Source: an optimization exercise on an open RTL-to-GDS flow (aim: small area and a short achievable clock period). Production flows keep margins and buffers that such runs may drop. At most, simulation tests tie the RTL to the original design; equivalence was not proved. Some runs may be left out. An edit can pass the tests and still lose a function that they never use. Function not checked in runs 13 to 17: the RTL went through the layout flow alone.

==> flow/design.v, too long to show whole: its modules and the start of the top module <==
// module fa: 4 lines
// module ha: 4 lines
// module pg00: 4 lines
// module pg01: 4 lines
// module pg10: 4 lines
// module pg11: 4 lines
// module sx0: 3 lines
// module wallace_mult_top: 3423 lines
module wallace_mult_top (
	input  wire        clk,
	input  wire        sext_a,
	input  wire        sext_b,
	input  wire [31:0] a,
	input  wire [31:0] b,
	output wire [63:0] out
);
  // ...
==> flow/run.sh <==
#!/bin/bash
# synth_recipe.tcl (not shown) runs the flow's synth.tcl, then flattens the netlist and writes it again
# the make line also repeats each setting of config.mk as NAME=value (left out here)
make -C /OpenROAD-flow-scripts/flow DESIGN_CONFIG=/design/flow/config.mk WORK_HOME=/design/flow/orfs CLKGATE_MAP_FILE= SYNTH_SCRIPT=/design/flow/synth_recipe.tcl finish
==> flow/config.mk <==
export PLATFORM = sky130hd
export DESIGN_NAME = wallace_mult_top
export DESIGN_NICKNAME = wallace_mult_top
export VERILOG_FILES = /design/flow/design.v
export SDC_FILE = /design/flow/constraint.sdc
export NUM_CORES = 4
export LEC_CHECK = 0
export CAP_MARGIN = 20
export CORE_MARGIN = 2
export CORE_UTILIZATION = 75
export SETUP_SLACK_MARGIN = 4.0
export SLEW_MARGIN = 20
export SYNTH_HIERARCHICAL = 1
export SYNTH_MINIMUM_KEEP_SIZE = 0
==> flow/constraint.sdc <==
create_clock -name core_clock -period 8.5 [get_ports {clk}]
set_input_delay 1.7000 -clock core_clock [delete_from_list [all_inputs] [get_ports {clk}]]
set_output_delay 1.7000 -clock core_clock [all_outputs]
set_load 0.01 [all_outputs]
==> run_1/logic_types.png <==
Scale: 2 px per µm.
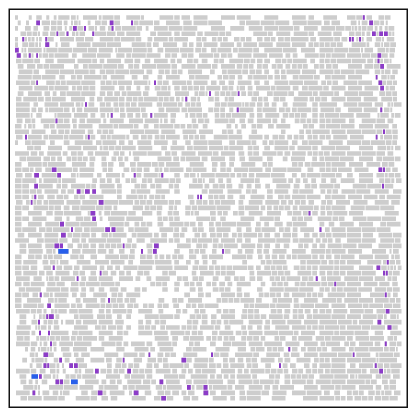
legend:
  blue:
    family: multiplexers
    cells: 3
  purple:
    family: NAND gates
    cells: 129
    where: all over the die
Non-Filler Instances: 3,118
fraction of area in multi-input gates: 75.3%
commonest non-fill, non-tap cell in the layout: xnor2_1

==> run_1/layer_met3.png <==
Scale: 2 px per µm.
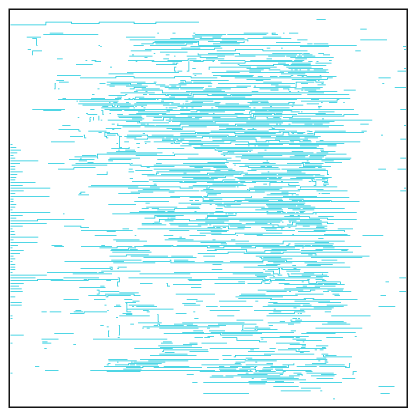
longest straight run: 105 µm
wire length on this layer: 14,300 µm
main direction: horizontal
nets with wire on the layer: 497
share of all routed wire: 16%

==> run_1/clocks.png <==
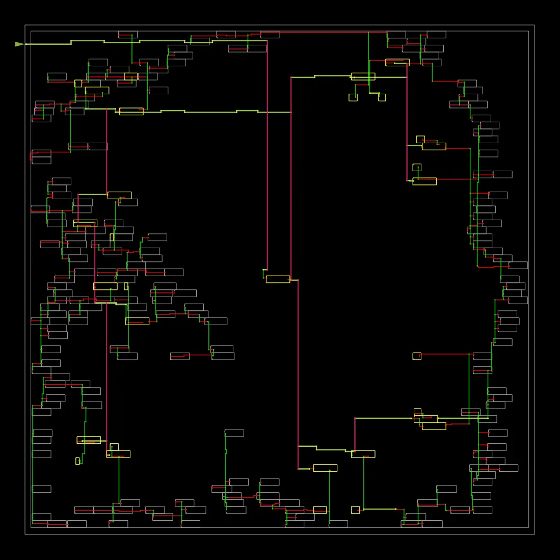
CLK BUF: 22
Seq cells: 193
Clock Latency Late Sink: 490 ps

==> run_1/io_fan.png <==
Scale: 2 px per µm.
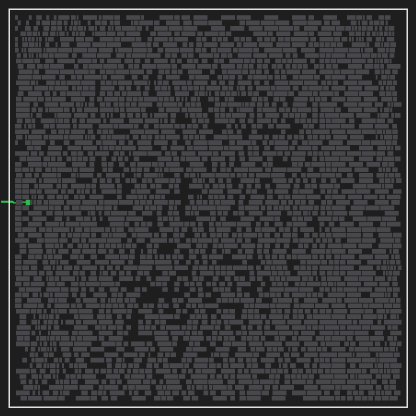
legend:
  green:
    port: `sext_b`
    direction: input
    edge: left
    end_cells: 1
    wire: 6.10 µm
number of port buffers: 130
I/O Pins: 131

==> flow_summary_export.csv, run 1 <==
group,metric,value,unit
outcome,status,"timing/DRC/antenna clean",
cells_and_area,final_cell_mix,"xnor2_1 (535), a22oi_1 (510), fa_1 (480), dfxtp_1 (161), clkdlybuf4s50_1 (97)",
worst_setup_path,regToRegSetupSlack,3970,ps
detailed_routing,wl_met1,31300,µm
run,cap_viol_max_count,0,
cells_and_area,largest_class,"multi-input gates",
cells_and_area,layout.nets,3235,
cells_and_area,syn_to_final_growth,6.54,%
cells_and_area,antenna_cells,0,
detailed_routing,viasPerCell,7.29,
sta,setup_viol,0,
synth,syn_inst,2743,
floorplan,die_w,198,µm
floorplan,coreArea,0.0374,mm²
cells_and_area,nonClkBufAreaFrac,7.04,%
worst_setup_path,path_cells,"ha_4 -> a21oi_4 -> o21a_2 -> inv_2 -> a21oi_4 -> o21a_4 -> buf_12 -> inv_8 -> a21oi_4 -> buf_12 -> buf_12 -> o21ai_4 -> xor2_1 -> buf_4",
grt,grt_pass1_vias,24100,
placed_design,hpwl,55300,µm
worst_setup_path,criticalPathCategory,"flop to output pin",
synth,synth_enable_flop_cells,0,
clock_tree,cts_buffers,17,
sta,max-slew-margin-rel,25.5,%
cells_and_area,clkCellAreaFrac,1.79,%
worst_setup_path,worstSetupEndpointType,"output pin",
cells_and_area,register_area,0.00393,mm²
sta,post-route-min-period,4610,ps
grt,use_met1,58.0,%
clock_tree,cts_tree,"done",
synth,synth.distinct_cells,51,
worst_setup_path,reg2regPathDepth,14,
sta,whs,722,ps
synth,syn_area,0.0283,mm²
cells_and_area,inv_count,52,
grt,met3_usage,19.0,%
synth,netlist_top_cells_count,"xnor2_1 (536), a22oi_1 (511), fa_1 (480)",
worst_setup_path,worst_setup_path_start_kind,"flop",
clock_tree,clk_pin_slew_worst_paths,70,ps
placed_design,gp_congestion,0.921,
sta,fmax,0.217,GHz
worst_setup_path,worst-path-max-fanout,7,
sta,worst-slew-pin-transition,1120,ps
synth,synth_seq_area_share,13.7,%
grt,grt_antenna_before_repair,1,
==> run_1/detail.png <==
Region (124, 124) to (174, 174) µm. Cells in grey, sequential cells in the stronger grey; small squares are vias.
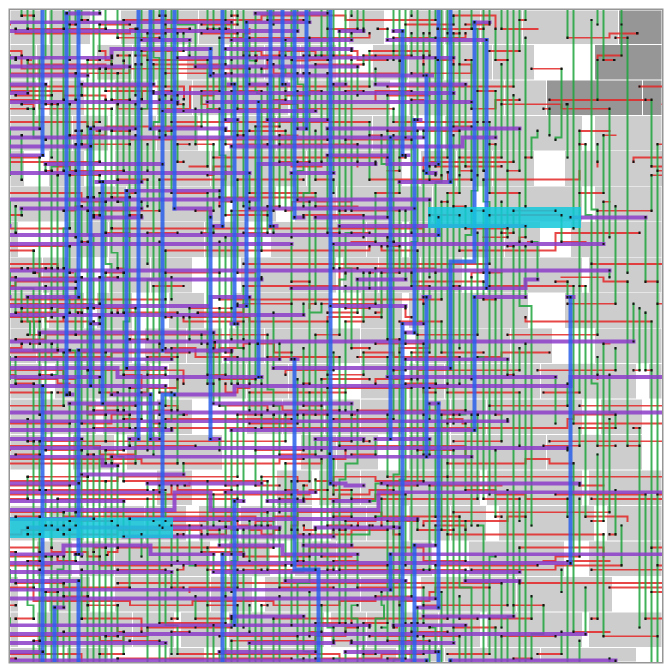

==> inputs of run 2 (changes only) <==
--- a/flow/config.mk
+++ b/flow/config.mk
@@ -7,7 +7,7 @@
 export LEC_CHECK = 0
 export CAP_MARGIN = 20
 export CORE_MARGIN = 2
-export CORE_UTILIZATION = 75
+export CORE_UTILIZATION = 60
 export SETUP_SLACK_MARGIN = 4.0
 export SLEW_MARGIN = 20
 export SYNTH_HIERARCHICAL = 1
==> run_2/detail.png <==
Region (141, 141) to (191, 191) µm. Cells in grey, sequential cells in the stronger grey; small squares are vias.
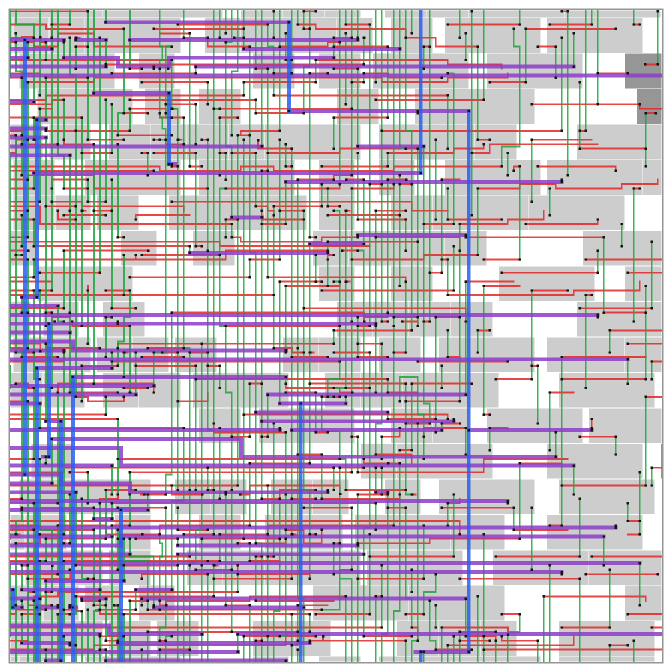
legend:
  blue:
    layer: metal 4
  green:
    layer: metal 2
  red:
    layer: metal 1
  purple:
    layer: metal 3
sequential cells in the window: 0
cells with their middle in the window: 133
most frequent: fa_1 (44), xnor2_1 (43), a22oi_1 (42)

==> run_2/io_fan.png <==
Scale: 2 px per µm.
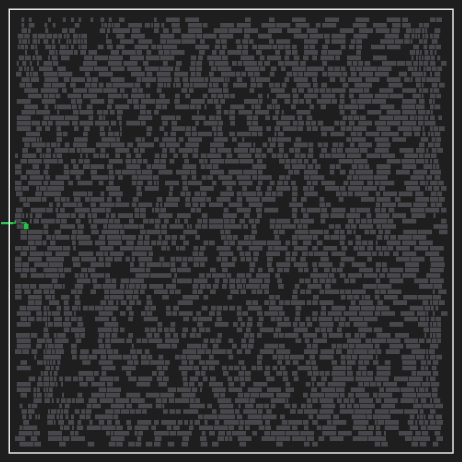
legend:
  green:
    port: `sext_b`
    direction: input
    edge: left
    end_cells: 1
    wire: 7.60 µm

==> run 2 against run 1 <==
Global-route usage decreased by 9.5 points. Worst hold slack better by 75 ps. Worst setup slack improved by 110 ps. Die area up 24%. Area after synthesis unchanged. Highest routed layer unchanged. Cell count up 2.9%. Synthesized cell count unchanged. Still clean on timing, DRC and antenna.
==> flow_summary_export.csv, run 2 <==
group,metric,value,unit
outcome,status,"timing/DRC/antenna clean",
run,cap_viol_max_count,0,
cells_and_area,layout.nets,3229,
cells_and_area,register_area,0.00392,mm²
cells_and_area,clkCellAreaFrac,2.15,%
synth,synth.distinct_cells,51,
worst_setup_path,worst-path-max-fanout,8,
detailed_routing,viasPerCell,6.75,
placed_design,port_buffers,130,
placed_design,hpwl,57100,µm
sta,drv_slew,0,
floorplan,io_pins,131,
synth,syn_area,0.0283,mm²
detailed_routing,route.vias.total,21700,
cells_and_area,syn_to_final_growth,6.60,%
detailed_routing,drt_wl_total,88700,µm
synth,netlist_top_cells_count,"xnor2_1 (536), a22oi_1 (511), fa_1 (480)",
synth,synth_enable_flop_cells,0,
cells_and_area,fin_cells,3209,
cells_and_area,nClkBuffers,17,
worst_setup_path,path_cells,"ha_4 -> a21oi_2 -> o21a_2 -> inv_2 -> a21oi_4 -> o21a_4 -> inv_8 -> a21oi_4 -> buf_12 -> inv_8 -> a21o_1 -> xor2_1 -> buf_2",
cells_and_area,fillerInstances,3746,
worst_setup_path,regToRegSetupSlack,4090,ps
grt,grt_pass1_wl,137000,µm
floorplan,die_w,221,µm
worst_setup_path,reg2regPathDepth,8,
cells_and_area,multi_input_area_share,74.9,%
sta,setup_viol,0,
synth,syn_inst,2743,
grt,grt_antenna_before_repair,2,
placed_design,gp_congestion,0.860,
grt,use_met1,50.7,%
clock_tree,clk_pin_slew_worst_paths,80,ps
sta,fmax,0.222,GHz
grt,grt_pass1_vias,22900,
cells_and_area,final_cell_mix,"xnor2_1 (536), a22oi_1 (511), fa_1 (480), dfxtp_1 (157), clkdlybuf4s50_1 (96)",
worst_setup_path,crit_buf_inv,5,
sta,max-slew-margin-rel,30.6,%
clock_tree,cts_buffers,17,
worst_setup_path,criticalPathCategory,"flop to output pin",
grt,met3_usage,13.4,%
sta,whs,797,ps
synth,synth_seq_area_share,13.7,%
clock_tree,clock_latency,520,ps
cells_and_area,antenna_cells,0,
synth,muxShareOfSynthArea,0.124,%
sta,min_period_over_period,52.9,%
cells_and_area,nonClkBufAreaFrac,6.78,%
cells_and_area,multi_input_area,0.0226,mm²
cells_and_area,design.seq.count,193,
cells_and_area,largest_class,"multi-input gates",
detailed_routing,wl_met1,35900,µm
worst_setup_path,worstSetupEndpointType,"output pin",
worst_setup_path,worst_setup_path_start_kind,"flop",
cells_and_area,final_common_cell,"xnor2_1",
clock_tree,cts_tree,"done",
==> run_2/layer_met3.png <==
Scale: 2 px per µm.
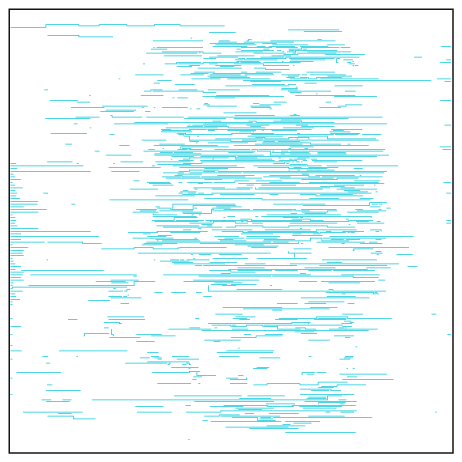

==> inputs of run 3 (changes only) <==
--- a/flow/config.mk
+++ b/flow/config.mk
@@ -12,3 +12,4 @@
 export SLEW_MARGIN = 20
 export SYNTH_HIERARCHICAL = 1
 export SYNTH_MINIMUM_KEEP_SIZE = 0
+export TNS_END_PERCENT = 30
==> run_3/layer_met3.png <==
Scale: 2 px per µm.
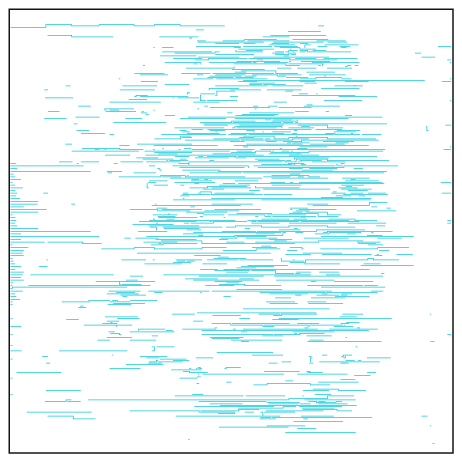
nets with wire on the layer: 362
main direction: horizontal
longest straight run: 100 µm
wire length on this layer: 12,300 µm
share of all routed wire: 14%
Post-Route WL: 89,000 µm
M3 GR Usage: 13.4%
vias after detailed routing: 21,700

==> run_3/logic_types.png <==
Scale: 1.5 px per µm.
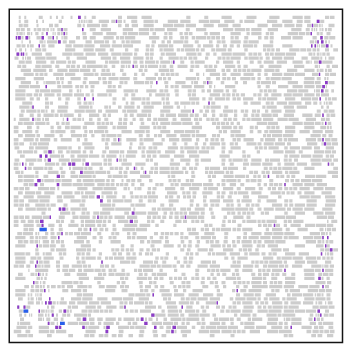
legend:
  purple:
    family: NAND gates
    cells: 129
    where: all over the die
  blue:
    family: multiplexers
    cells: 3

==> run 3 against run 2 <==
Count of clock-buffer cells in the layout unchanged. Still clean. Worst hold slack got worse by 1.6 ps. Fmax shrank 1.5%. Via count hardly changed. Register-to-register slack got worse by 130 ps. Die area stayed put. Critical path type unchanged. Wire length rose by 0.34%.
==> flow_summary_export.csv, run 3 <==
group,metric,value,unit
worst_setup_path,worstSetupEndpointType,"output pin",
cells_and_area,inv_count,51,
synth,synth.distinct_cells,51,
grt,grt_max_degree,38,
synth,synth_top_area_share,34.0,%
sta,worst-slew-pin-transition,1040,ps
sta,fmax,0.219,GHz
sta,max-slew-margin-rel,30.8,%
clock_tree,clk_pin_slew_worst_paths,80,ps
outcome,status,"timing/DRC/antenna clean",
sta,drv_slew,0,
floorplan,io_pins,131,
worst_setup_path,criticalPathCategory,"flop to output pin",
cells_and_area,nNonClkBuffers,218,
synth,synth_seq_area_share,13.7,%
synth,syn_inst,2743,
synth,netlist_top_cells_count,"xnor2_1 (536), a22oi_1 (511), fa_1 (480)",
clock_tree,clockBufferDepth,2,
placed_design,dpl.cell_count,3160,
cells_and_area,multi_input_comb_cells,2105,
clock_tree,clock_latency,520,ps
clock_tree,cts_buffers,17,
cells_and_area,drive_gt1_share,9.62,%
grt,grt_antenna_before_repair,2,
synth,yosys_warnings,7,
synth,yosysMostFrequentCell,"xnor2_1",
min_path,hold_path_class,"flop to flop",
grt,grt_pass1_vias,22900,
detailed_routing,wl_met1,35900,µm
synth,synth-xor-area-share,19.2,%
grt,grt_util_met2,52.6,%
detailed_routing,detail_route.first_pass.iterations,7,
sta,min_period_over_period,53.7,%
cells_and_area,nonClkBufAreaFrac,7.23,%
clock_tree,cts_tree,"done",
sta,whs,795,ps
synth,synth_enable_flop_cells,0,
worst_setup_path,reg2regPathDepth,9,
worst_setup_path,regToRegSetupSlack,3960,ps
sta,fin_setup_tns,0,ps
grt,gr-usage-all-layers,36.4,%
floorplan,coreArea,0.0466,mm²
cells_and_area,multi_input_area_share,74.5,%
synth,ys.flop_type,"dfxtp_1",
worst_setup_path,crit_top_cell,"a21oi_4",
placed_design,hpwl,57100,µm
min_path,hold_depth,2,
cells_and_area,syn_to_final_growth,7.07,%
cells_and_area,fin_cells,3206,
sta,fin_skew,28.6,ps
synth,muxShareOfSynthArea,0.124,%
worst_setup_path,worst-path-max-fanout,9,
cells_and_area,final_cell_mix,"xnor2_1 (536), a22oi_1 (511), fa_1 (480), dfxtp_1 (157), clkdlybuf4s50_1 (104)",
worst_setup_path,slowest_stage,"dfxtp_1",
sta,post-route-min-period,4560,ps
worst_setup_path,path_delay_family,"compound AO/OA/AOI/OAI gates",
synth,syn_area,0.0283,mm²
synth,syn-num-nets,3383,
worst_setup_path,cp.required,6800,ps
synth,synth-compound-area-share,18.5,%
detailed_routing,viasPerCell,6.76,
sta,setup_viol,0,
cells_and_area,clkCellAreaFrac,2.14,%
cells_and_area,antenna_cells,0,
worst_setup_path,slowest_delay,370,ps
cells_and_area,layout.nets,3226,
worst_setup_path,worst_setup_path_start_kind,"flop",
synth,synth-seq-cells,193,
cells_and_area,final_area,0.0303,mm²
cells_and_area,design.seq.count,193,
synth,synth_top_family_by_area,"adder cells",
cells_and_area,nClkBuffers,17,
placed_design,gp_congestion,0.860,
clock_tree,cts_hold_buf,0,
floorplan,die_y,221,µm
grt,use_met1,50.7,%
cells_and_area,fillerInstances,3732,
placed_design,placedInstanceArea,0.0292,mm²
synth,yosysTopAreaCell,"fa_1",
worst_setup_path,path_cells,"ha_4 -> a21oi_2 -> o21a_2 -> inv_2 -> a21oi_4 -> o21a_4 -> inv_8 -> a21oi_4 -> buf_12 -> buf_4 -> o21ai_1 -> xor2_1 -> clkdlybuf4s15_1",
floorplan,die_w,221,µm
cells_and_area,largest_reg_flops,32,
worst_setup_path,crit_buf_inv,5,
synth,yosys.area_share.simple,3.52,%
cells_and_area,register_area,0.00391,mm²
grt,grt_pass1_wl,136000,µm
cells_and_area,multi_input_area,0.0226,mm²
run,cap_viol_max_count,0,
floorplan,num_tap_cells,607,
cells_and_area,final_common_cell,"xnor2_1",
placed_design,place_ws,3750,ps
cells_and_area,largest_class,"multi-input gates",
placed_design,port_buffers,130,
==> run_3/detail.png <==
Region (141, 141) to (191, 191) µm. Cells in grey, sequential cells in the stronger grey; small squares are vias.
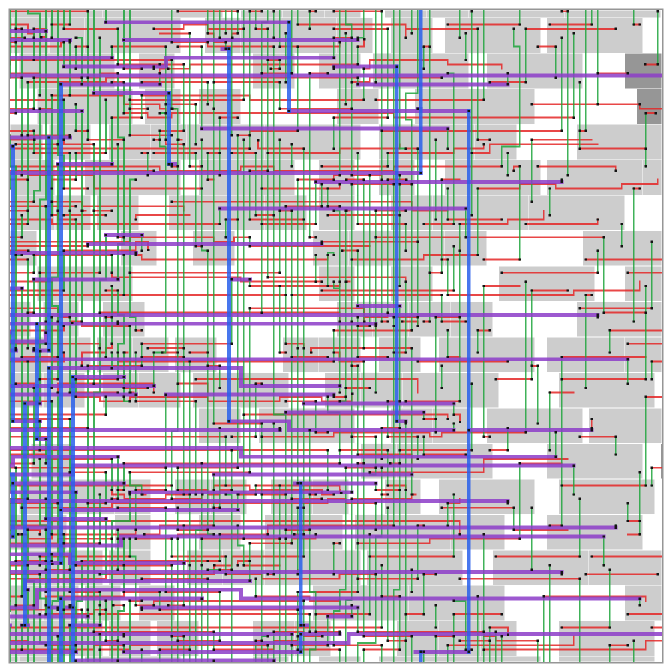

==> inputs of run 4 (changes only) <==
--- a/flow/config.mk
+++ b/flow/config.mk
@@ -8,8 +8,7 @@
 export CAP_MARGIN = 20
 export CORE_MARGIN = 2
 export CORE_UTILIZATION = 60
-export SETUP_SLACK_MARGIN = 4.0
+export SETUP_SLACK_MARGIN = 4.2
 export SLEW_MARGIN = 20
 export SYNTH_HIERARCHICAL = 1
 export SYNTH_MINIMUM_KEEP_SIZE = 0
-export TNS_END_PERCENT = 30
==> run_4/detail.png <==
Region (141, 141) to (191, 191) µm. Cells in grey, sequential cells in the stronger grey; small squares are vias.
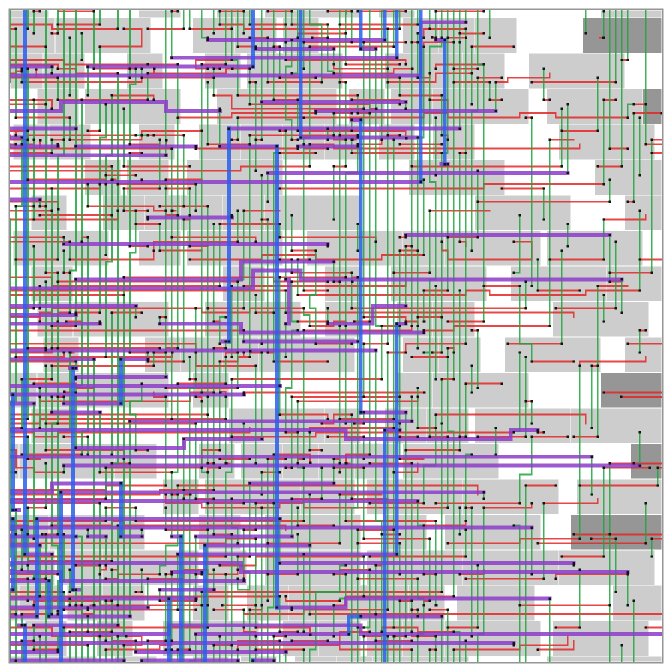
legend:
  red:
    layer: metal 1
  blue:
    layer: metal 4
  green:
    layer: metal 2
  purple:
    layer: metal 3
sequential cells in the window: 3
cells with their middle in the window: 135
most frequent: fa_1 (48), xnor2_1 (41), a22oi_1 (38)

==> run_4/layer_met3.png <==
Scale: 2 px per µm.
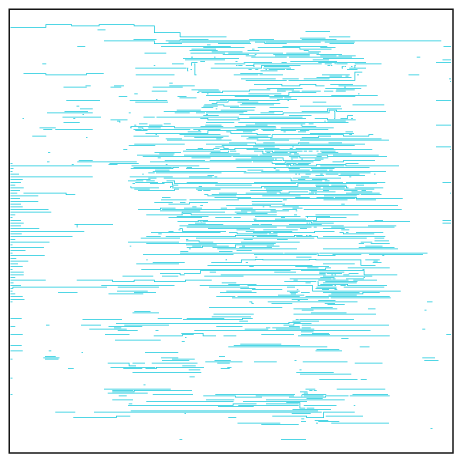
longest straight run: 130 µm
wire length on this layer: 13,000 µm
nets with wire on the layer: 392
share of all routed wire: 14%
main direction: horizontal

==> run 4 against run 3 <==
Still clean. First-iteration DRC count increased by 5.8%. Utilization increased by 1.5 points. Die area unchanged. Design area increased by 2.3%. Area after synthesis unchanged. Flip-flop and latch count unchanged. Worst setup slack improved by 94 ps. Clock skew increased by 2.7 ps. Sequential share of layout area decreased by 0.18 points. Critical path depth unchanged. Critical endpoint is now out[55].
==> flow_summary_export.csv, run 4 <==
group,metric,value,unit
cells_and_area,design.seq.count,193,
cells_and_area,nClkBuffers,18,
min_path,hold_path_class,"flop to flop",
placed_design,hpwl,57100,µm
cells_and_area,largest_class,"multi-input gates",
clock_tree,clk_pin_slew_worst_paths,80,ps
worst_setup_path,path_delay_family,"compound AO/OA/AOI/OAI gates",
floorplan,coreArea,0.0466,mm²
placed_design,port_buffers,130,
synth,muxShareOfSynthArea,0.124,%
cells_and_area,clkCellAreaFrac,2.03,%
sta,fmax,0.224,GHz
synth,synth-seq-cells,193,
sta,post-route-min-period,4470,ps
clock_tree,cts_buffers,17,
cells_and_area,multi_input_area,0.0229,mm²
sta,whs,771,ps
clock_tree,clock_latency,530,ps
floorplan,die_w,221,µm
worst_setup_path,worst_setup_path_start_kind,"flop",
cells_and_area,nonClkBufAreaFrac,8.22,%
cells_and_area,inv_count,51,
synth,syn_area,0.0283,mm²
cells_and_area,seq_area_share,12.7,%
sta,setup_viol,0,
cells_and_area,register_area,0.00395,mm²
cells_and_area,largest_reg_flops,32,
synth,netlist_top_cells_count,"xnor2_1 (536), a22oi_1 (511), fa_1 (480)",
grt,grt_pass1_vias,22900,
grt,grt_pass1_wl,138000,µm
worst_setup_path,worst-path-max-fanout,8,
worst_setup_path,worstSetupEndpointType,"output pin",
cells_and_area,fin_cells,3231,
grt,grt_max_degree,38,
synth,synth.distinct_cells,51,
cells_and_area,nNonClkBuffers,241,
floorplan,dieArea,0.0489,mm²
sta,fin_setup_tns,0,ps
grt,gr-usage-all-layers,36.8,%
worst_setup_path,criticalPathCategory,"flop to output pin",
floorplan,num_tap_cells,607,
placed_design,placedInstanceArea,0.0292,mm²
synth,yosysTopAreaCell,"fa_1",
worst_setup_path,regToRegSetupSlack,4250,ps
cells_and_area,drive_gt1_share,13.0,%
grt,use_met1,50.5,%
clock_tree,clockBufferDepth,2,
cells_and_area,final_util,66.5,%
cells_and_area,fillerInstances,3655,
sta,min_period_over_period,52.6,%
synth,synth_seq_area_share,13.7,%
worst_setup_path,reg2regPathDepth,7,
grt,grt_antenna_before_repair,1,
placed_design,gp_congestion,0.884,
detailed_routing,wl_met1,36000,µm
sta,drv_slew,0,
clock_tree,cts_tree,"done",
worst_setup_path,slowest_stage,"dfxtp_2",
cells_and_area,multi_input_comb_cells,2105,
synth,yosysMostFrequentCell,"xnor2_1",
cells_and_area,final_cell_mix,"xnor2_1 (535), a22oi_1 (510), fa_1 (478), dfxtp_1 (148), clkdlybuf4s50_1 (91)",
synth,synth_enable_flop_cells,0,
synth,synth-xor-area-share,19.2,%
synth,yosys_warnings,7,
cells_and_area,final_area,0.0310,mm²
synth,synth_top_family_by_area,"adder cells",
placed_design,dpl.cell_count,3162,
synth,syn_inst,2743,
worst_setup_path,path_cells,"ha_4 -> a21oi_2 -> o21a_2 -> inv_2 -> a21oi_4 -> o21a_4 -> inv_8 -> a21oi_4 -> buf_12 -> inv_8 -> a21o_1 -> xor2_1 -> buf_2",
synth,syn_avg_cell_area,10.3,µm²
cells_and_area,layout.nets,3249,
run,cap_viol_max_count,0,
floorplan,start_util,60.8,%
cells_and_area,syn_to_final_growth,9.48,%
grt,met3_usage,13.3,%
worst_setup_path,cp.required,6800,ps
synth,yosys.area_share.simple,3.52,%
synth,ys.flop_type,"dfxtp_1",
worst_setup_path,slowest_delay,330,ps
synth,synth_top_area_share,34.0,%
floorplan,io_pins,131,
min_path,hold_depth,2,
synth,syn-num-nets,3383,
floorplan,die_y,221,µm
outcome,status,"timing/DRC/antenna clean",
detailed_routing,viasPerCell,6.79,
sta,fin_skew,31.3,ps
sta,worst-slew-pin-transition,1040,ps
cells_and_area,multi_input_area_share,73.9,%
synth,synth-compound-area-share,18.5,%
detailed_routing,drt_wl_total,91400,µm
worst_setup_path,crit_buf_inv,5,
sta,max-slew-margin-rel,30.5,%
detailed_routing,detail_route.first_pass.iterations,7,
grt,grt_util_met2,53.9,%
cells_and_area,antenna_cells,2,
placed_design,place_ws,3770,ps
cells_and_area,final_common_cell,"xnor2_1",
==> run_4/clocks.png <==
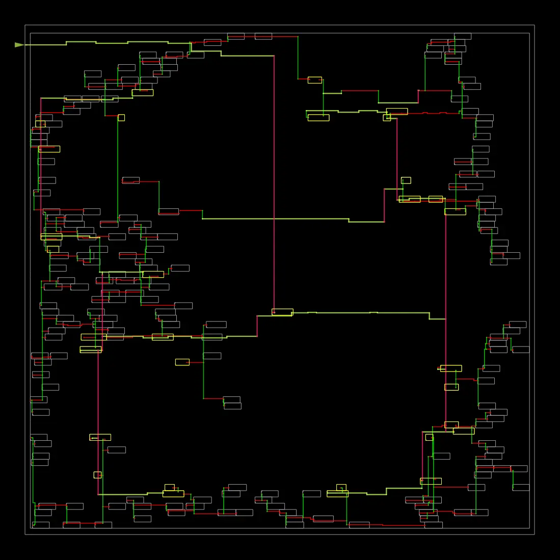

==> inputs of run 5 (changes only) <==
==> flow/config.mk (replaced) <==
export PLATFORM = sky130hd
export DESIGN_NAME = wallace_mult_top
export DESIGN_NICKNAME = wallace_mult_top
export VERILOG_FILES = /design/flow/design.v
export SDC_FILE = /design/flow/constraint.sdc
export NUM_CORES = 4
export LEC_CHECK = 0
export CAP_MARGIN = 0
export CORE_MARGIN = 2
export CORE_UTILIZATION = 40
export SETUP_SLACK_MARGIN = 4.0
export SLEW_MARGIN = 0
export SYNTH_HIERARCHICAL = 1
export SYNTH_MINIMUM_KEEP_SIZE = 0
==> run_5/clocks.png <==
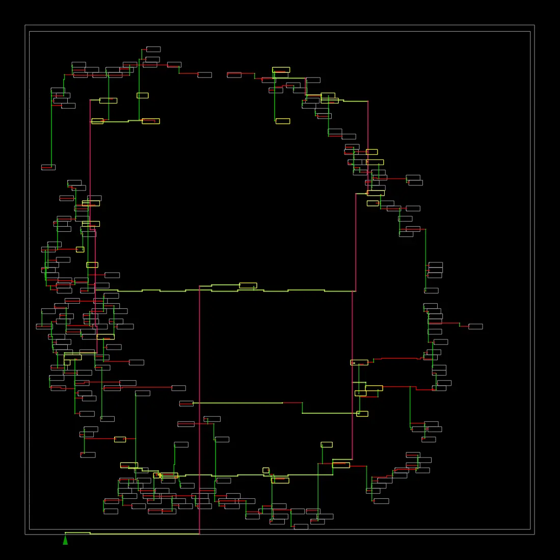
clk sinks: 193
CLK BUF: 17

==> run 5 against run 4 <==
Synthesized cell count unchanged. Area after synthesis unchanged. Flip-flop and latch count unchanged. Critical path depth unchanged.
==> flow_summary_export.csv, run 5 <==
group,metric,value,unit
worst_setup_path,worstSetupEndpointType,"output pin",
synth,syn_inst,2743,
sta,fin_skew,22.4,ps
synth,syn_avg_cell_area,10.3,µm²
synth,ys.flop_type,"dfxtp_1",
detailed_routing,detail_route.first_pass.iterations,7,
placed_design,place_ws,3630,ps
worst_setup_path,criticalPathCategory,"flop to output pin",
worst_setup_path,slowest_stage,"dfxtp_2",
floorplan,dieArea,0.0729,mm²
synth,synth_top_family_by_area,"adder cells",
floorplan,die_y,270,µm
sta,fmax,0.221,GHz
cells_and_area,antenna_cells,0,
clock_tree,cts_hold_buf,0,
grt,grt_util_met2,40.6,%
worst_setup_path,path_cells,"ha_4 -> a21oi_4 -> o21a_2 -> inv_4 -> a21oi_4 -> o21a_4 -> inv_8 -> a21oi_4 -> buf_12 -> inv_8 -> a21o_1 -> xor2_1 -> clkbuf_2",
clock_tree,clk_pin_slew_worst_paths,90,ps
worst_setup_path,cp.required,6800,ps
sta,whs,852,ps
worst_setup_path,path_delay_family,"compound AO/OA/AOI/OAI gates",
placed_design,dpl.cell_count,3488,
synth,yosys-top-cells-area,"fa_1 (34%), xnor2_1 (17%), dfxtp_1 (14%)",
placed_design,port_buffers,130,
worst_setup_path,crit_buf_inv,5,
synth,synth_top_area_share,34.0,%
synth,synth_enable_flop_cells,0,
sta,min_period_over_period,53.2,%
cells_and_area,fillerInstances,6522,
cells_and_area,multi_input_comb_cells,2105,
cells_and_area,final_area,0.0309,mm²
cells_and_area,final_util,44.1,%
grt,gr-usage-all-layers,25.5,%
worst_setup_path,worst-path-max-fanout,8,
outcome,status,"timing/DRC/antenna clean",
grt,use_met1,32.9,%
sta,fin_setup_tns,0,ps
synth,netlist_top_cells_count,"xnor2_1 (536), a22oi_1 (511), fa_1 (480)",
cells_and_area,clkCellAreaFrac,2.10,%
clock_tree,clockBufferDepth,2,
synth,synth_seq_area_share,13.7,%
synth,yosysTopAreaCell,"fa_1",
min_path,hold_path_class,"flop to flop",
sta,setup_viol,0,
cells_and_area,final_cell_mix,"xnor2_1 (536), a22oi_1 (511), fa_1 (480), dfxtp_1 (139), clkdlybuf4s50_1 (91)",
sta,worst-slew-pin-transition,1090,ps
cells_and_area,multi_input_area_share,73.4,%
placed_design,gp_congestion,0.883,
sta,post-route-min-period,4520,ps
sta,drv_slew,0,
detailed_routing,viasPerCell,6.13,
clock_tree,cts_max_level,4,
detailed_routing,route.vias.total,21700,
floorplan,coreArea,0.0700,mm²
synth,synth-compound-area-share,18.5,%
detailed_routing,drt_wl_total,93600,µm
synth,yosys.area_share.simple,3.52,%
clock_tree,cts_buffers,17,
cells_and_area,seq_area_share,12.8,%
floorplan,num_tap_cells,940,
cells_and_area,inv_count,51,
floorplan,start_util,40.4,%
clock_tree,clock_latency,530,ps
placed_design,placedInstanceArea,0.0296,mm²
grt,met3_usage,6.53,%
cells_and_area,final_common_cell,"xnor2_1",
cells_and_area,largest_reg_flops,32,
worst_setup_path,slowest_delay,340,ps
grt,grt_pass1_vias,23300,
grt,grt_antenna_before_repair,1,
floorplan,die_w,270,µm
min_path,hold_depth,4,
synth,synth-xor-area-share,19.2,%
cells_and_area,syn_to_final_growth,9.25,%
cells_and_area,register_area,0.00397,mm²
run,cap_viol_max_count,0,
worst_setup_path,reg2regPathDepth,8,
cells_and_area,layout.nets,3231,
synth,syn_area,0.0283,mm²
cells_and_area,nNonClkBuffers,223,
worst_setup_path,worst_setup_path_start_kind,"flop",
placed_design,hpwl,59500,µm
cells_and_area,drive_gt1_share,11.4,%
grt,grt_pass1_wl,143000,µm
cells_and_area,fin_cells,3544,
synth,yosys_warnings,7,
synth,yosysMostFrequentCell,"xnor2_1",
detailed_routing,wl_met1,36500,µm
worst_setup_path,crit_top_cell,"a21oi_4",
grt,grt_max_degree,38,
==> run_5/logic_types.png <==
Scale: 1.5 px per µm.
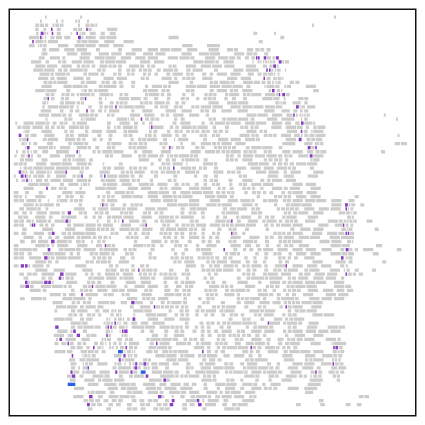
legend:
  blue:
    family: multiplexers
    cells: 3
  purple:
    family: NAND gates
    cells: 129
    where: all over the die

==> run_5/detail.png <==
Region (177, 177) to (227, 227) µm. Cells in grey, sequential cells in the stronger grey; small squares are vias.
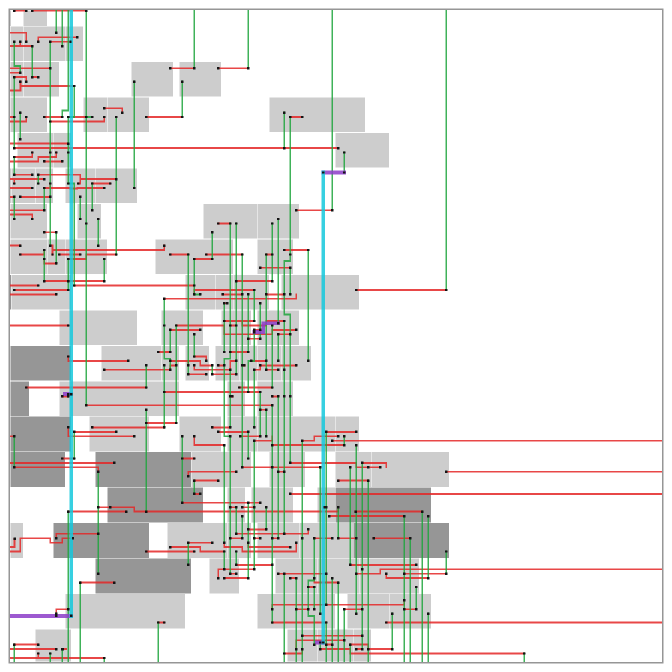

==> inputs of run 6 (changes only) <==
==> flow/flow/run.sh (new file) <==
#!/bin/bash
# The standard layout (standard.sh, with the standard flow's synthesis and settings), except that
# the port buffers that global placement inserts are buf_1 cells instead of the
# default choice. make's own output goes to standard.log; each tool's log is under
# orfs/logs/.
set -euo pipefail
bash standard.sh 'BUFFER_PORTS_ARGS=-buffer_cell sky130_fd_sc_hd__buf_1' SKIP_GATE_CLONING=1 finish > standard.log 2>&1
==> flow/standard.sh (new file) <==
#!/bin/bash
# synth_recipe.tcl (not shown) runs the flow's synth.tcl, then flattens the netlist and writes it again
# the make line also repeats each setting of config.mk as NAME=value (left out here)
make -C /OpenROAD-flow-scripts/flow DESIGN_CONFIG=/design/flow/config.mk WORK_HOME=/design/flow/orfs CLKGATE_MAP_FILE= SYNTH_SCRIPT=/design/flow/synth_recipe.tcl "${@:-finish}"
--- a/flow/config.mk
+++ b/flow/config.mk
@@ -5,10 +5,10 @@
 export SDC_FILE = /design/flow/constraint.sdc
 export NUM_CORES = 4
 export LEC_CHECK = 0
-export CAP_MARGIN = 0
+export CAP_MARGIN = 20
 export CORE_MARGIN = 2
-export CORE_UTILIZATION = 40
+export CORE_UTILIZATION = 60
 export SETUP_SLACK_MARGIN = 4.0
-export SLEW_MARGIN = 0
+export SLEW_MARGIN = 20
 export SYNTH_HIERARCHICAL = 1
 export SYNTH_MINIMUM_KEEP_SIZE = 0
removed: flow/run.sh
==> run_6/detail.png <==
Region (141, 141) to (191, 191) µm. Cells in grey, sequential cells in the stronger grey; small squares are vias.
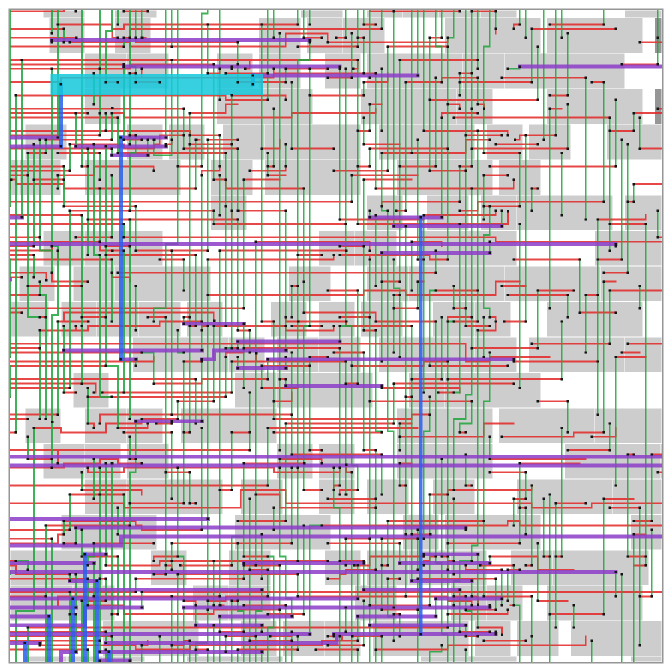
legend:
  blue:
    layer: metal 4
  red:
    layer: metal 1
  green:
    layer: metal 2
  cyan:
    layer: metal 5
  purple:
    layer: metal 3
sequential cells in the window: 0
most frequent: fa_1 (44), xnor2_1 (42), a22oi_1 (40)
cells with their middle in the window: 128

==> run 6 against run 5 <==
Critical path depth stayed put. Worst setup slack better by 22 ps. Area after synthesis stayed put. Cell count is 9.3% lower. Register-to-register slack better by 40 ps. First-iteration DRC count is 5.8% higher. Global-route usage is 11 points higher. Critical endpoint unchanged. Utilization is 19 points higher.
==> flow_summary_export.csv, run 6 <==
group,metric,value,unit
outcome,status,"timing/DRC/antenna clean",
worst_setup_path,slowest_stage,"dfxtp_2",
grt,grt_pass1_vias,22700,
min_path,hold_path_class,"flop to flop",
synth,synth-seq-cells,193,
sta,fmax,0.222,GHz
synth,syn_inst,2743,
floorplan,io_pins,131,
synth,synth-compound-area-share,18.5,%
cells_and_area,fillerInstances,3849,
synth,yosys-top-cells-area,"fa_1 (34%), xnor2_1 (17%), dfxtp_1 (14%)",
clock_tree,cts_tree,"done",
synth,yosys_warnings,7,
worst_setup_path,criticalPathCategory,"flop to output pin",
synth,muxShareOfSynthArea,0.124,%
sta,setup_viol,0,
placed_design,dpl.cell_count,3165,
grt,grt_pass1_wl,136000,µm
synth,synth-xor-area-share,19.2,%
cells_and_area,multi_input_comb_cells,2105,
detailed_routing,route.vias.total,21500,
cells_and_area,clkCellAreaFrac,2.05,%
placed_design,port_buffers,130,
cells_and_area,largest_class,"multi-input gates",
cells_and_area,antenna_cells,0,
floorplan,num_tap_cells,607,
cells_and_area,drive_gt1_share,9.55,%
floorplan,die_w,221,µm
detailed_routing,drt_wl_total,88400,µm
sta,fin_skew,25.8,ps
cells_and_area,final_util,63.1,%
synth,synth_top_area_share,34.0,%
sta,post-route-min-period,4500,ps
grt,grt_util_met2,53.6,%
synth,yosys.area_share.simple,3.52,%
clock_tree,cts.sinks,193,
clock_tree,clockBufferDepth,2,
placed_design,hpwl,57300,µm
worst_setup_path,crit_top_cell,"a21oi_4",
synth,syn_area,0.0283,mm²
sta,worst-slew-pin-transition,1000,ps
floorplan,die_y,221,µm
grt,met3_usage,12.4,%
floorplan,coreArea,0.0466,mm²
worst_setup_path,slowest_delay,340,ps
placed_design,gp_congestion,0.888,
==> run_6/layer_met3.png <==
Scale: 2 px per µm.
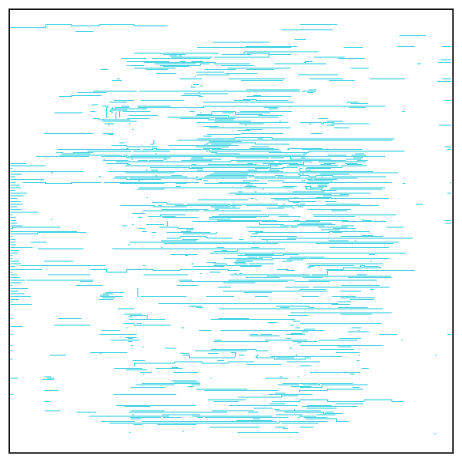
nets with wire on the layer: 342
share of all routed wire: 13%
main direction: horizontal

==> run_6/io_fan.png <==
Scale: 2 px per µm.
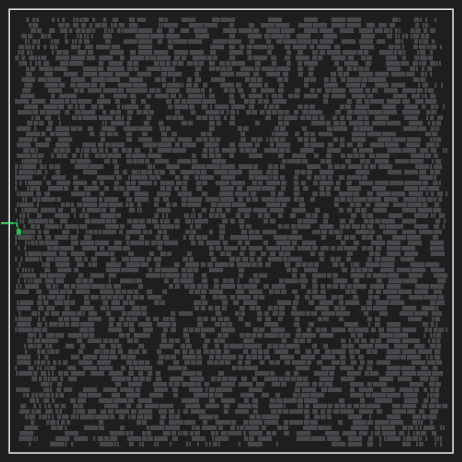

==> inputs of run 7 (changes only) <==
--- a/flow/flow/run.sh
+++ b/flow/flow/run.sh
@@ -4,4 +4,4 @@
 # default choice. make's own output goes to standard.log; each tool's log is under
 # orfs/logs/.
 set -euo pipefail
-bash standard.sh 'BUFFER_PORTS_ARGS=-buffer_cell sky130_fd_sc_hd__buf_1' SKIP_GATE_CLONING=1 finish > standard.log 2>&1
+bash standard.sh 'BUFFER_PORTS_ARGS=-buffer_cell sky130_fd_sc_hd__buf_1' finish > standard.log 2>&1
--- a/flow/config.mk
+++ b/flow/config.mk
@@ -8,7 +8,7 @@
 export CAP_MARGIN = 20
 export CORE_MARGIN = 2
 export CORE_UTILIZATION = 60
-export SETUP_SLACK_MARGIN = 4.0
+export SETUP_SLACK_MARGIN = 4.15
 export SLEW_MARGIN = 20
 export SYNTH_HIERARCHICAL = 1
 export SYNTH_MINIMUM_KEEP_SIZE = 0
==> run_7/io_fan.png <==
Scale: 2 px per µm.
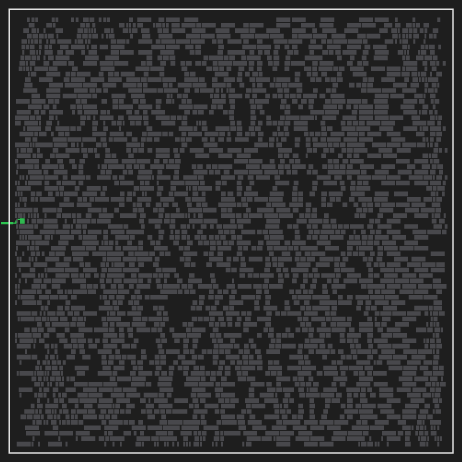
legend:
  green:
    port: `sext_b`
    direction: input
    edge: left
    end_cells: 1
    wire: 6.70 µm

==> run 7 against run 6 <==
Utilization increased by 1.2 points. Die area is the same. Wire length is 1.1% higher. Worst setup slack got worse by 57 ps. Worst hold slack improved by 42 ps. Fmax decreased by 1.3%. Flip-flop and latch count is the same.
==> flow_summary_export.csv, run 7 <==
group,metric,value,unit
outcome,status,"timing/DRC/antenna clean",
clock_tree,cts_max_level,4,
synth,yosysTopAreaCell,"fa_1",
grt,met3_usage,11.8,%
synth,synth-xor-area-share,19.2,%
synth,yosys.area_share.simple,3.52,%
sta,worst-slew-pin-transition,862,ps
worst_setup_path,path_cells,"ha_4 -> a21oi_4 -> o21a_2 -> inv_2 -> a21oi_4 -> o21a_4 -> inv_8 -> a21oi_4 -> buf_12 -> inv_8 -> a21o_1 -> xor2_1 -> buf_2",
clock_tree,cts_tree,"done",
synth,synth_top_area_share,34.0,%
floorplan,dieArea,0.0489,mm²
min_path,hold_path_class,"flop to flop",
placed_design,port_buffers,130,
synth,synth.distinct_cells,51,
cells_and_area,syn_to_final_growth,5.85,%
clock_tree,clockBufferDepth,2,
synth,syn_area,0.0283,mm²
placed_design,placedInstanceArea,0.0284,mm²
cells_and_area,final_area,0.0299,mm²
cells_and_area,final_common_cell,"xnor2_1",
worst_setup_path,worstSetupEndpointType,"output pin",
detailed_routing,viasPerCell,6.70,
synth,yosys-top-cells-area,"fa_1 (34%), xnor2_1 (17%), dfxtp_1 (14%)",
synth,netlist_top_cells_count,"xnor2_1 (536), a22oi_1 (511), fa_1 (480)",
worst_setup_path,worst-path-max-fanout,8,
cells_and_area,inv_count,51,
worst_setup_path,criticalPathCategory,"flop to output pin",
grt,use_met1,51.3,%
grt,grt_util_met2,52.1,%
sta,min_period_over_period,53.6,%
synth,syn_inst,2743,
worst_setup_path,reg2regPathDepth,14,
synth,muxShareOfSynthArea,0.124,%
cells_and_area,layout.nets,3245,
clock_tree,clk_pin_slew_worst_paths,80,ps
worst_setup_path,path_delay_family,"compound AO/OA/AOI/OAI gates",
min_path,hold_depth,4,
cells_and_area,largest_reg_flops,32,
cells_and_area,clkCellAreaFrac,2.08,%
synth,yosysMostFrequentCell,"xnor2_1",
synth,synth_seq_area_share,13.7,%
synth,synth_enable_flop_cells,0,
placed_design,hpwl,56700,µm
grt,grt_pass1_wl,135000,µm
floorplan,num_tap_cells,607,
sta,setup_viol,0,
detailed_routing,drt_wl_total,89400,µm
==> run_7/detail.png <==
Region (141, 141) to (191, 191) µm. Cells in grey, sequential cells in the stronger grey; small squares are vias.
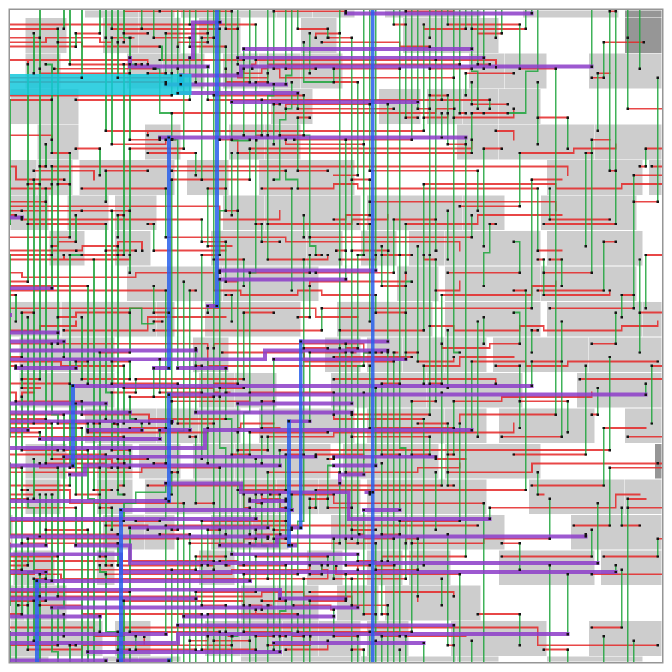
legend:
  purple:
    layer: metal 3
  red:
    layer: metal 1
  blue:
    layer: metal 4
  green:
    layer: metal 2
  cyan:
    layer: metal 5
sequential cells in the window: 0
cells with their middle in the window: 129
most frequent: fa_1 (46), xnor2_1 (42), a22oi_1 (36)

==> run_7/clocks.png <==
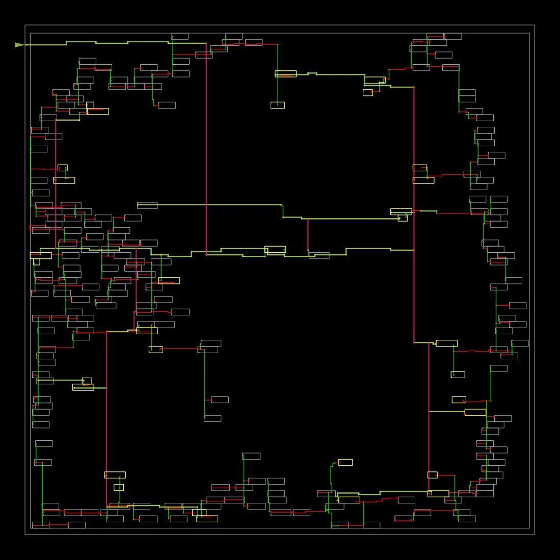

==> inputs of run 8 (changes only) <==
--- a/flow/config.mk
+++ b/flow/config.mk
@@ -8,7 +8,7 @@
 export CAP_MARGIN = 20
 export CORE_MARGIN = 2
 export CORE_UTILIZATION = 60
-export SETUP_SLACK_MARGIN = 4.15
+export SETUP_SLACK_MARGIN = 3.85
 export SLEW_MARGIN = 20
 export SYNTH_HIERARCHICAL = 1
 export SYNTH_MINIMUM_KEEP_SIZE = 0
==> run_8/clocks.png <==
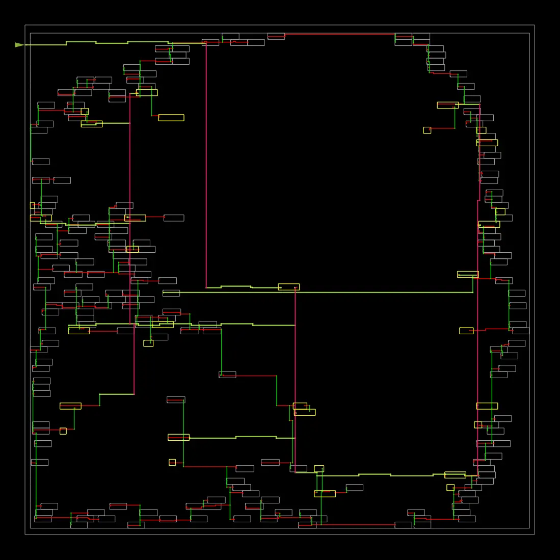
number of buffers created by CTS: 17
Layout Skew: 25.4 ps
CLK BUF: 18
Clock Latency Late Sink: 520 ps

==> run_8/detail.png <==
Region (141, 141) to (191, 191) µm. Cells in grey, sequential cells in the stronger grey; small squares are vias.
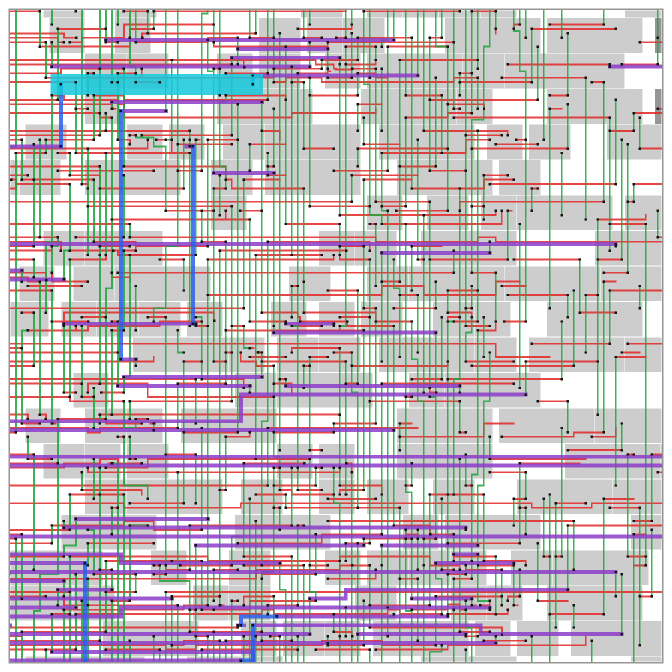
legend:
  blue:
    layer: metal 4
  cyan:
    layer: metal 5
  green:
    layer: metal 2
  purple:
    layer: metal 3
  red:
    layer: metal 1
cells with their middle in the window: 128
sequential cells in the window: 0
most frequent: fa_1 (44), xnor2_1 (42), a22oi_1 (40)

==> run 8 against run 7 <==
Via count is 0.32% lower. Synthesized cell count stayed put. Cell count is 0.53% lower. Global-route usage is 0.13 points higher. Flip-flop and latch count stayed put. Die area stayed put. Area after synthesis stayed put. Count of clock-buffer cells in the layout is 1 higher. Fmax is 0.66% lower. Worst setup slack worse by 30 ps. Sequential share of layout area is 0.18 points higher. Worst hold slack worse by 41 ps.
==> flow_summary_export.csv, run 8 <==
group,metric,value,unit
worst_setup_path,worst_setup_path_start_kind,"flop",
placed_design,placedInstanceArea,0.0284,mm²
detailed_routing,drt_wl_total,88000,µm
placed_design,port_buffers,130,
cells_and_area,nonClkBufAreaFrac,4.11,%
sta,setup_viol,0,
placed_design,hpwl,57300,µm
run,cap_viol_max_count,0,
cells_and_area,multi_input_comb_cells,2105,
clock_tree,cts_hold_buf,0,
detailed_routing,route.vias.total,21500,
worst_setup_path,reg2regPathDepth,13,
cells_and_area,multi_input_area,0.0225,mm²
synth,syn_avg_cell_area,10.3,µm²
grt,met3_usage,12.4,%
sta,fmax,0.218,GHz
synth,syn-num-nets,3383,
floorplan,num_tap_cells,607,
synth,yosysTopAreaCell,"fa_1",
synth,synth-compound-area-share,18.5,%
detailed_routing,detail_route.first_pass.iterations,6,
worst_setup_path,slowest_stage,"dfxtp_2",
cells_and_area,final_util,62.7,%
synth,yosys_warnings,7,
placed_design,place_ws,3610,ps
cells_and_area,clkCellAreaFrac,2.06,%
grt,grt_pass1_wl,135000,µm
cells_and_area,layout.nets,3228,
cells_and_area,largest_class,"multi-input gates",
worst_setup_path,slowest_delay,340,ps
sta,min_period_over_period,53.9,%
synth,muxShareOfSynthArea,0.124,%
grt,use_met1,49.9,%
worst_setup_path,cp.required,6800,ps
worst_setup_path,crit_top_cell,"a21oi_4",
floorplan,io_pins,131,
detailed_routing,viasPerCell,6.71,
synth,synth_top_area_share,34.0,%
worst_setup_path,regToRegSetupSlack,3970,ps
outcome,status,"timing/DRC/antenna clean",
synth,synth-seq-cells,193,
sta,post-route-min-period,4580,ps
synth,synth_top_family_by_area,"adder cells",
cells_and_area,final_cell_mix,"xnor2_1 (536), a22oi_1 (511), fa_1 (480), dfxtp_1 (165), buf_1 (123)",
synth,netlist_top_cells_count,"xnor2_1 (536), a22oi_1 (511), fa_1 (480)",
cells_and_area,fin_cells,3208,
synth,synth-xor-area-share,19.2,%
grt,grt_pass1_vias,22600,
floorplan,coreArea,0.0466,mm²
cells_and_area,register_area,0.00390,mm²
worst_setup_path,worst-path-max-fanout,8,
floorplan,start_util,60.8,%
synth,synth.distinct_cells,51,
floorplan,dieArea,0.0489,mm²
cells_and_area,syn_to_final_growth,3.22,%
placed_design,dpl.cell_count,3165,
worst_setup_path,criticalPathCategory,"flop to output pin",
clock_tree,cts_tree,"done",
worst_setup_path,crit_buf_inv,5,
worst_setup_path,path_cells,"ha_4 -> a21oi_4 -> o21a_2 -> inv_4 -> a21oi_4 -> o21a_4 -> inv_8 -> a21oi_4 -> buf_12 -> inv_8 -> a21o_1 -> xor2_1 -> buf_2",
sta,whs,797,ps
cells_and_area,seq_area_share,13.4,%
cells_and_area,design.seq.count,193,
cells_and_area,fillerInstances,3876,
clock_tree,cts.sinks,193,
cells_and_area,nNonClkBuffers,220,
grt,grt_util_met2,53.5,%
synth,syn_inst,2743,
sta,worst-slew-pin-transition,966,ps
==> run_8/logic_types.png <==
Scale: 1.5 px per µm.
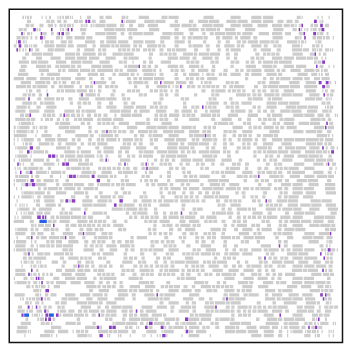

==> inputs of run 9 (changes only) <==
--- a/flow/config.mk
+++ b/flow/config.mk
@@ -8,7 +8,7 @@
 export CAP_MARGIN = 20
 export CORE_MARGIN = 2
 export CORE_UTILIZATION = 60
-export SETUP_SLACK_MARGIN = 3.85
+export SETUP_SLACK_MARGIN = 4.0
 export SLEW_MARGIN = 20
 export SYNTH_HIERARCHICAL = 1
 export SYNTH_MINIMUM_KEEP_SIZE = 0
==> run_9/logic_types.png <==
Scale: 1.5 px per µm.
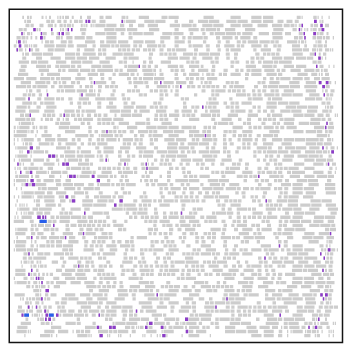
legend:
  purple:
    family: NAND gates
    cells: 129
    where: all over the die
  blue:
    family: multiplexers
    cells: 3

==> run_9/clocks.png <==
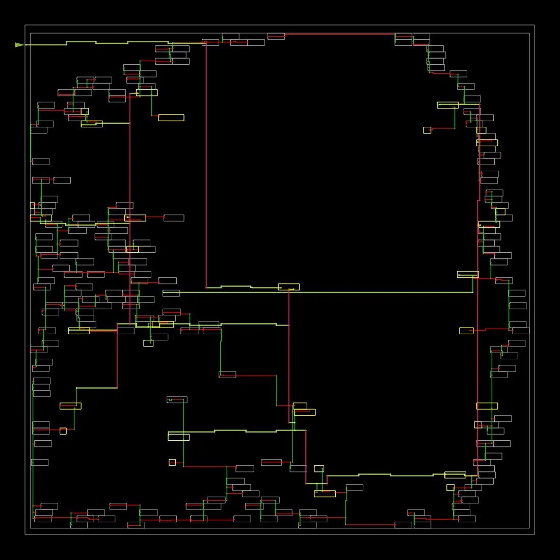
Layout Skew: 25.8 ps

==> run 9 against run 8 <==
Highest routed layer unchanged. Worst hold slack got worse by 0.85 ps. Global-route usage increased by 0.073 points. Still clean. Critical endpoint is now out[59].
==> flow_summary_export.csv, run 9 <==
group,metric,value,unit
worst_setup_path,crit_top_cell,"a21oi_4",
grt,grt_pass1_wl,136000,µm
floorplan,coreArea,0.0466,mm²
clock_tree,clk_pin_slew_worst_paths,90,ps
detailed_routing,route.vias.total,21500,
worst_setup_path,regToRegSetupSlack,4060,ps
placed_design,port_buffers,130,
cells_and_area,clkCellAreaFrac,2.05,%
clock_tree,cts_buffers,17,
grt,gr-usage-all-layers,36.2,%
cells_and_area,final_common_cell,"xnor2_1",
cells_and_area,register_area,0.00391,mm²
worst_setup_path,cp.required,6800,ps
floorplan,io_pins,131,
cells_and_area,drive_gt1_share,9.55,%
sta,setup_viol,0,
clock_tree,cts.sinks,193,
synth,syn_inst,2743,
cells_and_area,nonClkBufAreaFrac,4.50,%
floorplan,die_w,221,µm
cells_and_area,antenna_cells,0,
outcome,status,"timing/DRC/antenna clean",
run,cap_viol_max_count,0,
floorplan,dieArea,0.0489,mm²
cells_and_area,multi_input_area,0.0226,mm²
worst_setup_path,worstSetupEndpointType,"output pin",
cells_and_area,nClkBuffers,18,
clock_tree,cts_hold_buf,0,
grt,grt_antenna_before_repair,3,
clock_tree,clock_latency,520,ps
synth,yosysMostFrequentCell,"xnor2_1",
synth,syn-num-nets,3383,
synth,synth-xor-area-share,19.2,%
worst_setup_path,crit_buf_inv,5,
cells_and_area,fin_cells,3213,
sta,worst-slew-pin-transition,1000,ps
==> inputs of run 10 (changes only) <==
--- a/flow/config.mk
+++ b/flow/config.mk
@@ -8,6 +8,7 @@
 export CAP_MARGIN = 20
 export CORE_MARGIN = 2
 export CORE_UTILIZATION = 60
+export GPL_TIMING_DRIVEN = 0
 export SETUP_SLACK_MARGIN = 4.0
 export SLEW_MARGIN = 20
 export SYNTH_HIERARCHICAL = 1
==> run_10/io_fan.png <==
Scale: 2 px per µm.
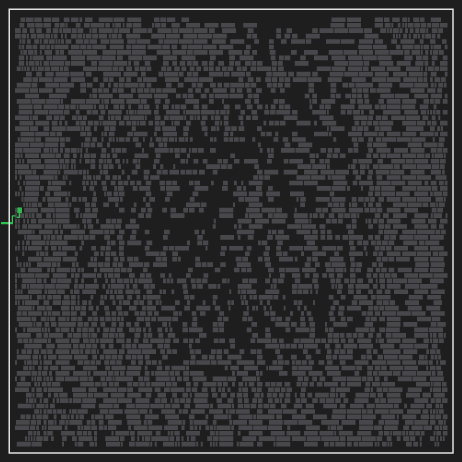
legend:
  green:
    port: `sext_b`
    direction: input
    edge: left
    end_cells: 1
    wire: 10.8 µm

==> run 10 against run 9 <==
Cell count is 10% higher. Register-to-register slack lost 230 ps. Critical endpoint is now out[55]. Largest cell class unchanged. Highest routed layer is now met4.
==> flow_summary_export.csv, run 10 <==
group,metric,value,unit
synth,yosys_warnings,7,
floorplan,dieArea,0.0489,mm²
grt,grt_pass1_wl,157000,µm
grt,met3_usage,14.8,%
detailed_routing,route.vias.total,23900,
min_path,hold_path_class,"flop to flop",
floorplan,coreArea,0.0466,mm²
synth,yosys-top-cells-area,"fa_1 (34%), xnor2_1 (17%), dfxtp_1 (14%)",
sta,whs,670,ps
sta,drv_slew,0,
synth,synth-xor-area-share,19.2,%
worst_setup_path,crit_top_cell,"a21oi_4",
worst_setup_path,worstSetupEndpointType,"output pin",
synth,synth.distinct_cells,51,
cells_and_area,largest_reg_flops,32,
sta,setup_viol,0,
synth,ys.flop_type,"dfxtp_1",
clock_tree,cts_hold_buf,0,
detailed_routing,viasPerCell,6.75,
grt,grt_pass1_vias,24100,
cells_and_area,register_area,0.00387,mm²
sta,min_period_over_period,55.5,%
placed_design,dpl.cell_count,3480,
synth,synth_top_family_by_area,"adder cells",
synth,yosysMostFrequentCell,"xnor2_1",
cells_and_area,multi_input_comb_cells,2105,
worst_setup_path,criticalPathCategory,"flop to output pin",
sta,max-slew-margin-rel,24.2,%
synth,muxShareOfSynthArea,0.124,%
synth,synth-seq-cells,193,
cells_and_area,fillerInstances,3647,
cells_and_area,final_area,0.0312,mm²
worst_setup_path,reg2regPathDepth,9,
detailed_routing,wl_met1,41700,µm
clock_tree,clock_latency,520,ps
cells_and_area,clkCellAreaFrac,1.82,%
cells_and_area,multi_input_area,0.0227,mm²
cells_and_area,drive_gt1_share,17.3,%
synth,yosys.area_share.simple,3.52,%
run,cap_viol_max_count,0,
outcome,status,"timing/DRC/antenna clean",
cells_and_area,nonClkBufAreaFrac,10.0,%
clock_tree,cts_buffers,17,
worst_setup_path,worst-path-max-fanout,8,
placed_design,placedInstanceArea,0.0295,mm²
placed_design,hpwl,83300,µm
cells_and_area,nNonClkBuffers,543,
detailed_routing,drt_wl_total,108000,µm
worst_setup_path,slowest_stage,"dfxtp_4",
synth,netlist_top_cells_count,"xnor2_1 (536), a22oi_1 (511), fa_1 (480)",
cells_and_area,antenna_cells,5,
floorplan,die_w,221,µm
sta,fin_skew,24.7,ps
synth,synth_top_area_share,34.0,%
floorplan,io_pins,131,
clock_tree,cts_max_level,4,
clock_tree,clockBufferDepth,2,
sta,fin_setup_tns,0,ps
grt,use_met1,59.2,%
==> run_10/logic_types.png <==
Scale: 1.5 px per µm.
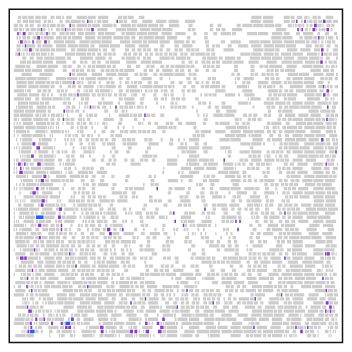
legend:
  blue:
    family: multiplexers
    cells: 3
  purple:
    family: NAND gates
    cells: 129
    where: all over the die
Non-Filler Instances: 3,536
fraction of area in multi-input gates: 72.6%

==> run_10/layer_met3.png <==
Scale: 2 px per µm.
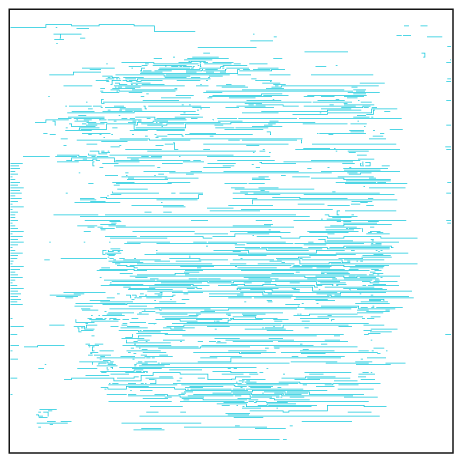

==> inputs of run 11 (changes only) <==
--- a/flow/config.mk
+++ b/flow/config.mk
@@ -7,8 +7,7 @@
 export LEC_CHECK = 0
 export CAP_MARGIN = 20
 export CORE_MARGIN = 2
-export CORE_UTILIZATION = 60
-export GPL_TIMING_DRIVEN = 0
+export CORE_UTILIZATION = 65
 export SETUP_SLACK_MARGIN = 4.0
 export SLEW_MARGIN = 20
 export SYNTH_HIERARCHICAL = 1
==> run_11/layer_met3.png <==
Scale: 2 px per µm.
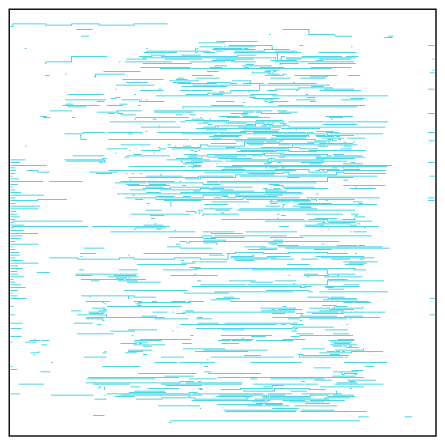
nets with wire on the layer: 361
longest straight run: 94.8 µm
share of all routed wire: 14%
main direction: horizontal
wire length on this layer: 12,200 µm
M3 GR Usage: 14.8%
Post-Route WL: 86,800 µm
vias after detailed routing: 21,600

==> run 11 against run 10 <==
Register-to-register slack better by 190 ps. Via count is 9.5% lower. Largest cell class unchanged.
==> flow_summary_export.csv, run 11 <==
group,metric,value,unit
synth,syn-num-nets,3383,
cells_and_area,multi_input_area_share,77.2,%
floorplan,dieArea,0.0452,mm²
cells_and_area,design.seq.count,193,
worst_setup_path,worst_setup_path_start_kind,"flop",
synth,syn_avg_cell_area,10.3,µm²
placed_design,hpwl,56000,µm
synth,yosys_warnings,7,
worst_setup_path,regToRegSetupSlack,4020,ps
worst_setup_path,slowest_stage,"dfxtp_2",
worst_setup_path,crit_top_cell,"a21oi_4",
grt,use_met1,54.1,%
clock_tree,clk_pin_slew_worst_paths,70,ps
outcome,status,"timing/DRC/antenna clean",
min_path,hold_depth,2,
synth,synth-compound-area-share,18.5,%
synth,ys.flop_type,"dfxtp_1",
worst_setup_path,worstSetupEndpointType,"output pin",
grt,grt_util_met2,58.0,%
cells_and_area,drive_gt1_share,9.19,%
worst_setup_path,slowest_delay,330,ps
sta,post-route-min-period,4600,ps
floorplan,io_pins,131,
cells_and_area,nNonClkBuffers,210,
synth,synth_top_family_by_area,"adder cells",
cells_and_area,multi_input_area,0.0225,mm²
clock_tree,cts_hold_buf,0,
grt,grt_antenna_before_repair,0,
worst_setup_path,path_delay_family,"compound AO/OA/AOI/OAI gates",
cells_and_area,fillerInstances,3460,
cells_and_area,register_area,0.00393,mm²
clock_tree,cts_tree,"done",
cells_and_area,final_cell_mix,"xnor2_1 (535), a22oi_1 (511), fa_1 (480), dfxtp_1 (162), buf_1 (108)",
synth,yosysTopAreaCell,"fa_1",
grt,grt_pass1_wl,134000,µm
synth,muxShareOfSynthArea,0.124,%
cells_and_area,clkCellAreaFrac,1.89,%
worst_setup_path,criticalPathCategory,"flop to output pin",
detailed_routing,wl_met1,34000,µm
grt,grt_pass1_vias,22700,
synth,synth_top_area_share,34.0,%
floorplan,die_y,213,µm
cells_and_area,antenna_cells,0,
synth,synth_enable_flop_cells,0,
floorplan,coreArea,0.0430,mm²
clock_tree,cts.sinks,193,
cells_and_area,final_common_cell,"xnor2_1",
cells_and_area,inv_count,51,
synth,synth-xor-area-share,19.2,%
sta,min_period_over_period,54.1,%
sta,whs,749,ps
worst_setup_path,reg2regPathDepth,13,
min_path,hold_path_class,"flop to flop",
cells_and_area,syn_to_final_growth,3.17,%
synth,syn_inst,2743,
sta,max-slew-margin-rel,29.4,%
grt,grt_max_degree,38,
sta,fmax,0.218,GHz
sta,worst-slew-pin-transition,1060,ps
placed_design,placedInstanceArea,0.0283,mm²
detailed_routing,detail_route.first_pass.iterations,7,
cells_and_area,fin_cells,3175,
cells_and_area,nonClkBufAreaFrac,4.20,%
synth,netlist_top_cells_count,"xnor2_1 (536), a22oi_1 (511), fa_1 (480)",
cells_and_area,largest_class,"multi-input gates",
worst_setup_path,worst-path-max-fanout,8,
sta,drv_slew,0,
clock_tree,cts_buffers,17,
cells_and_area,seq_area_share,13.4,%
synth,syn_area,0.0283,mm²
cells_and_area,final_util,67.9,%
detailed_routing,viasPerCell,6.80,
synth,synth.distinct_cells,51,
worst_setup_path,path_cells,"ha_4 -> a21oi_4 -> o21a_4 -> inv_4 -> a21oi_4 -> o21a_4 -> inv_8 -> a21oi_4 -> buf_12 -> inv_8 -> a21o_1 -> xor2_1 -> buf_2",
sta,fin_setup_tns,0,ps
run,cap_viol_max_count,0,
placed_design,dpl.cell_count,3135,
cells_and_area,multi_input_comb_cells,2105,
floorplan,die_w,213,µm
sta,hold_viol,0,
clock_tree,clockBufferDepth,2,
cells_and_area,largest_reg_flops,32,
synth,yosysMostFrequentCell,"xnor2_1",
placed_design,port_buffers,130,
synth,synth_seq_area_share,13.7,%
worst_setup_path,cp.required,6800,ps
placed_design,gp_congestion,0.892,
synth,yosys.area_share.simple,3.52,%
synth,synth-seq-cells,193,
cells_and_area,layout.nets,3218,
synth,yosys-top-cells-area,"fa_1 (34%), xnor2_1 (17%), dfxtp_1 (14%)",
cells_and_area,nClkBuffers,18,
clock_tree,cts_max_level,4,
sta,setup_viol,0,
worst_setup_path,crit_buf_inv,5,
cells_and_area,final_area,0.0292,mm²
placed_design,place_ws,3740,ps
grt,gr-usage-all-layers,39.9,%
==> run_11/clocks.png <==
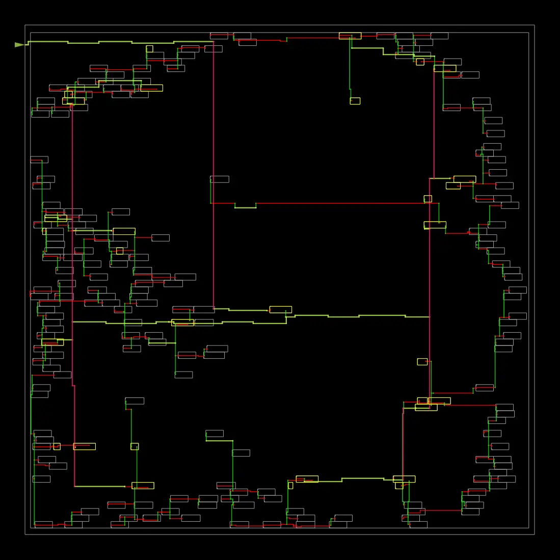
Clock Latency Late Sink: 510 ps
Layout Skew: 20.2 ps

==> run_11/logic_types.png <==
Scale: 2 px per µm.
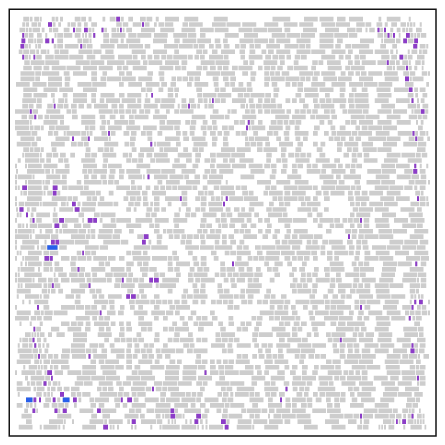

==> inputs of run 12 (changes only) <==
--- a/flow/config.mk
+++ b/flow/config.mk
@@ -7,7 +7,7 @@
 export LEC_CHECK = 0
 export CAP_MARGIN = 20
 export CORE_MARGIN = 2
-export CORE_UTILIZATION = 65
+export CORE_UTILIZATION = 55
 export SETUP_SLACK_MARGIN = 4.0
 export SLEW_MARGIN = 20
 export SYNTH_HIERARCHICAL = 1
==> run_12/logic_types.png <==
Scale: 1.5 px per µm.
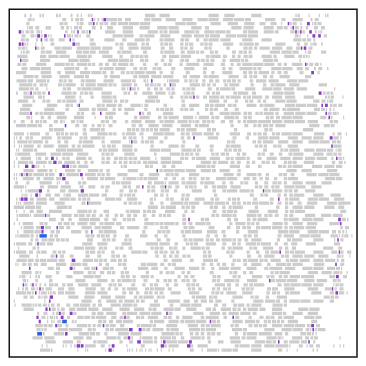
legend:
  purple:
    family: NAND gates
    cells: 129
    where: all over the die
  blue:
    family: multiplexers
    cells: 3

==> run 12 against run 11 <==
Non-clock buffer count is 8 higher. Sequential share of layout area is 0.15 points lower. Die area grew 18%. Utilization decreased by 10 points. Flip-flop and latch count stayed put. Worst setup slack better by 59 ps. Via count down 0.90%. Critical endpoint is now out[62]. Critical path type unchanged. Highest routed layer unchanged. Register-to-register slack lost 20 ps. Area after synthesis stayed put.
==> flow_summary_export.csv, run 12 <==
group,metric,value,unit
worst_setup_path,path_delay_family,"compound AO/OA/AOI/OAI gates",
sta,max-slew-margin-rel,44.4,%
sta,worst-slew-pin-transition,833,ps
floorplan,io_pins,131,
cells_and_area,multi_input_area_share,76.6,%
worst_setup_path,criticalPathCategory,"flop to output pin",
worst_setup_path,crit_top_cell,"a21oi_4",
cells_and_area,final_cell_mix,"xnor2_1 (535), a22oi_1 (511), fa_1 (480), dfxtp_1 (162), buf_1 (115)",
synth,synth-compound-area-share,18.5,%
cells_and_area,antenna_cells,0,
worst_setup_path,crit_buf_inv,5,
clock_tree,clockBufferDepth,2,
clock_tree,clk_pin_slew_worst_paths,80,ps
clock_tree,cts_hold_buf,0,
sta,fin_setup_tns,0,ps
placed_design,dpl.cell_count,3236,
detailed_routing,drt_wl_total,88500,µm
sta,post-route-min-period,4540,ps
floorplan,start_util,55.4,%
outcome,status,"timing/DRC/antenna clean",
synth,synth_enable_flop_cells,0,
grt,grt_antenna_before_repair,0,
placed_design,hpwl,56900,µm
worst_setup_path,worst-path-max-fanout,8,
synth,syn_inst,2743,
floorplan,die_w,231,µm
cells_and_area,final_area,0.0295,mm²
grt,grt_pass1_wl,135000,µm
synth,synth-seq-cells,193,
synth,yosysTopAreaCell,"fa_1",
floorplan,coreArea,0.0511,mm²
grt,gr-usage-all-layers,33.7,%
sta,min_period_over_period,53.4,%
grt,use_met1,45.2,%
cells_and_area,design.seq.count,193,
cells_and_area,final_util,57.7,%
cells_and_area,nonClkBufAreaFrac,4.36,%
worst_setup_path,cp.required,6800,ps
floorplan,die_y,231,µm
==> run_12/clocks.png <==
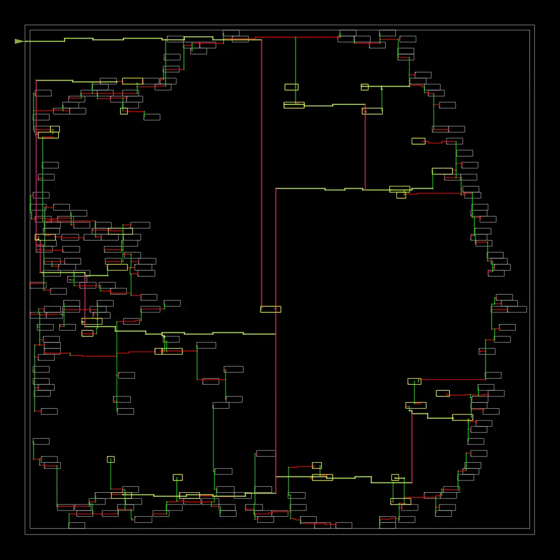
Layout Skew: 21.0 ps
Clock Latency Late Sink: 520 ps

==> run_12/io_fan.png <==
Scale: 2 px per µm.
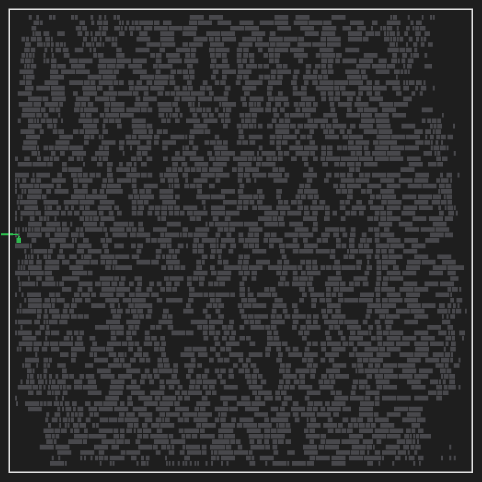

## Run 13: large edit since run 12, in outline
flow/design.v: 3450 -> 3474 lines; modules unchanged: 7
  wallace_mult_top: edited, 3423 -> 3447 lines
--- a/flow/config.mk
+++ b/flow/config.mk
@@ -8,5 +8,5 @@
 export CAP_MARGIN = 20
 export CORE_MARGIN = 2
-export CORE_UTILIZATION = 55
+export CORE_UTILIZATION = 60
 export SETUP_SLACK_MARGIN = 4.0
 export SLEW_MARGIN = 20
==> run_13/io_fan.png <==
Scale: 2 px per µm.
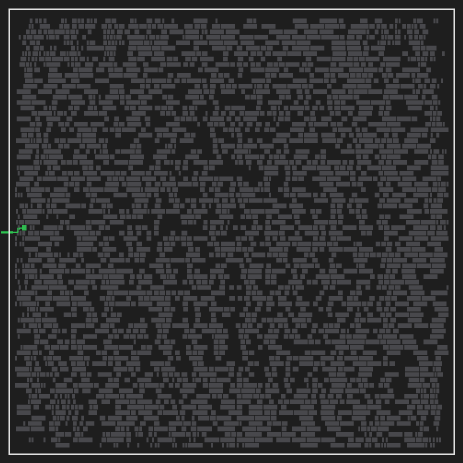
legend:
  green:
    port: `sext_b`
    direction: input
    edge: left
    end_cells: 1
    wire: 8.60 µm

==> run 13 against run 12 <==
Highest routed layer is now met5. Die area shrank 7.7%. Wire length increased by 4.2%. Critical path type is now flop to flop. Largest cell class unchanged. Worst setup slack improved by 56 ps. Still clean on timing, DRC and antenna. Critical path depth shrank 5. Global-route usage increased by 3.9 points. Clock skew down 2.0 ps.
==> flow_summary_export.csv, run 13 <==
group,metric,value,unit
outcome,status,"timing/DRC/antenna clean",
worst_setup_path,crit_top_cell,"fa_1",
sta,post-route-min-period,4480,ps
worst_setup_path,regToRegSetupSlack,4020,ps
synth,synth_enable_flop_cells,0,
cells_and_area,nClkBuffers,17,
synth,syn_inst,2764,
cells_and_area,inv_count,55,
worst_setup_path,reg2regPathDepth,8,
synth,synth-compound-area-share,18.5,%
worst_setup_path,worst-path-max-fanout,34,
worst_setup_path,worstSetupEndpointType,"flop",
synth,yosys_warnings,7,
worst_setup_path,slowest_stage,"dfxtp_2",
synth,synth.distinct_cells,49,
synth,synth-seq-cells,195,
sta,max-slew-margin-rel,27.3,%
synth,ys.flop_type,"dfxtp_1",
cells_and_area,syn_to_final_growth,5.37,%
clock_tree,cts.sinks,195,
sta,drv_slew,0,
grt,grt_pass1_wl,140000,µm
cells_and_area,final_area,0.0300,mm²
cells_and_area,fin_cells,3222,
clock_tree,clock_latency,520,ps
placed_design,placedInstanceArea,0.0284,mm²
synth,synth_seq_area_share,13.7,%
synth,yosys.area_share.simple,3.67,%
synth,muxShareOfSynthArea,0.0704,%
worst_setup_path,worst_setup_path_start_kind,"flop",
sta,worst-slew-pin-transition,1090,ps
synth,yosysMostFrequentCell,"xnor2_1",
floorplan,die_w,222,µm
grt,grt_max_degree,38,
worst_setup_path,criticalPathCategory,"flop to flop",
grt,use_met1,48.7,%
grt,grt_util_met2,56.8,%
detailed_routing,detail_route.first_pass.iterations,19,
worst_setup_path,slowest_delay,940,ps
synth,yosysTopAreaCell,"fa_1",
clock_tree,cts_max_level,4,
placed_design,dpl.cell_count,3164,
cells_and_area,multi_input_area_share,77.1,%
placed_design,port_buffers,130,
cells_and_area,final_cell_mix,"xnor2_1 (536), a22oi_1 (511), fa_1 (480), dfxtp_1 (134), buf_1 (116)",
sta,hold_viol,0,
clock_tree,cts_hold_buf,0,
cells_and_area,fillerInstances,3807,
floorplan,io_pins,131,
cells_and_area,clkCellAreaFrac,2.24,%
grt,gr-usage-all-layers,37.6,%
cells_and_area,multi_input_comb_cells,2122,
sta,whs,730,ps
cells_and_area,seq_area_share,13.4,%
cells_and_area,nNonClkBuffers,211,
sta,fin_skew,19.0,ps
synth,syn_area,0.0284,mm²
cells_and_area,largest_reg_flops,32,
cells_and_area,layout.nets,3242,
clock_tree,clk_pin_slew_worst_paths,80,ps
detailed_routing,viasPerCell,6.86,
floorplan,coreArea,0.0467,mm²
sta,min_period_over_period,52.7,%
detailed_routing,wl_met1,34800,µm
clock_tree,clockBufferDepth,2,
sta,fin_setup_tns,0,ps
clock_tree,cts_buffers,17,
synth,synth_top_area_share,33.8,%
cells_and_area,nonClkBufAreaFrac,3.97,%
==> run_13/layer_met3.png <==
Scale: 2 px per µm.
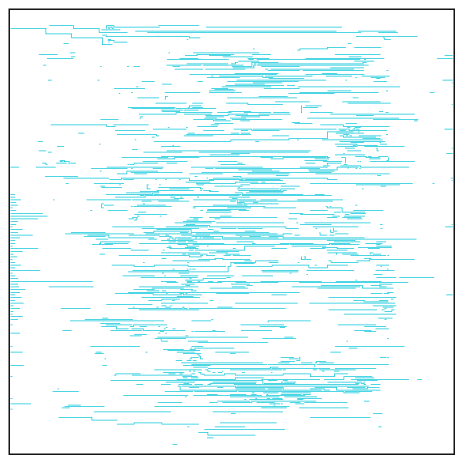
wire length on this layer: 11,900 µm
share of all routed wire: 13%
Post-Route WL: 92,200 µm
vias after detailed routing: 22,100
M3 GR Usage: 11.8%

==> run_13/detail.png <==
Region (141, 141) to (191, 191) µm. Cells in grey, sequential cells in the stronger grey; small squares are vias.
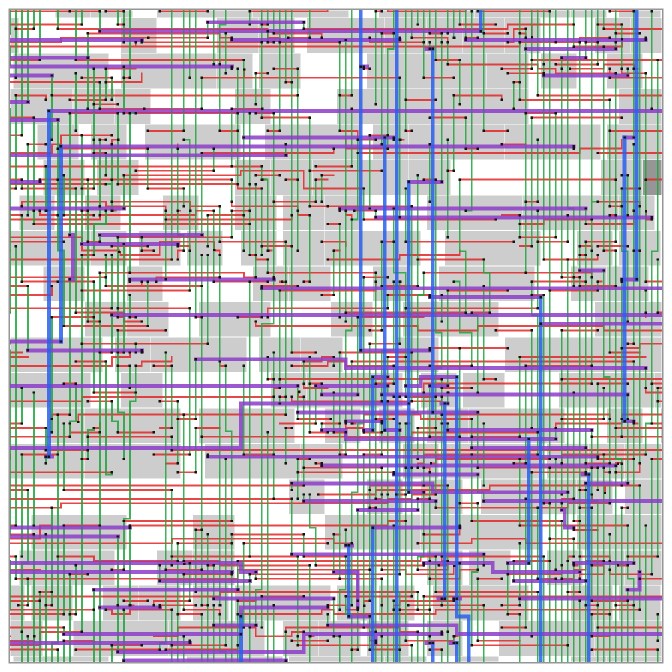

--- run 14: outline of the changes from run 13 ---
flow/design.v: 3474 -> 3496 lines; modules unchanged: 7
  wallace_mult_top: edited, 3447 -> 3469 lines
==> flow/run.sh (new file) <==
#!/bin/bash
# synth_recipe.tcl (not shown) runs the flow's synth.tcl, then flattens the netlist and writes it again
# the make line also repeats each setting of config.mk as NAME=value (left out here)
make -C /OpenROAD-flow-scripts/flow DESIGN_CONFIG=/design/flow/config.mk WORK_HOME=/design/flow/orfs CLKGATE_MAP_FILE= SYNTH_SCRIPT=/design/flow/synth_recipe.tcl finish
--- a/flow/config.mk
+++ b/flow/config.mk
@@ -8,6 +8,6 @@
 export CAP_MARGIN = 20
 export CORE_MARGIN = 2
-export CORE_UTILIZATION = 60
-export SETUP_SLACK_MARGIN = 4.0
+export CORE_UTILIZATION = 40
+export SETUP_SLACK_MARGIN = 4.3
 export SLEW_MARGIN = 20
 export SYNTH_HIERARCHICAL = 1
removed: flow/flow/run.sh
removed: flow/standard.sh
==> run_14/detail.png <==
Region (178, 178) to (228, 228) µm. Cells in grey, sequential cells in the stronger grey; small squares are vias.
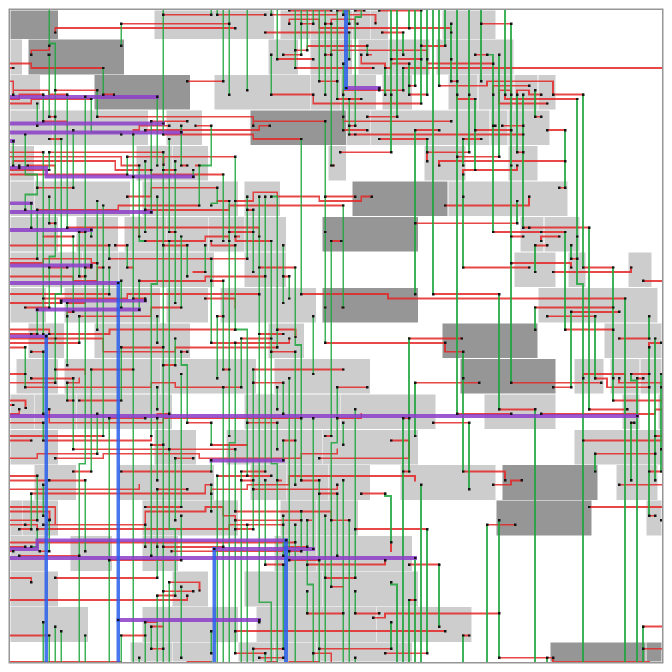
legend:
  red:
    layer: metal 1
  green:
    layer: metal 2
  purple:
    layer: metal 3
  blue:
    layer: metal 4
most frequent: fa_1 (27), xnor2_1 (20), a22oi_1 (17)
sequential cells in the window: 12
cells with their middle in the window: 121

==> run_14/logic_types.png <==
Scale: 1.5 px per µm.
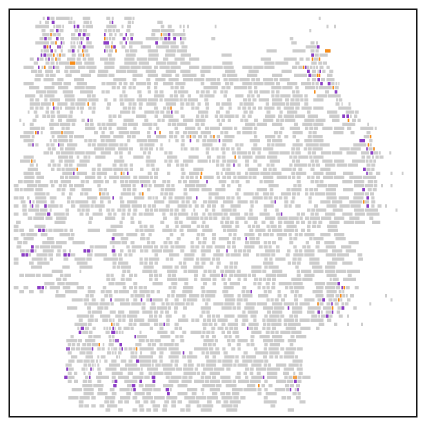
legend:
  purple:
    family: NAND gates
    cells: 145
    where: all over the die
  orange:
    family: inverters
    cells: 54
    where: all over the die
fraction of area in multi-input gates: 72.1%
Non-Filler Instances: 3,638

==> run 14 against run 13 <==
Largest cell class unchanged. Count of clock-buffer cells in the layout rose by 2. Cell count rose by 13%. Critical path depth grew 4. Wire length rose by 9.6%. Via count rose by 3.1%.
==> flow_summary_export.csv, run 14 <==
group,metric,value,unit
synth,yosys-top-cells-area,"fa_1 (34%), xnor2_1 (16%), dfxtp_1 (14%)",
synth,muxShareOfSynthArea,0.0352,%
sta,hold_viol,0,
worst_setup_path,worst_setup_path_start_kind,"flop",
outcome,status,"timing/DRC/antenna clean",
grt,grt_pass1_vias,24600,
synth,synth_seq_area_share,13.9,%
cells_and_area,final_util,46.1,%
sta,worst-slew-pin-transition,965,ps
sta,max-slew-margin-rel,35.7,%
cells_and_area,final_cell_mix,"xnor2_1 (533), a22oi_1 (511), fa_1 (480), dfxtp_1 (126), clkdlybuf4s50_1 (84)",
detailed_routing,viasPerCell,6.27,
grt,grt_antenna_before_repair,1,
floorplan,start_util,40.5,%
cells_and_area,syn_to_final_growth,13.9,%
cells_and_area,nonClkBufAreaFrac,9.24,%
sta,min_period_over_period,51.6,%
placed_design,port_buffers,130,
synth,synth_top_area_share,33.8,%
synth,netlist_top_cells_count,"xnor2_1 (533), a22oi_1 (511), fa_1 (480)",
synth,syn_area,0.0285,mm²
cells_and_area,register_area,0.00407,mm²
floorplan,num_tap_cells,940,
min_path,hold_path_class,"flop to flop",
synth,synth-seq-cells,197,
sta,fmax,0.228,GHz
cells_and_area,largest_reg_flops,32,
cells_and_area,final_area,0.0324,mm²
synth,yosysTopAreaCell,"fa_1",
run,cap_viol_max_count,0,
worst_setup_path,crit_buf_inv,5,
cells_and_area,fillerInstances,6391,
grt,grt_util_met2,42.7,%
synth,synth-compound-area-share,18.5,%
cells_and_area,nClkBuffers,19,
synth,yosys_warnings,7,
grt,gr-usage-all-layers,26.9,%
synth,yosys.area_share.simple,3.71,%
cells_and_area,design.seq.count,197,
cells_and_area,drive_gt1_share,17.3,%
floorplan,coreArea,0.0703,mm²
cells_and_area,multi_input_area,0.0234,mm²
cells_and_area,final_common_cell,"xnor2_1",
synth,syn_inst,2774,
detailed_routing,wl_met1,38000,µm
placed_design,placedInstanceArea,0.0298,mm²
synth,syn_avg_cell_area,10.3,µm²
cells_and_area,largest_class,"multi-input gates",
synth,ys.flop_type,"dfxtp_1",
worst_setup_path,path_delay_family,"compound AO/OA/AOI/OAI gates",
grt,use_met1,33.5,%
worst_setup_path,worstSetupEndpointType,"output pin",
sta,fin_skew,19.0,ps
detailed_routing,route.vias.total,22800,
floorplan,io_pins,131,
floorplan,die_w,271,µm
clock_tree,cts.sinks,197,
==> run_14/clocks.png <==
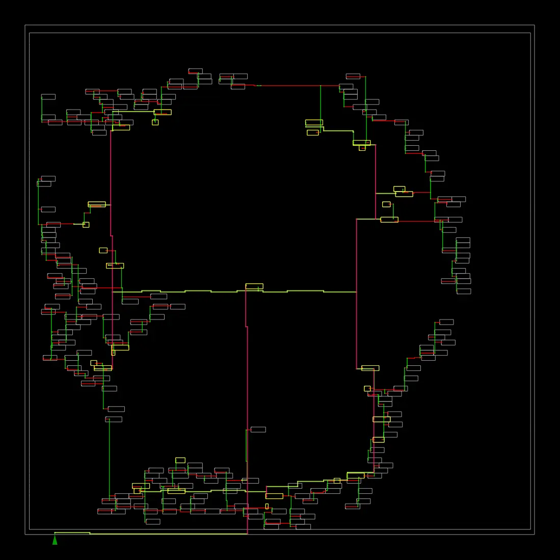

==> run 15: too many edits to list; what changed since run 14 <==
flow/design.v: 3496 -> 3520 lines; modules unchanged: 7
  wallace_mult_top: edited, 3469 -> 3493 lines
--- a/flow/config.mk
+++ b/flow/config.mk
@@ -8,6 +8,6 @@
 export CAP_MARGIN = 20
 export CORE_MARGIN = 2
-export CORE_UTILIZATION = 40
-export SETUP_SLACK_MARGIN = 4.3
+export CORE_UTILIZATION = 60
+export SETUP_SLACK_MARGIN = 4.0
 export SLEW_MARGIN = 20
 export SYNTH_HIERARCHICAL = 1
==> run_15/clocks.png <==
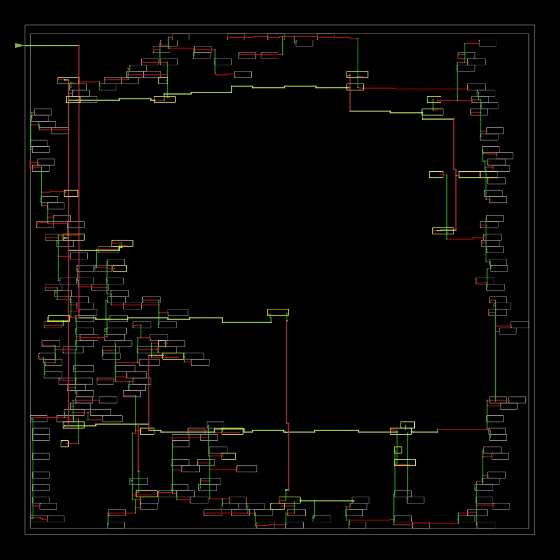
Seq cells: 198
CLK BUF: 17
Clock Latency Late Sink: 530 ps

==> run_15/io_fan.png <==
Scale: 2 px per µm.
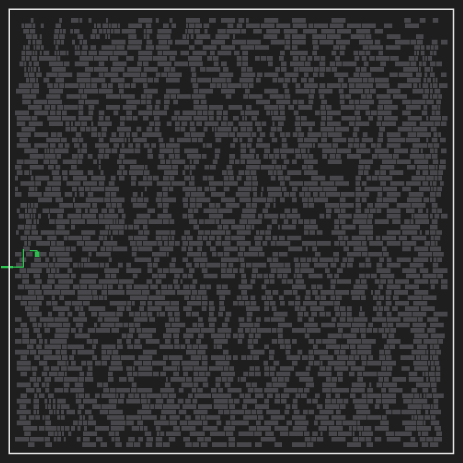
legend:
  green:
    port: `sext_b`
    direction: input
    edge: left
    end_cells: 1
    wire: 20.6 µm

==> run 15 against run 14 <==
Flip-flop and latch count grew 1. Register-to-register slack lost 320 ps. Sequential share of layout area grew 0.85 points. Critical path depth shrank 4. Clock skew grew 4.2 ps. Critical path type is now flop to flop. Critical endpoint is now p42_q.
==> flow_summary_export.csv, run 15 <==
group,metric,value,unit
cells_and_area,largest_reg_flops,32,
placed_design,placedInstanceArea,0.0292,mm²
cells_and_area,nonClkBufAreaFrac,7.26,%
synth,yosysTopAreaCell,"fa_1",
sta,whs,742,ps
synth,synth-seq-cells,198,
cells_and_area,final_cell_mix,"xnor2_1 (530), a22oi_1 (511), fa_1 (480), dfxtp_1 (120), clkdlybuf4s50_1 (95)",
sta,fin_setup_tns,0,ps
worst_setup_path,criticalPathCategory,"flop to flop",
floorplan,die_y,221,µm
grt,gr-usage-all-layers,38.5,%
cells_and_area,clkCellAreaFrac,2.12,%
placed_design,port_buffers,130,
cells_and_area,final_util,65.8,%
placed_design,place_ws,3010,ps
synth,syn_inst,2752,
cells_and_area,final_area,0.0306,mm²
worst_setup_path,slowest_stage,"dfxtp_2",
synth,yosys.area_share.simple,3.52,%
clock_tree,cts_buffers,17,
sta,fmax,0.223,GHz
clock_tree,cts_tree,"done",
worst_setup_path,worst_setup_path_start_kind,"flop",
synth,yosys_warnings,7,
cells_and_area,fin_cells,3222,
floorplan,io_pins,131,
worst_setup_path,worst-path-max-fanout,33,
grt,grt_util_met2,58.3,%
floorplan,die_w,221,µm
synth,syn-num-nets,3393,
floorplan,dieArea,0.0490,mm²
floorplan,coreArea,0.0466,mm²
synth,yosys-top-cells-area,"fa_1 (34%), xnor2_1 (16%), dfxtp_1 (14%)",
cells_and_area,layout.nets,3242,
sta,setup_viol,0,
sta,fin_skew,23.3,ps
synth,yosysMostFrequentCell,"xnor2_1",
min_path,hold_depth,3,
floorplan,start_util,60.9,%
sta,drv_slew,0,
min_path,hold_path_class,"flop to flop",
detailed_routing,drt_wl_total,94200,µm
synth,netlist_top_cells_count,"xnor2_1 (530), a22oi_1 (511), fa_1 (480)",
synth,syn_avg_cell_area,10.3,µm²
synth,synth_top_area_share,33.9,%
sta,hold_viol,0,
detailed_routing,route.vias.total,22100,
worst_setup_path,regToRegSetupSlack,4010,ps
cells_and_area,fillerInstances,3665,
cells_and_area,antenna_cells,1,
synth,synth_top_family_by_area,"adder cells",
synth,ys.flop_type,"dfxtp_1",
sta,worst-slew-pin-transition,1120,ps
sta,post-route-min-period,4490,ps
cells_and_area,largest_class,"multi-input gates",
cells_and_area,multi_input_area,0.0226,mm²
sta,max-slew-margin-rel,25.1,%
run,cap_viol_max_count,0,
detailed_routing,detail_route.first_pass.iterations,27,
grt,grt_antenna_before_repair,0,
grt,grt_max_degree,36,
worst_setup_path,reg2regPathDepth,8,
cells_and_area,syn_to_final_growth,7.95,%
outcome,status,"timing/DRC/antenna clean",
worst_setup_path,crit_buf_inv,0,
worst_setup_path,crit_top_cell,"fa_1",
sta,min_period_over_period,52.8,%
clock_tree,cts.sinks,198,
clock_tree,clockBufferDepth,2,
detailed_routing,wl_met1,35500,µm
grt,grt_pass1_wl,142000,µm
==> run_15/logic_types.png <==
Scale: 1.5 px per µm.
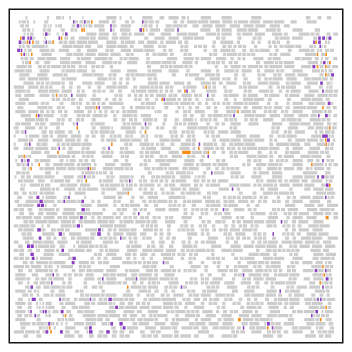

==> inputs of run 16 (changes only) <==
--- a/flow/config.mk
+++ b/flow/config.mk
@@ -8,7 +8,7 @@
 export CAP_MARGIN = 20
 export CORE_MARGIN = 2
 export CORE_UTILIZATION = 60
-export SETUP_SLACK_MARGIN = 4.0
+export SETUP_SLACK_MARGIN = 4.3
 export SLEW_MARGIN = 20
 export SYNTH_HIERARCHICAL = 1
 export SYNTH_MINIMUM_KEEP_SIZE = 0
==> run_16/logic_types.png <==
Scale: 1.5 px per µm.
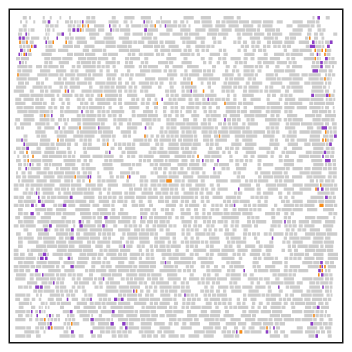
legend:
  orange:
    family: inverters
    cells: 57
    where: all over the die
  purple:
    family: NAND gates
    cells: 130
    where: all over the die
fraction of area in multi-input gates: 70.2%
Non-Filler Instances: 3,323

==> run_16/detail.png <==
Region (141, 141) to (191, 191) µm. Cells in grey, sequential cells in the stronger grey; small squares are vias.
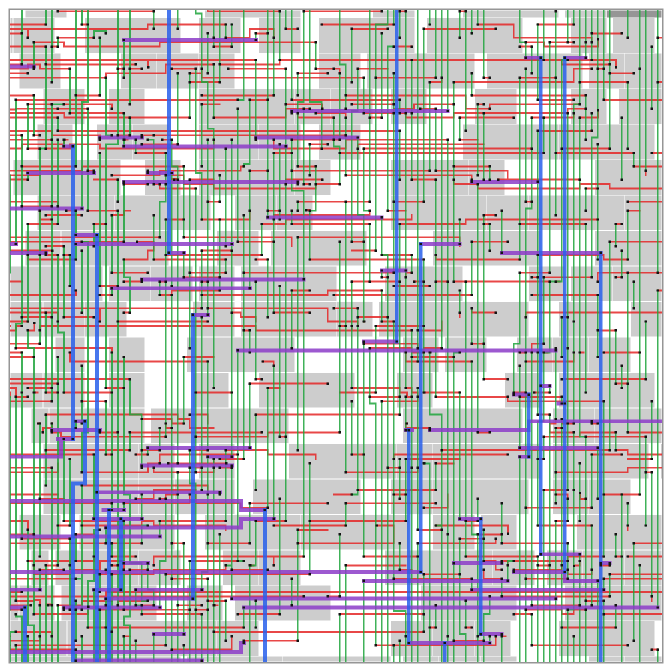
legend:
  blue:
    layer: metal 4
  purple:
    layer: metal 3
  red:
    layer: metal 1
  green:
    layer: metal 2
most frequent: xnor2_1 (44), a22oi_1 (38), fa_1 (32)
cells with their middle in the window: 143
sequential cells in the window: 0

==> run 16 against run 15 <==
Synthesized cell count unchanged. Still clean. Worst hold slack worse by 28 ps. Fmax up 5.3%. Critical endpoint is now out[49]. Wire length increased by 7.3%. Via count is 5.0% higher. Global-route usage rose by 0.54 points. Area after synthesis did not move.
==> flow_summary_export.csv, run 16 <==
group,metric,value,unit
grt,grt_pass1_vias,23900,
synth,yosysMostFrequentCell,"xnor2_1",
synth,synth-xor-area-share,19.1,%
worst_setup_path,reg2regPathDepth,10,
cells_and_area,antenna_cells,1,
floorplan,start_util,60.9,%
floorplan,dieArea,0.0490,mm²
floorplan,io_pins,131,
placed_design,gp_congestion,0.899,
synth,syn-num-nets,3393,
synth,synth_top_family_by_area,"adder cells",
grt,grt_pass1_wl,145000,µm
cells_and_area,syn_to_final_growth,16.5,%
clock_tree,clockBufferDepth,2,
synth,muxShareOfSynthArea,0.0353,%
synth,synth-seq-cells,198,
run,cap_viol_max_count,0,
sta,whs,714,ps
placed_design,port_buffers,130,
sta,hold_viol,0,
cells_and_area,largest_reg_flops,32,
cells_and_area,nClkBuffers,17,
synth,synth_enable_flop_cells,0,
worst_setup_path,criticalPathCategory,"flop to output pin",
cells_and_area,nNonClkBuffers,327,
synth,yosys-top-cells-area,"fa_1 (34%), xnor2_1 (16%), dfxtp_1 (14%)",
min_path,hold_path_class,"flop to flop",
grt,met3_usage,13.1,%
synth,yosys.area_share.simple,3.52,%
detailed_routing,wl_met1,36200,µm
cells_and_area,multi_input_comb_cells,2102,
cells_and_area,seq_area_share,12.7,%
worst_setup_path,worst-path-max-fanout,11,
outcome,status,"timing/DRC/antenna clean",
worst_setup_path,slowest_delay,370,ps
worst_setup_path,slowest_stage,"dfxtp_4",
synth,syn_avg_cell_area,10.3,µm²
placed_design,place_ws,3050,ps
cells_and_area,inv_count,57,
cells_and_area,drive_gt1_share,21.2,%
synth,synth.distinct_cells,43,
worst_setup_path,worstSetupEndpointType,"output pin",
floorplan,die_w,221,µm
clock_tree,clk_pin_slew_worst_paths,80,ps
clock_tree,cts_tree,"done",
floorplan,coreArea,0.0466,mm²
cells_and_area,final_area,0.0330,mm²
sta,max-slew-margin-rel,58.4,%
sta,fin_setup_tns,0,ps
worst_setup_path,path_delay_family,"compound AO/OA/AOI/OAI gates",
clock_tree,cts_buffers,17,
worst_setup_path,worst_setup_path_start_kind,"flop",
synth,syn_area,0.0284,mm²
detailed_routing,detail_route.first_pass.iterations,9,
clock_tree,cts_max_level,4,
worst_setup_path,regToRegSetupSlack,4250,ps
placed_design,hpwl,56700,µm
cells_and_area,multi_input_area,0.0232,mm²
synth,synth_top_area_share,33.9,%
min_path,hold_depth,2,
detailed_routing,viasPerCell,6.97,
cells_and_area,fillerInstances,3337,
synth,yosys_warnings,7,
synth,netlist_top_cells_count,"xnor2_1 (530), a22oi_1 (511), fa_1 (480)",
sta,fin_skew,19.2,ps
grt,gr-usage-all-layers,39.0,%
cells_and_area,final_util,71.0,%
cells_and_area,final_cell_mix,"xnor2_1 (520), a22oi_1 (473), fa_1 (435), dfxtp_1 (97), ha_1 (93)",
worst_setup_path,path_cells,"a21oi_4 -> o21ai_4 -> a21oi_4 -> o21ai_4 -> a2111oi_4 -> or2_4 -> buf_6 -> inv_8 -> a21o_1 -> xor2_1 -> buf_2",
grt,grt_util_met2,60.0,%
==> run_16/clocks.png <==
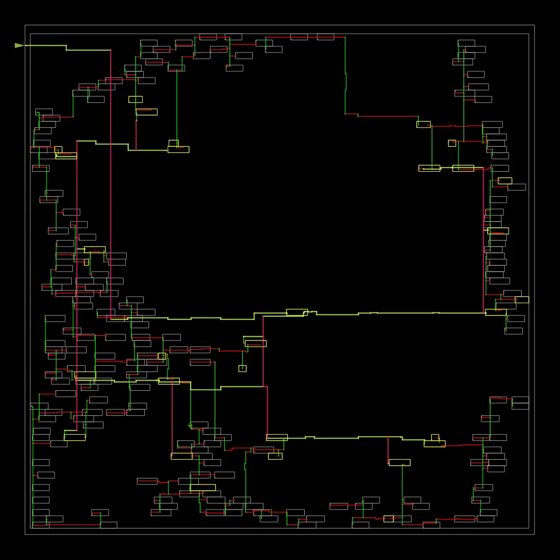

## Run 17: large edit since run 16, in outline
flow/design.v: 3520 -> 3702 lines; modules unchanged: 5
  wallace_mult_top: edited, 3493 -> 3683 lines
  removed: pg01, pg10
--- a/flow/config.mk
+++ b/flow/config.mk
@@ -8,5 +8,5 @@
 export CAP_MARGIN = 20
 export CORE_MARGIN = 2
-export CORE_UTILIZATION = 60
+export CORE_UTILIZATION = 40
 export SETUP_SLACK_MARGIN = 4.3
 export SLEW_MARGIN = 20
==> run_17/clocks.png <==
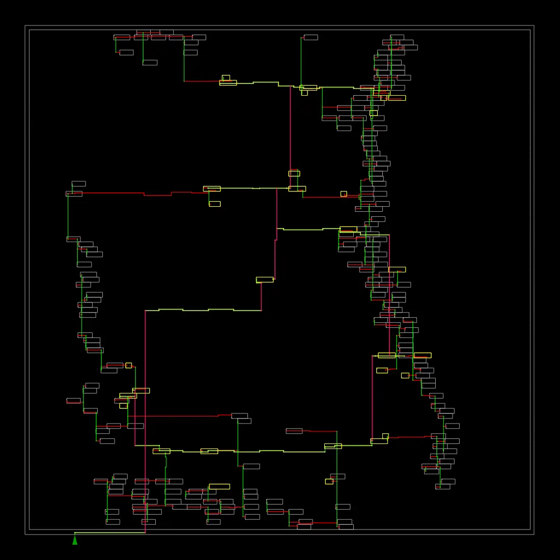
Layout Skew: 19.7 ps
Clock Latency Late Sink: 490 ps

==> run 17 against run 16 <==
Fmax shrank 0.28%. Via count grew 5.1%. Worst setup slack lost 12 ps.
==> flow_summary_export.csv, run 17 <==
group,metric,value,unit
detailed_routing,top_layer_used,"met5",
cells_and_area,design.seq.count,197,
floorplan,num_tap_cells,959,
worst_setup_path,path_delay_family,"compound AO/OA/AOI/OAI gates",
grt,grt_max_degree,38,
placed_design,placedInstanceArea,0.0305,mm²
floorplan,start_util,40.2,%
clock_tree,cts_max_level,4,
worst_setup_path,crit_top_cell,"buf_6",
detailed_routing,detail_route.first_pass.iterations,6,
synth,yosys_warnings,7,
synth,synth_top_area_share,32.9,%
synth,synth-compound-area-share,20.2,%
sta,fmax,0.234,GHz
worst_setup_path,reg2regPathDepth,9,
cells_and_area,nNonClkBuffers,303,
cells_and_area,clkCellAreaFrac,1.72,%
cells_and_area,final_common_cell,"xnor2_1",
synth,yosysTopAreaCell,"fa_1",
worst_setup_path,criticalPathCategory,"flop to output pin",
clock_tree,clk_pin_slew_worst_paths,80,ps
synth,syn_avg_cell_area,9.97,µm²
synth,yosysMostFrequentCell,"xnor2_1",
sta,whs,791,ps
synth,synth_top_family_by_area,"adder cells",
placed_design,place_ws,3090,ps
cells_and_area,multi_input_comb_cells,2309,
cells_and_area,fillerInstances,6465,
run,cap_viol_max_count,0,
cells_and_area,final_cell_mix,"xnor2_1 (533), a22oi_1 (510), fa_1 (477), dfxtp_1 (124), clkdlybuf4s50_1 (84)",
grt,grt_pass1_wl,165000,µm
synth,synth.distinct_cells,42,
synth,yosys-top-cells-area,"fa_1 (33%), xnor2_1 (16%), dfxtp_1 (13%)",
outcome,status,"timing/DRC/antenna clean",
cells_and_area,largest_class,"multi-input gates",
synth,synth-seq-cells,197,
sta,hold_viol,0,
worst_setup_path,worstSetupEndpointType,"output pin",
grt,grt_util_met2,45.1,%
cells_and_area,nClkBuffers,17,
cells_and_area,drive_gt1_share,25.5,%
cells_and_area,largest_reg_flops,32,
synth,ys.flop_type,"dfxtp_1",
grt,grt_antenna_before_repair,8,
floorplan,io_pins,131,
sta,fin_setup_tns,0,ps
synth,syn_inst,2933,
synth,synth_enable_flop_cells,0,
worst_setup_path,path_cells,"ha_4 -> a21oi_4 -> o21a_1 -> inv_2 -> a21oi_4 -> buf_6 -> buf_6 -> inv_4 -> a21o_4 -> xor2_4 -> buf_6",
synth,synth_seq_area_share,13.5,%
cells_and_area,final_util,48.3,%
cells_and_area,inv_count,37,
cells_and_area,syn_to_final_growth,20.1,%
floorplan,coreArea,0.0727,mm²
sta,max-slew-margin-rel,43.0,%
placed_design,dpl.cell_count,3702,
synth,syn_area,0.0292,mm²
cells_and_area,multi_input_area_share,73.3,%
sta,worst-slew-pin-transition,855,ps
sta,rsz0062_at_grt,"true",
cells_and_area,fin_cells,3838,
cells_and_area,final_area,0.0351,mm²
placed_design,port_buffers,130,
synth,muxShareOfSynthArea,0.0342,%
worst_setup_path,crit_buf_inv,5,
min_path,hold_path_class,"flop to flop",
floorplan,die_y,274,µm
cells_and_area,multi_input_area,0.0257,mm²
sta,min_period_over_period,50.3,%
detailed_routing,drt_wl_total,114000,µm
cells_and_area,antenna_cells,2,
worst_setup_path,cp.required,6800,ps
worst_setup_path,slowest_delay,340,ps
detailed_routing,viasPerCell,6.34,
worst_setup_path,slowest_stage,"dfxtp_2",
clock_tree,cts_hold_buf,0,
synth,yosys.area_share.simple,4.38,%
sta,post-route-min-period,4270,ps
clock_tree,cts_buffers,17,
floorplan,die_w,274,µm
sta,drv_slew,0,
cells_and_area,register_area,0.00410,mm²
synth,syn-num-nets,3573,
detailed_routing,route.vias.total,24300,
worst_setup_path,regToRegSetupSlack,4330,ps
placed_design,gp_congestion,1.01,
clock_tree,clockBufferDepth,2,
worst_setup_path,worst_setup_path_start_kind,"flop",
floorplan,dieArea,0.0753,mm²
grt,grt_pass1_vias,25900,
synth,synth-xor-area-share,18.5,%
cells_and_area,seq_area_share,11.7,%
detailed_routing,wl_met1,42900,µm
grt,met3_usage,10.4,%
cells_and_area,layout.nets,3505,
worst_setup_path,arrival,2570,ps
sta,setup_viol,0,
worst_setup_path,worst-path-max-fanout,4,
grt,gr-usage-all-layers,29.5,%
==> run_17/layer_met3.png <==
Scale: 1.5 px per µm.
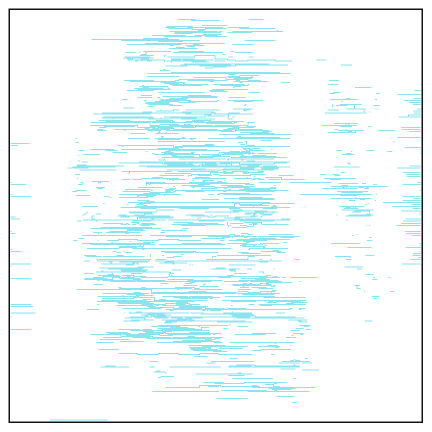
wire length on this layer: 15,000 µm
nets with wire on the layer: 445
share of all routed wire: 13%
main direction: horizontal


## Gallery

Close-up of the layout.
image #1
Region (148, 148) to (198, 198) µm. Cells in grey, sequential cells in the stronger grey; small squares are vias.
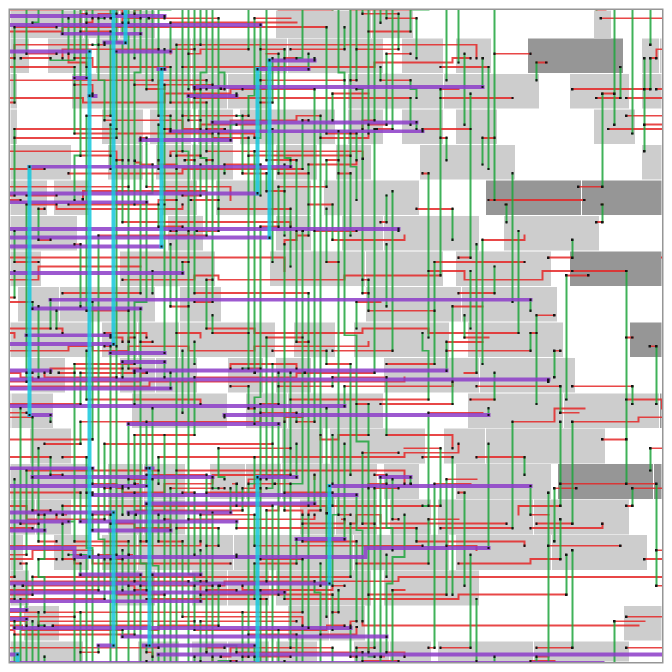
image #2
Region (181, 181) to (231, 231) µm. Cells in grey, sequential cells in the stronger grey; small squares are vias.
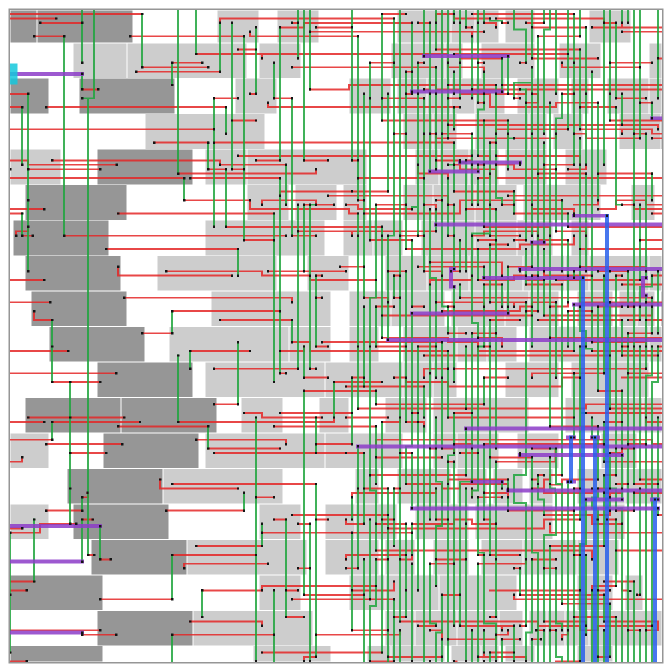
image #3
Region (141, 141) to (191, 191) µm. Cells in grey, sequential cells in the stronger grey; small squares are vias.
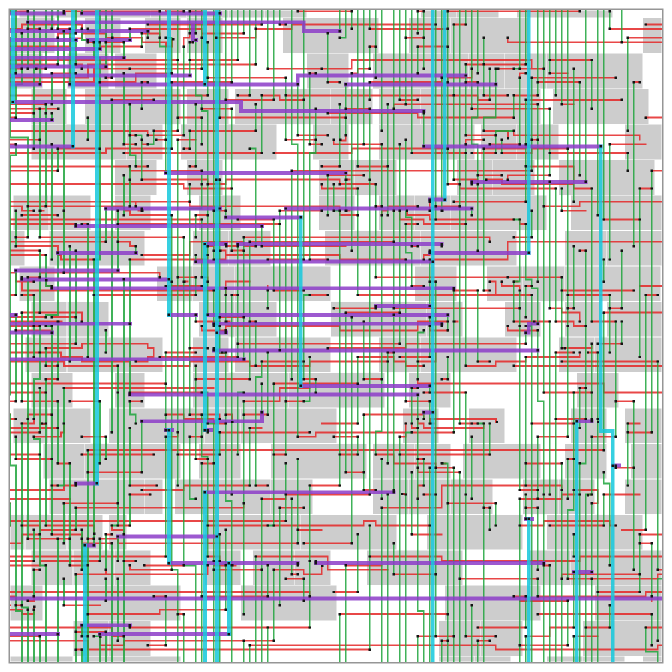
image #4
Region (134, 134) to (184, 184) µm. Cells in grey, sequential cells in the stronger grey; small squares are vias.
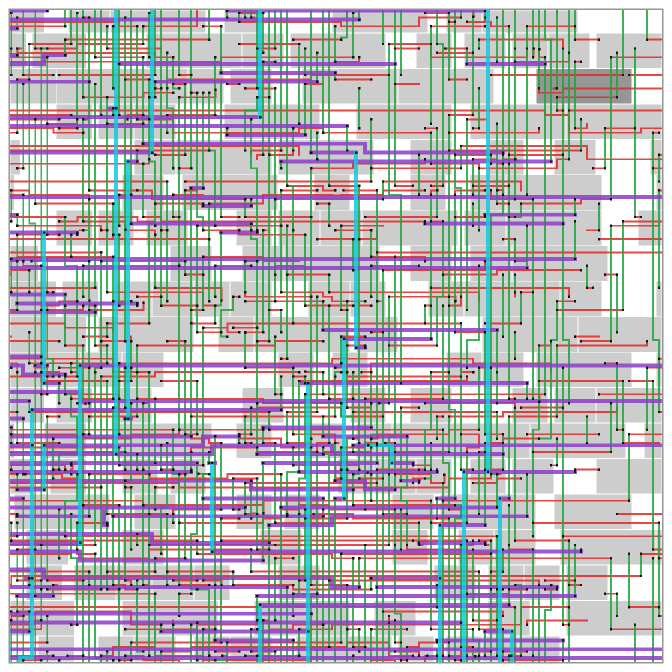
image #5
Region (141, 141) to (191, 191) µm. Cells in grey, sequential cells in the stronger grey; small squares are vias.
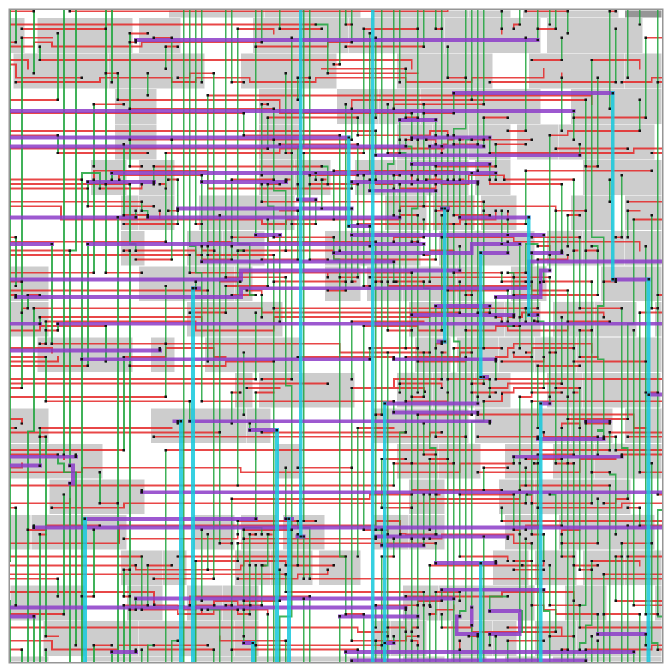
image #1 -> run 12
image #5 -> run 10
image #3 -> run 15
image #4 -> run 11
image #2 -> run 17

Key to image #3:
legend:
  purple:
    layer: metal 3
  red:
    layer: metal 1
  green:
    layer: metal 2
  cyan:
    layer: metal 4
cells with their middle in the window: 134
sequential cells in the window: 0
most frequent: a22oi_1 (43), fa_1 (43), xnor2_1 (42)

## separate check: timing with driven ports
How much do the figures lean on ideal ports? The routed layouts below were timed once more, with nothing changed but the port constraints. Step 1 assumes that a clkbuf_16 drives the clock port and a buf_2 every other input. Step 2 moves the port delays by t, midway between the first and last clock arrival at a register: inputs arrive t later, outputs are due t later. That takes back most of the time a late clock gives input paths. Slacks: ideal / step 1 / step 2; pairs: ideal / step 1.
| run | t, ns | setup WS [ns] | clock arrival spread, ns | slew at the worst register clock pin (ns) |
|---|---|---|---|---|
| run 1 | 0.544 | 3.891 / 3.831 / 3.968 | 0.011 / 0.010 | 0.07 / 0.07 |
| run 2 | 0.561 | 4.006 / 3.946 / 4.090 | 0.029 / 0.029 | 0.09 / 0.09 |
| run 3 | 0.562 | 3.936 / 3.877 / 3.959 | 0.028 / 0.028 | 0.09 / 0.09 |
| run 4 | 0.581 | 4.030 / 3.968 / 4.252 | 0.031 / 0.031 | 0.10 / 0.10 |
| run 5 | 0.575 | 3.981 / 3.921 / 4.021 | 0.022 / 0.022 | 0.10 / 0.10 |
| run 6 | 0.572 | 4.003 / 3.940 / 4.059 | 0.027 / 0.026 | 0.10 / 0.10 |
| run 7 | 0.578 | 3.945 / 3.887 / 4.214 | 0.030 / 0.030 | 0.10 / 0.10 |
| run 8 | 0.570 | 3.915 / 3.853 / 3.969 | 0.026 / 0.025 | 0.09 / 0.09 |
| run 9 | 0.572 | 4.003 / 3.940 / 4.059 | 0.027 / 0.026 | 0.10 / 0.10 |
| run 10 | 0.568 | 3.784 / 3.721 / 3.833 | 0.025 / 0.025 | 0.09 / 0.09 |
| run 11 | 0.563 | 3.904 / 3.843 / 4.018 | 0.020 / 0.020 | 0.09 / 0.09 |
| run 12 | 0.577 | 3.963 / 3.899 / 3.996 | 0.021 / 0.021 | 0.09 / 0.09 |
| run 13 | 0.581 | 4.019 / 3.978 / 4.019 | 0.020 / 0.019 | 0.10 / 0.10 |
| run 14 | 0.558 | 4.118 / 4.059 / 4.329 | 0.019 / 0.019 | 0.08 / 0.08 |
| run 15 | 0.585 | 4.013 / 3.983 / 4.013 | 0.023 / 0.023 | 0.09 / 0.09 |
| run 16 | 0.560 | 4.238 / 4.170 / 4.247 | 0.021 / 0.021 | 0.08 / 0.08 |
| run 17 | 0.548 | 4.226 / 4.162 / 4.332 | 0.020 / 0.019 | 0.08 / 0.08 |
After both steps setup and hold are still met in every run listed.
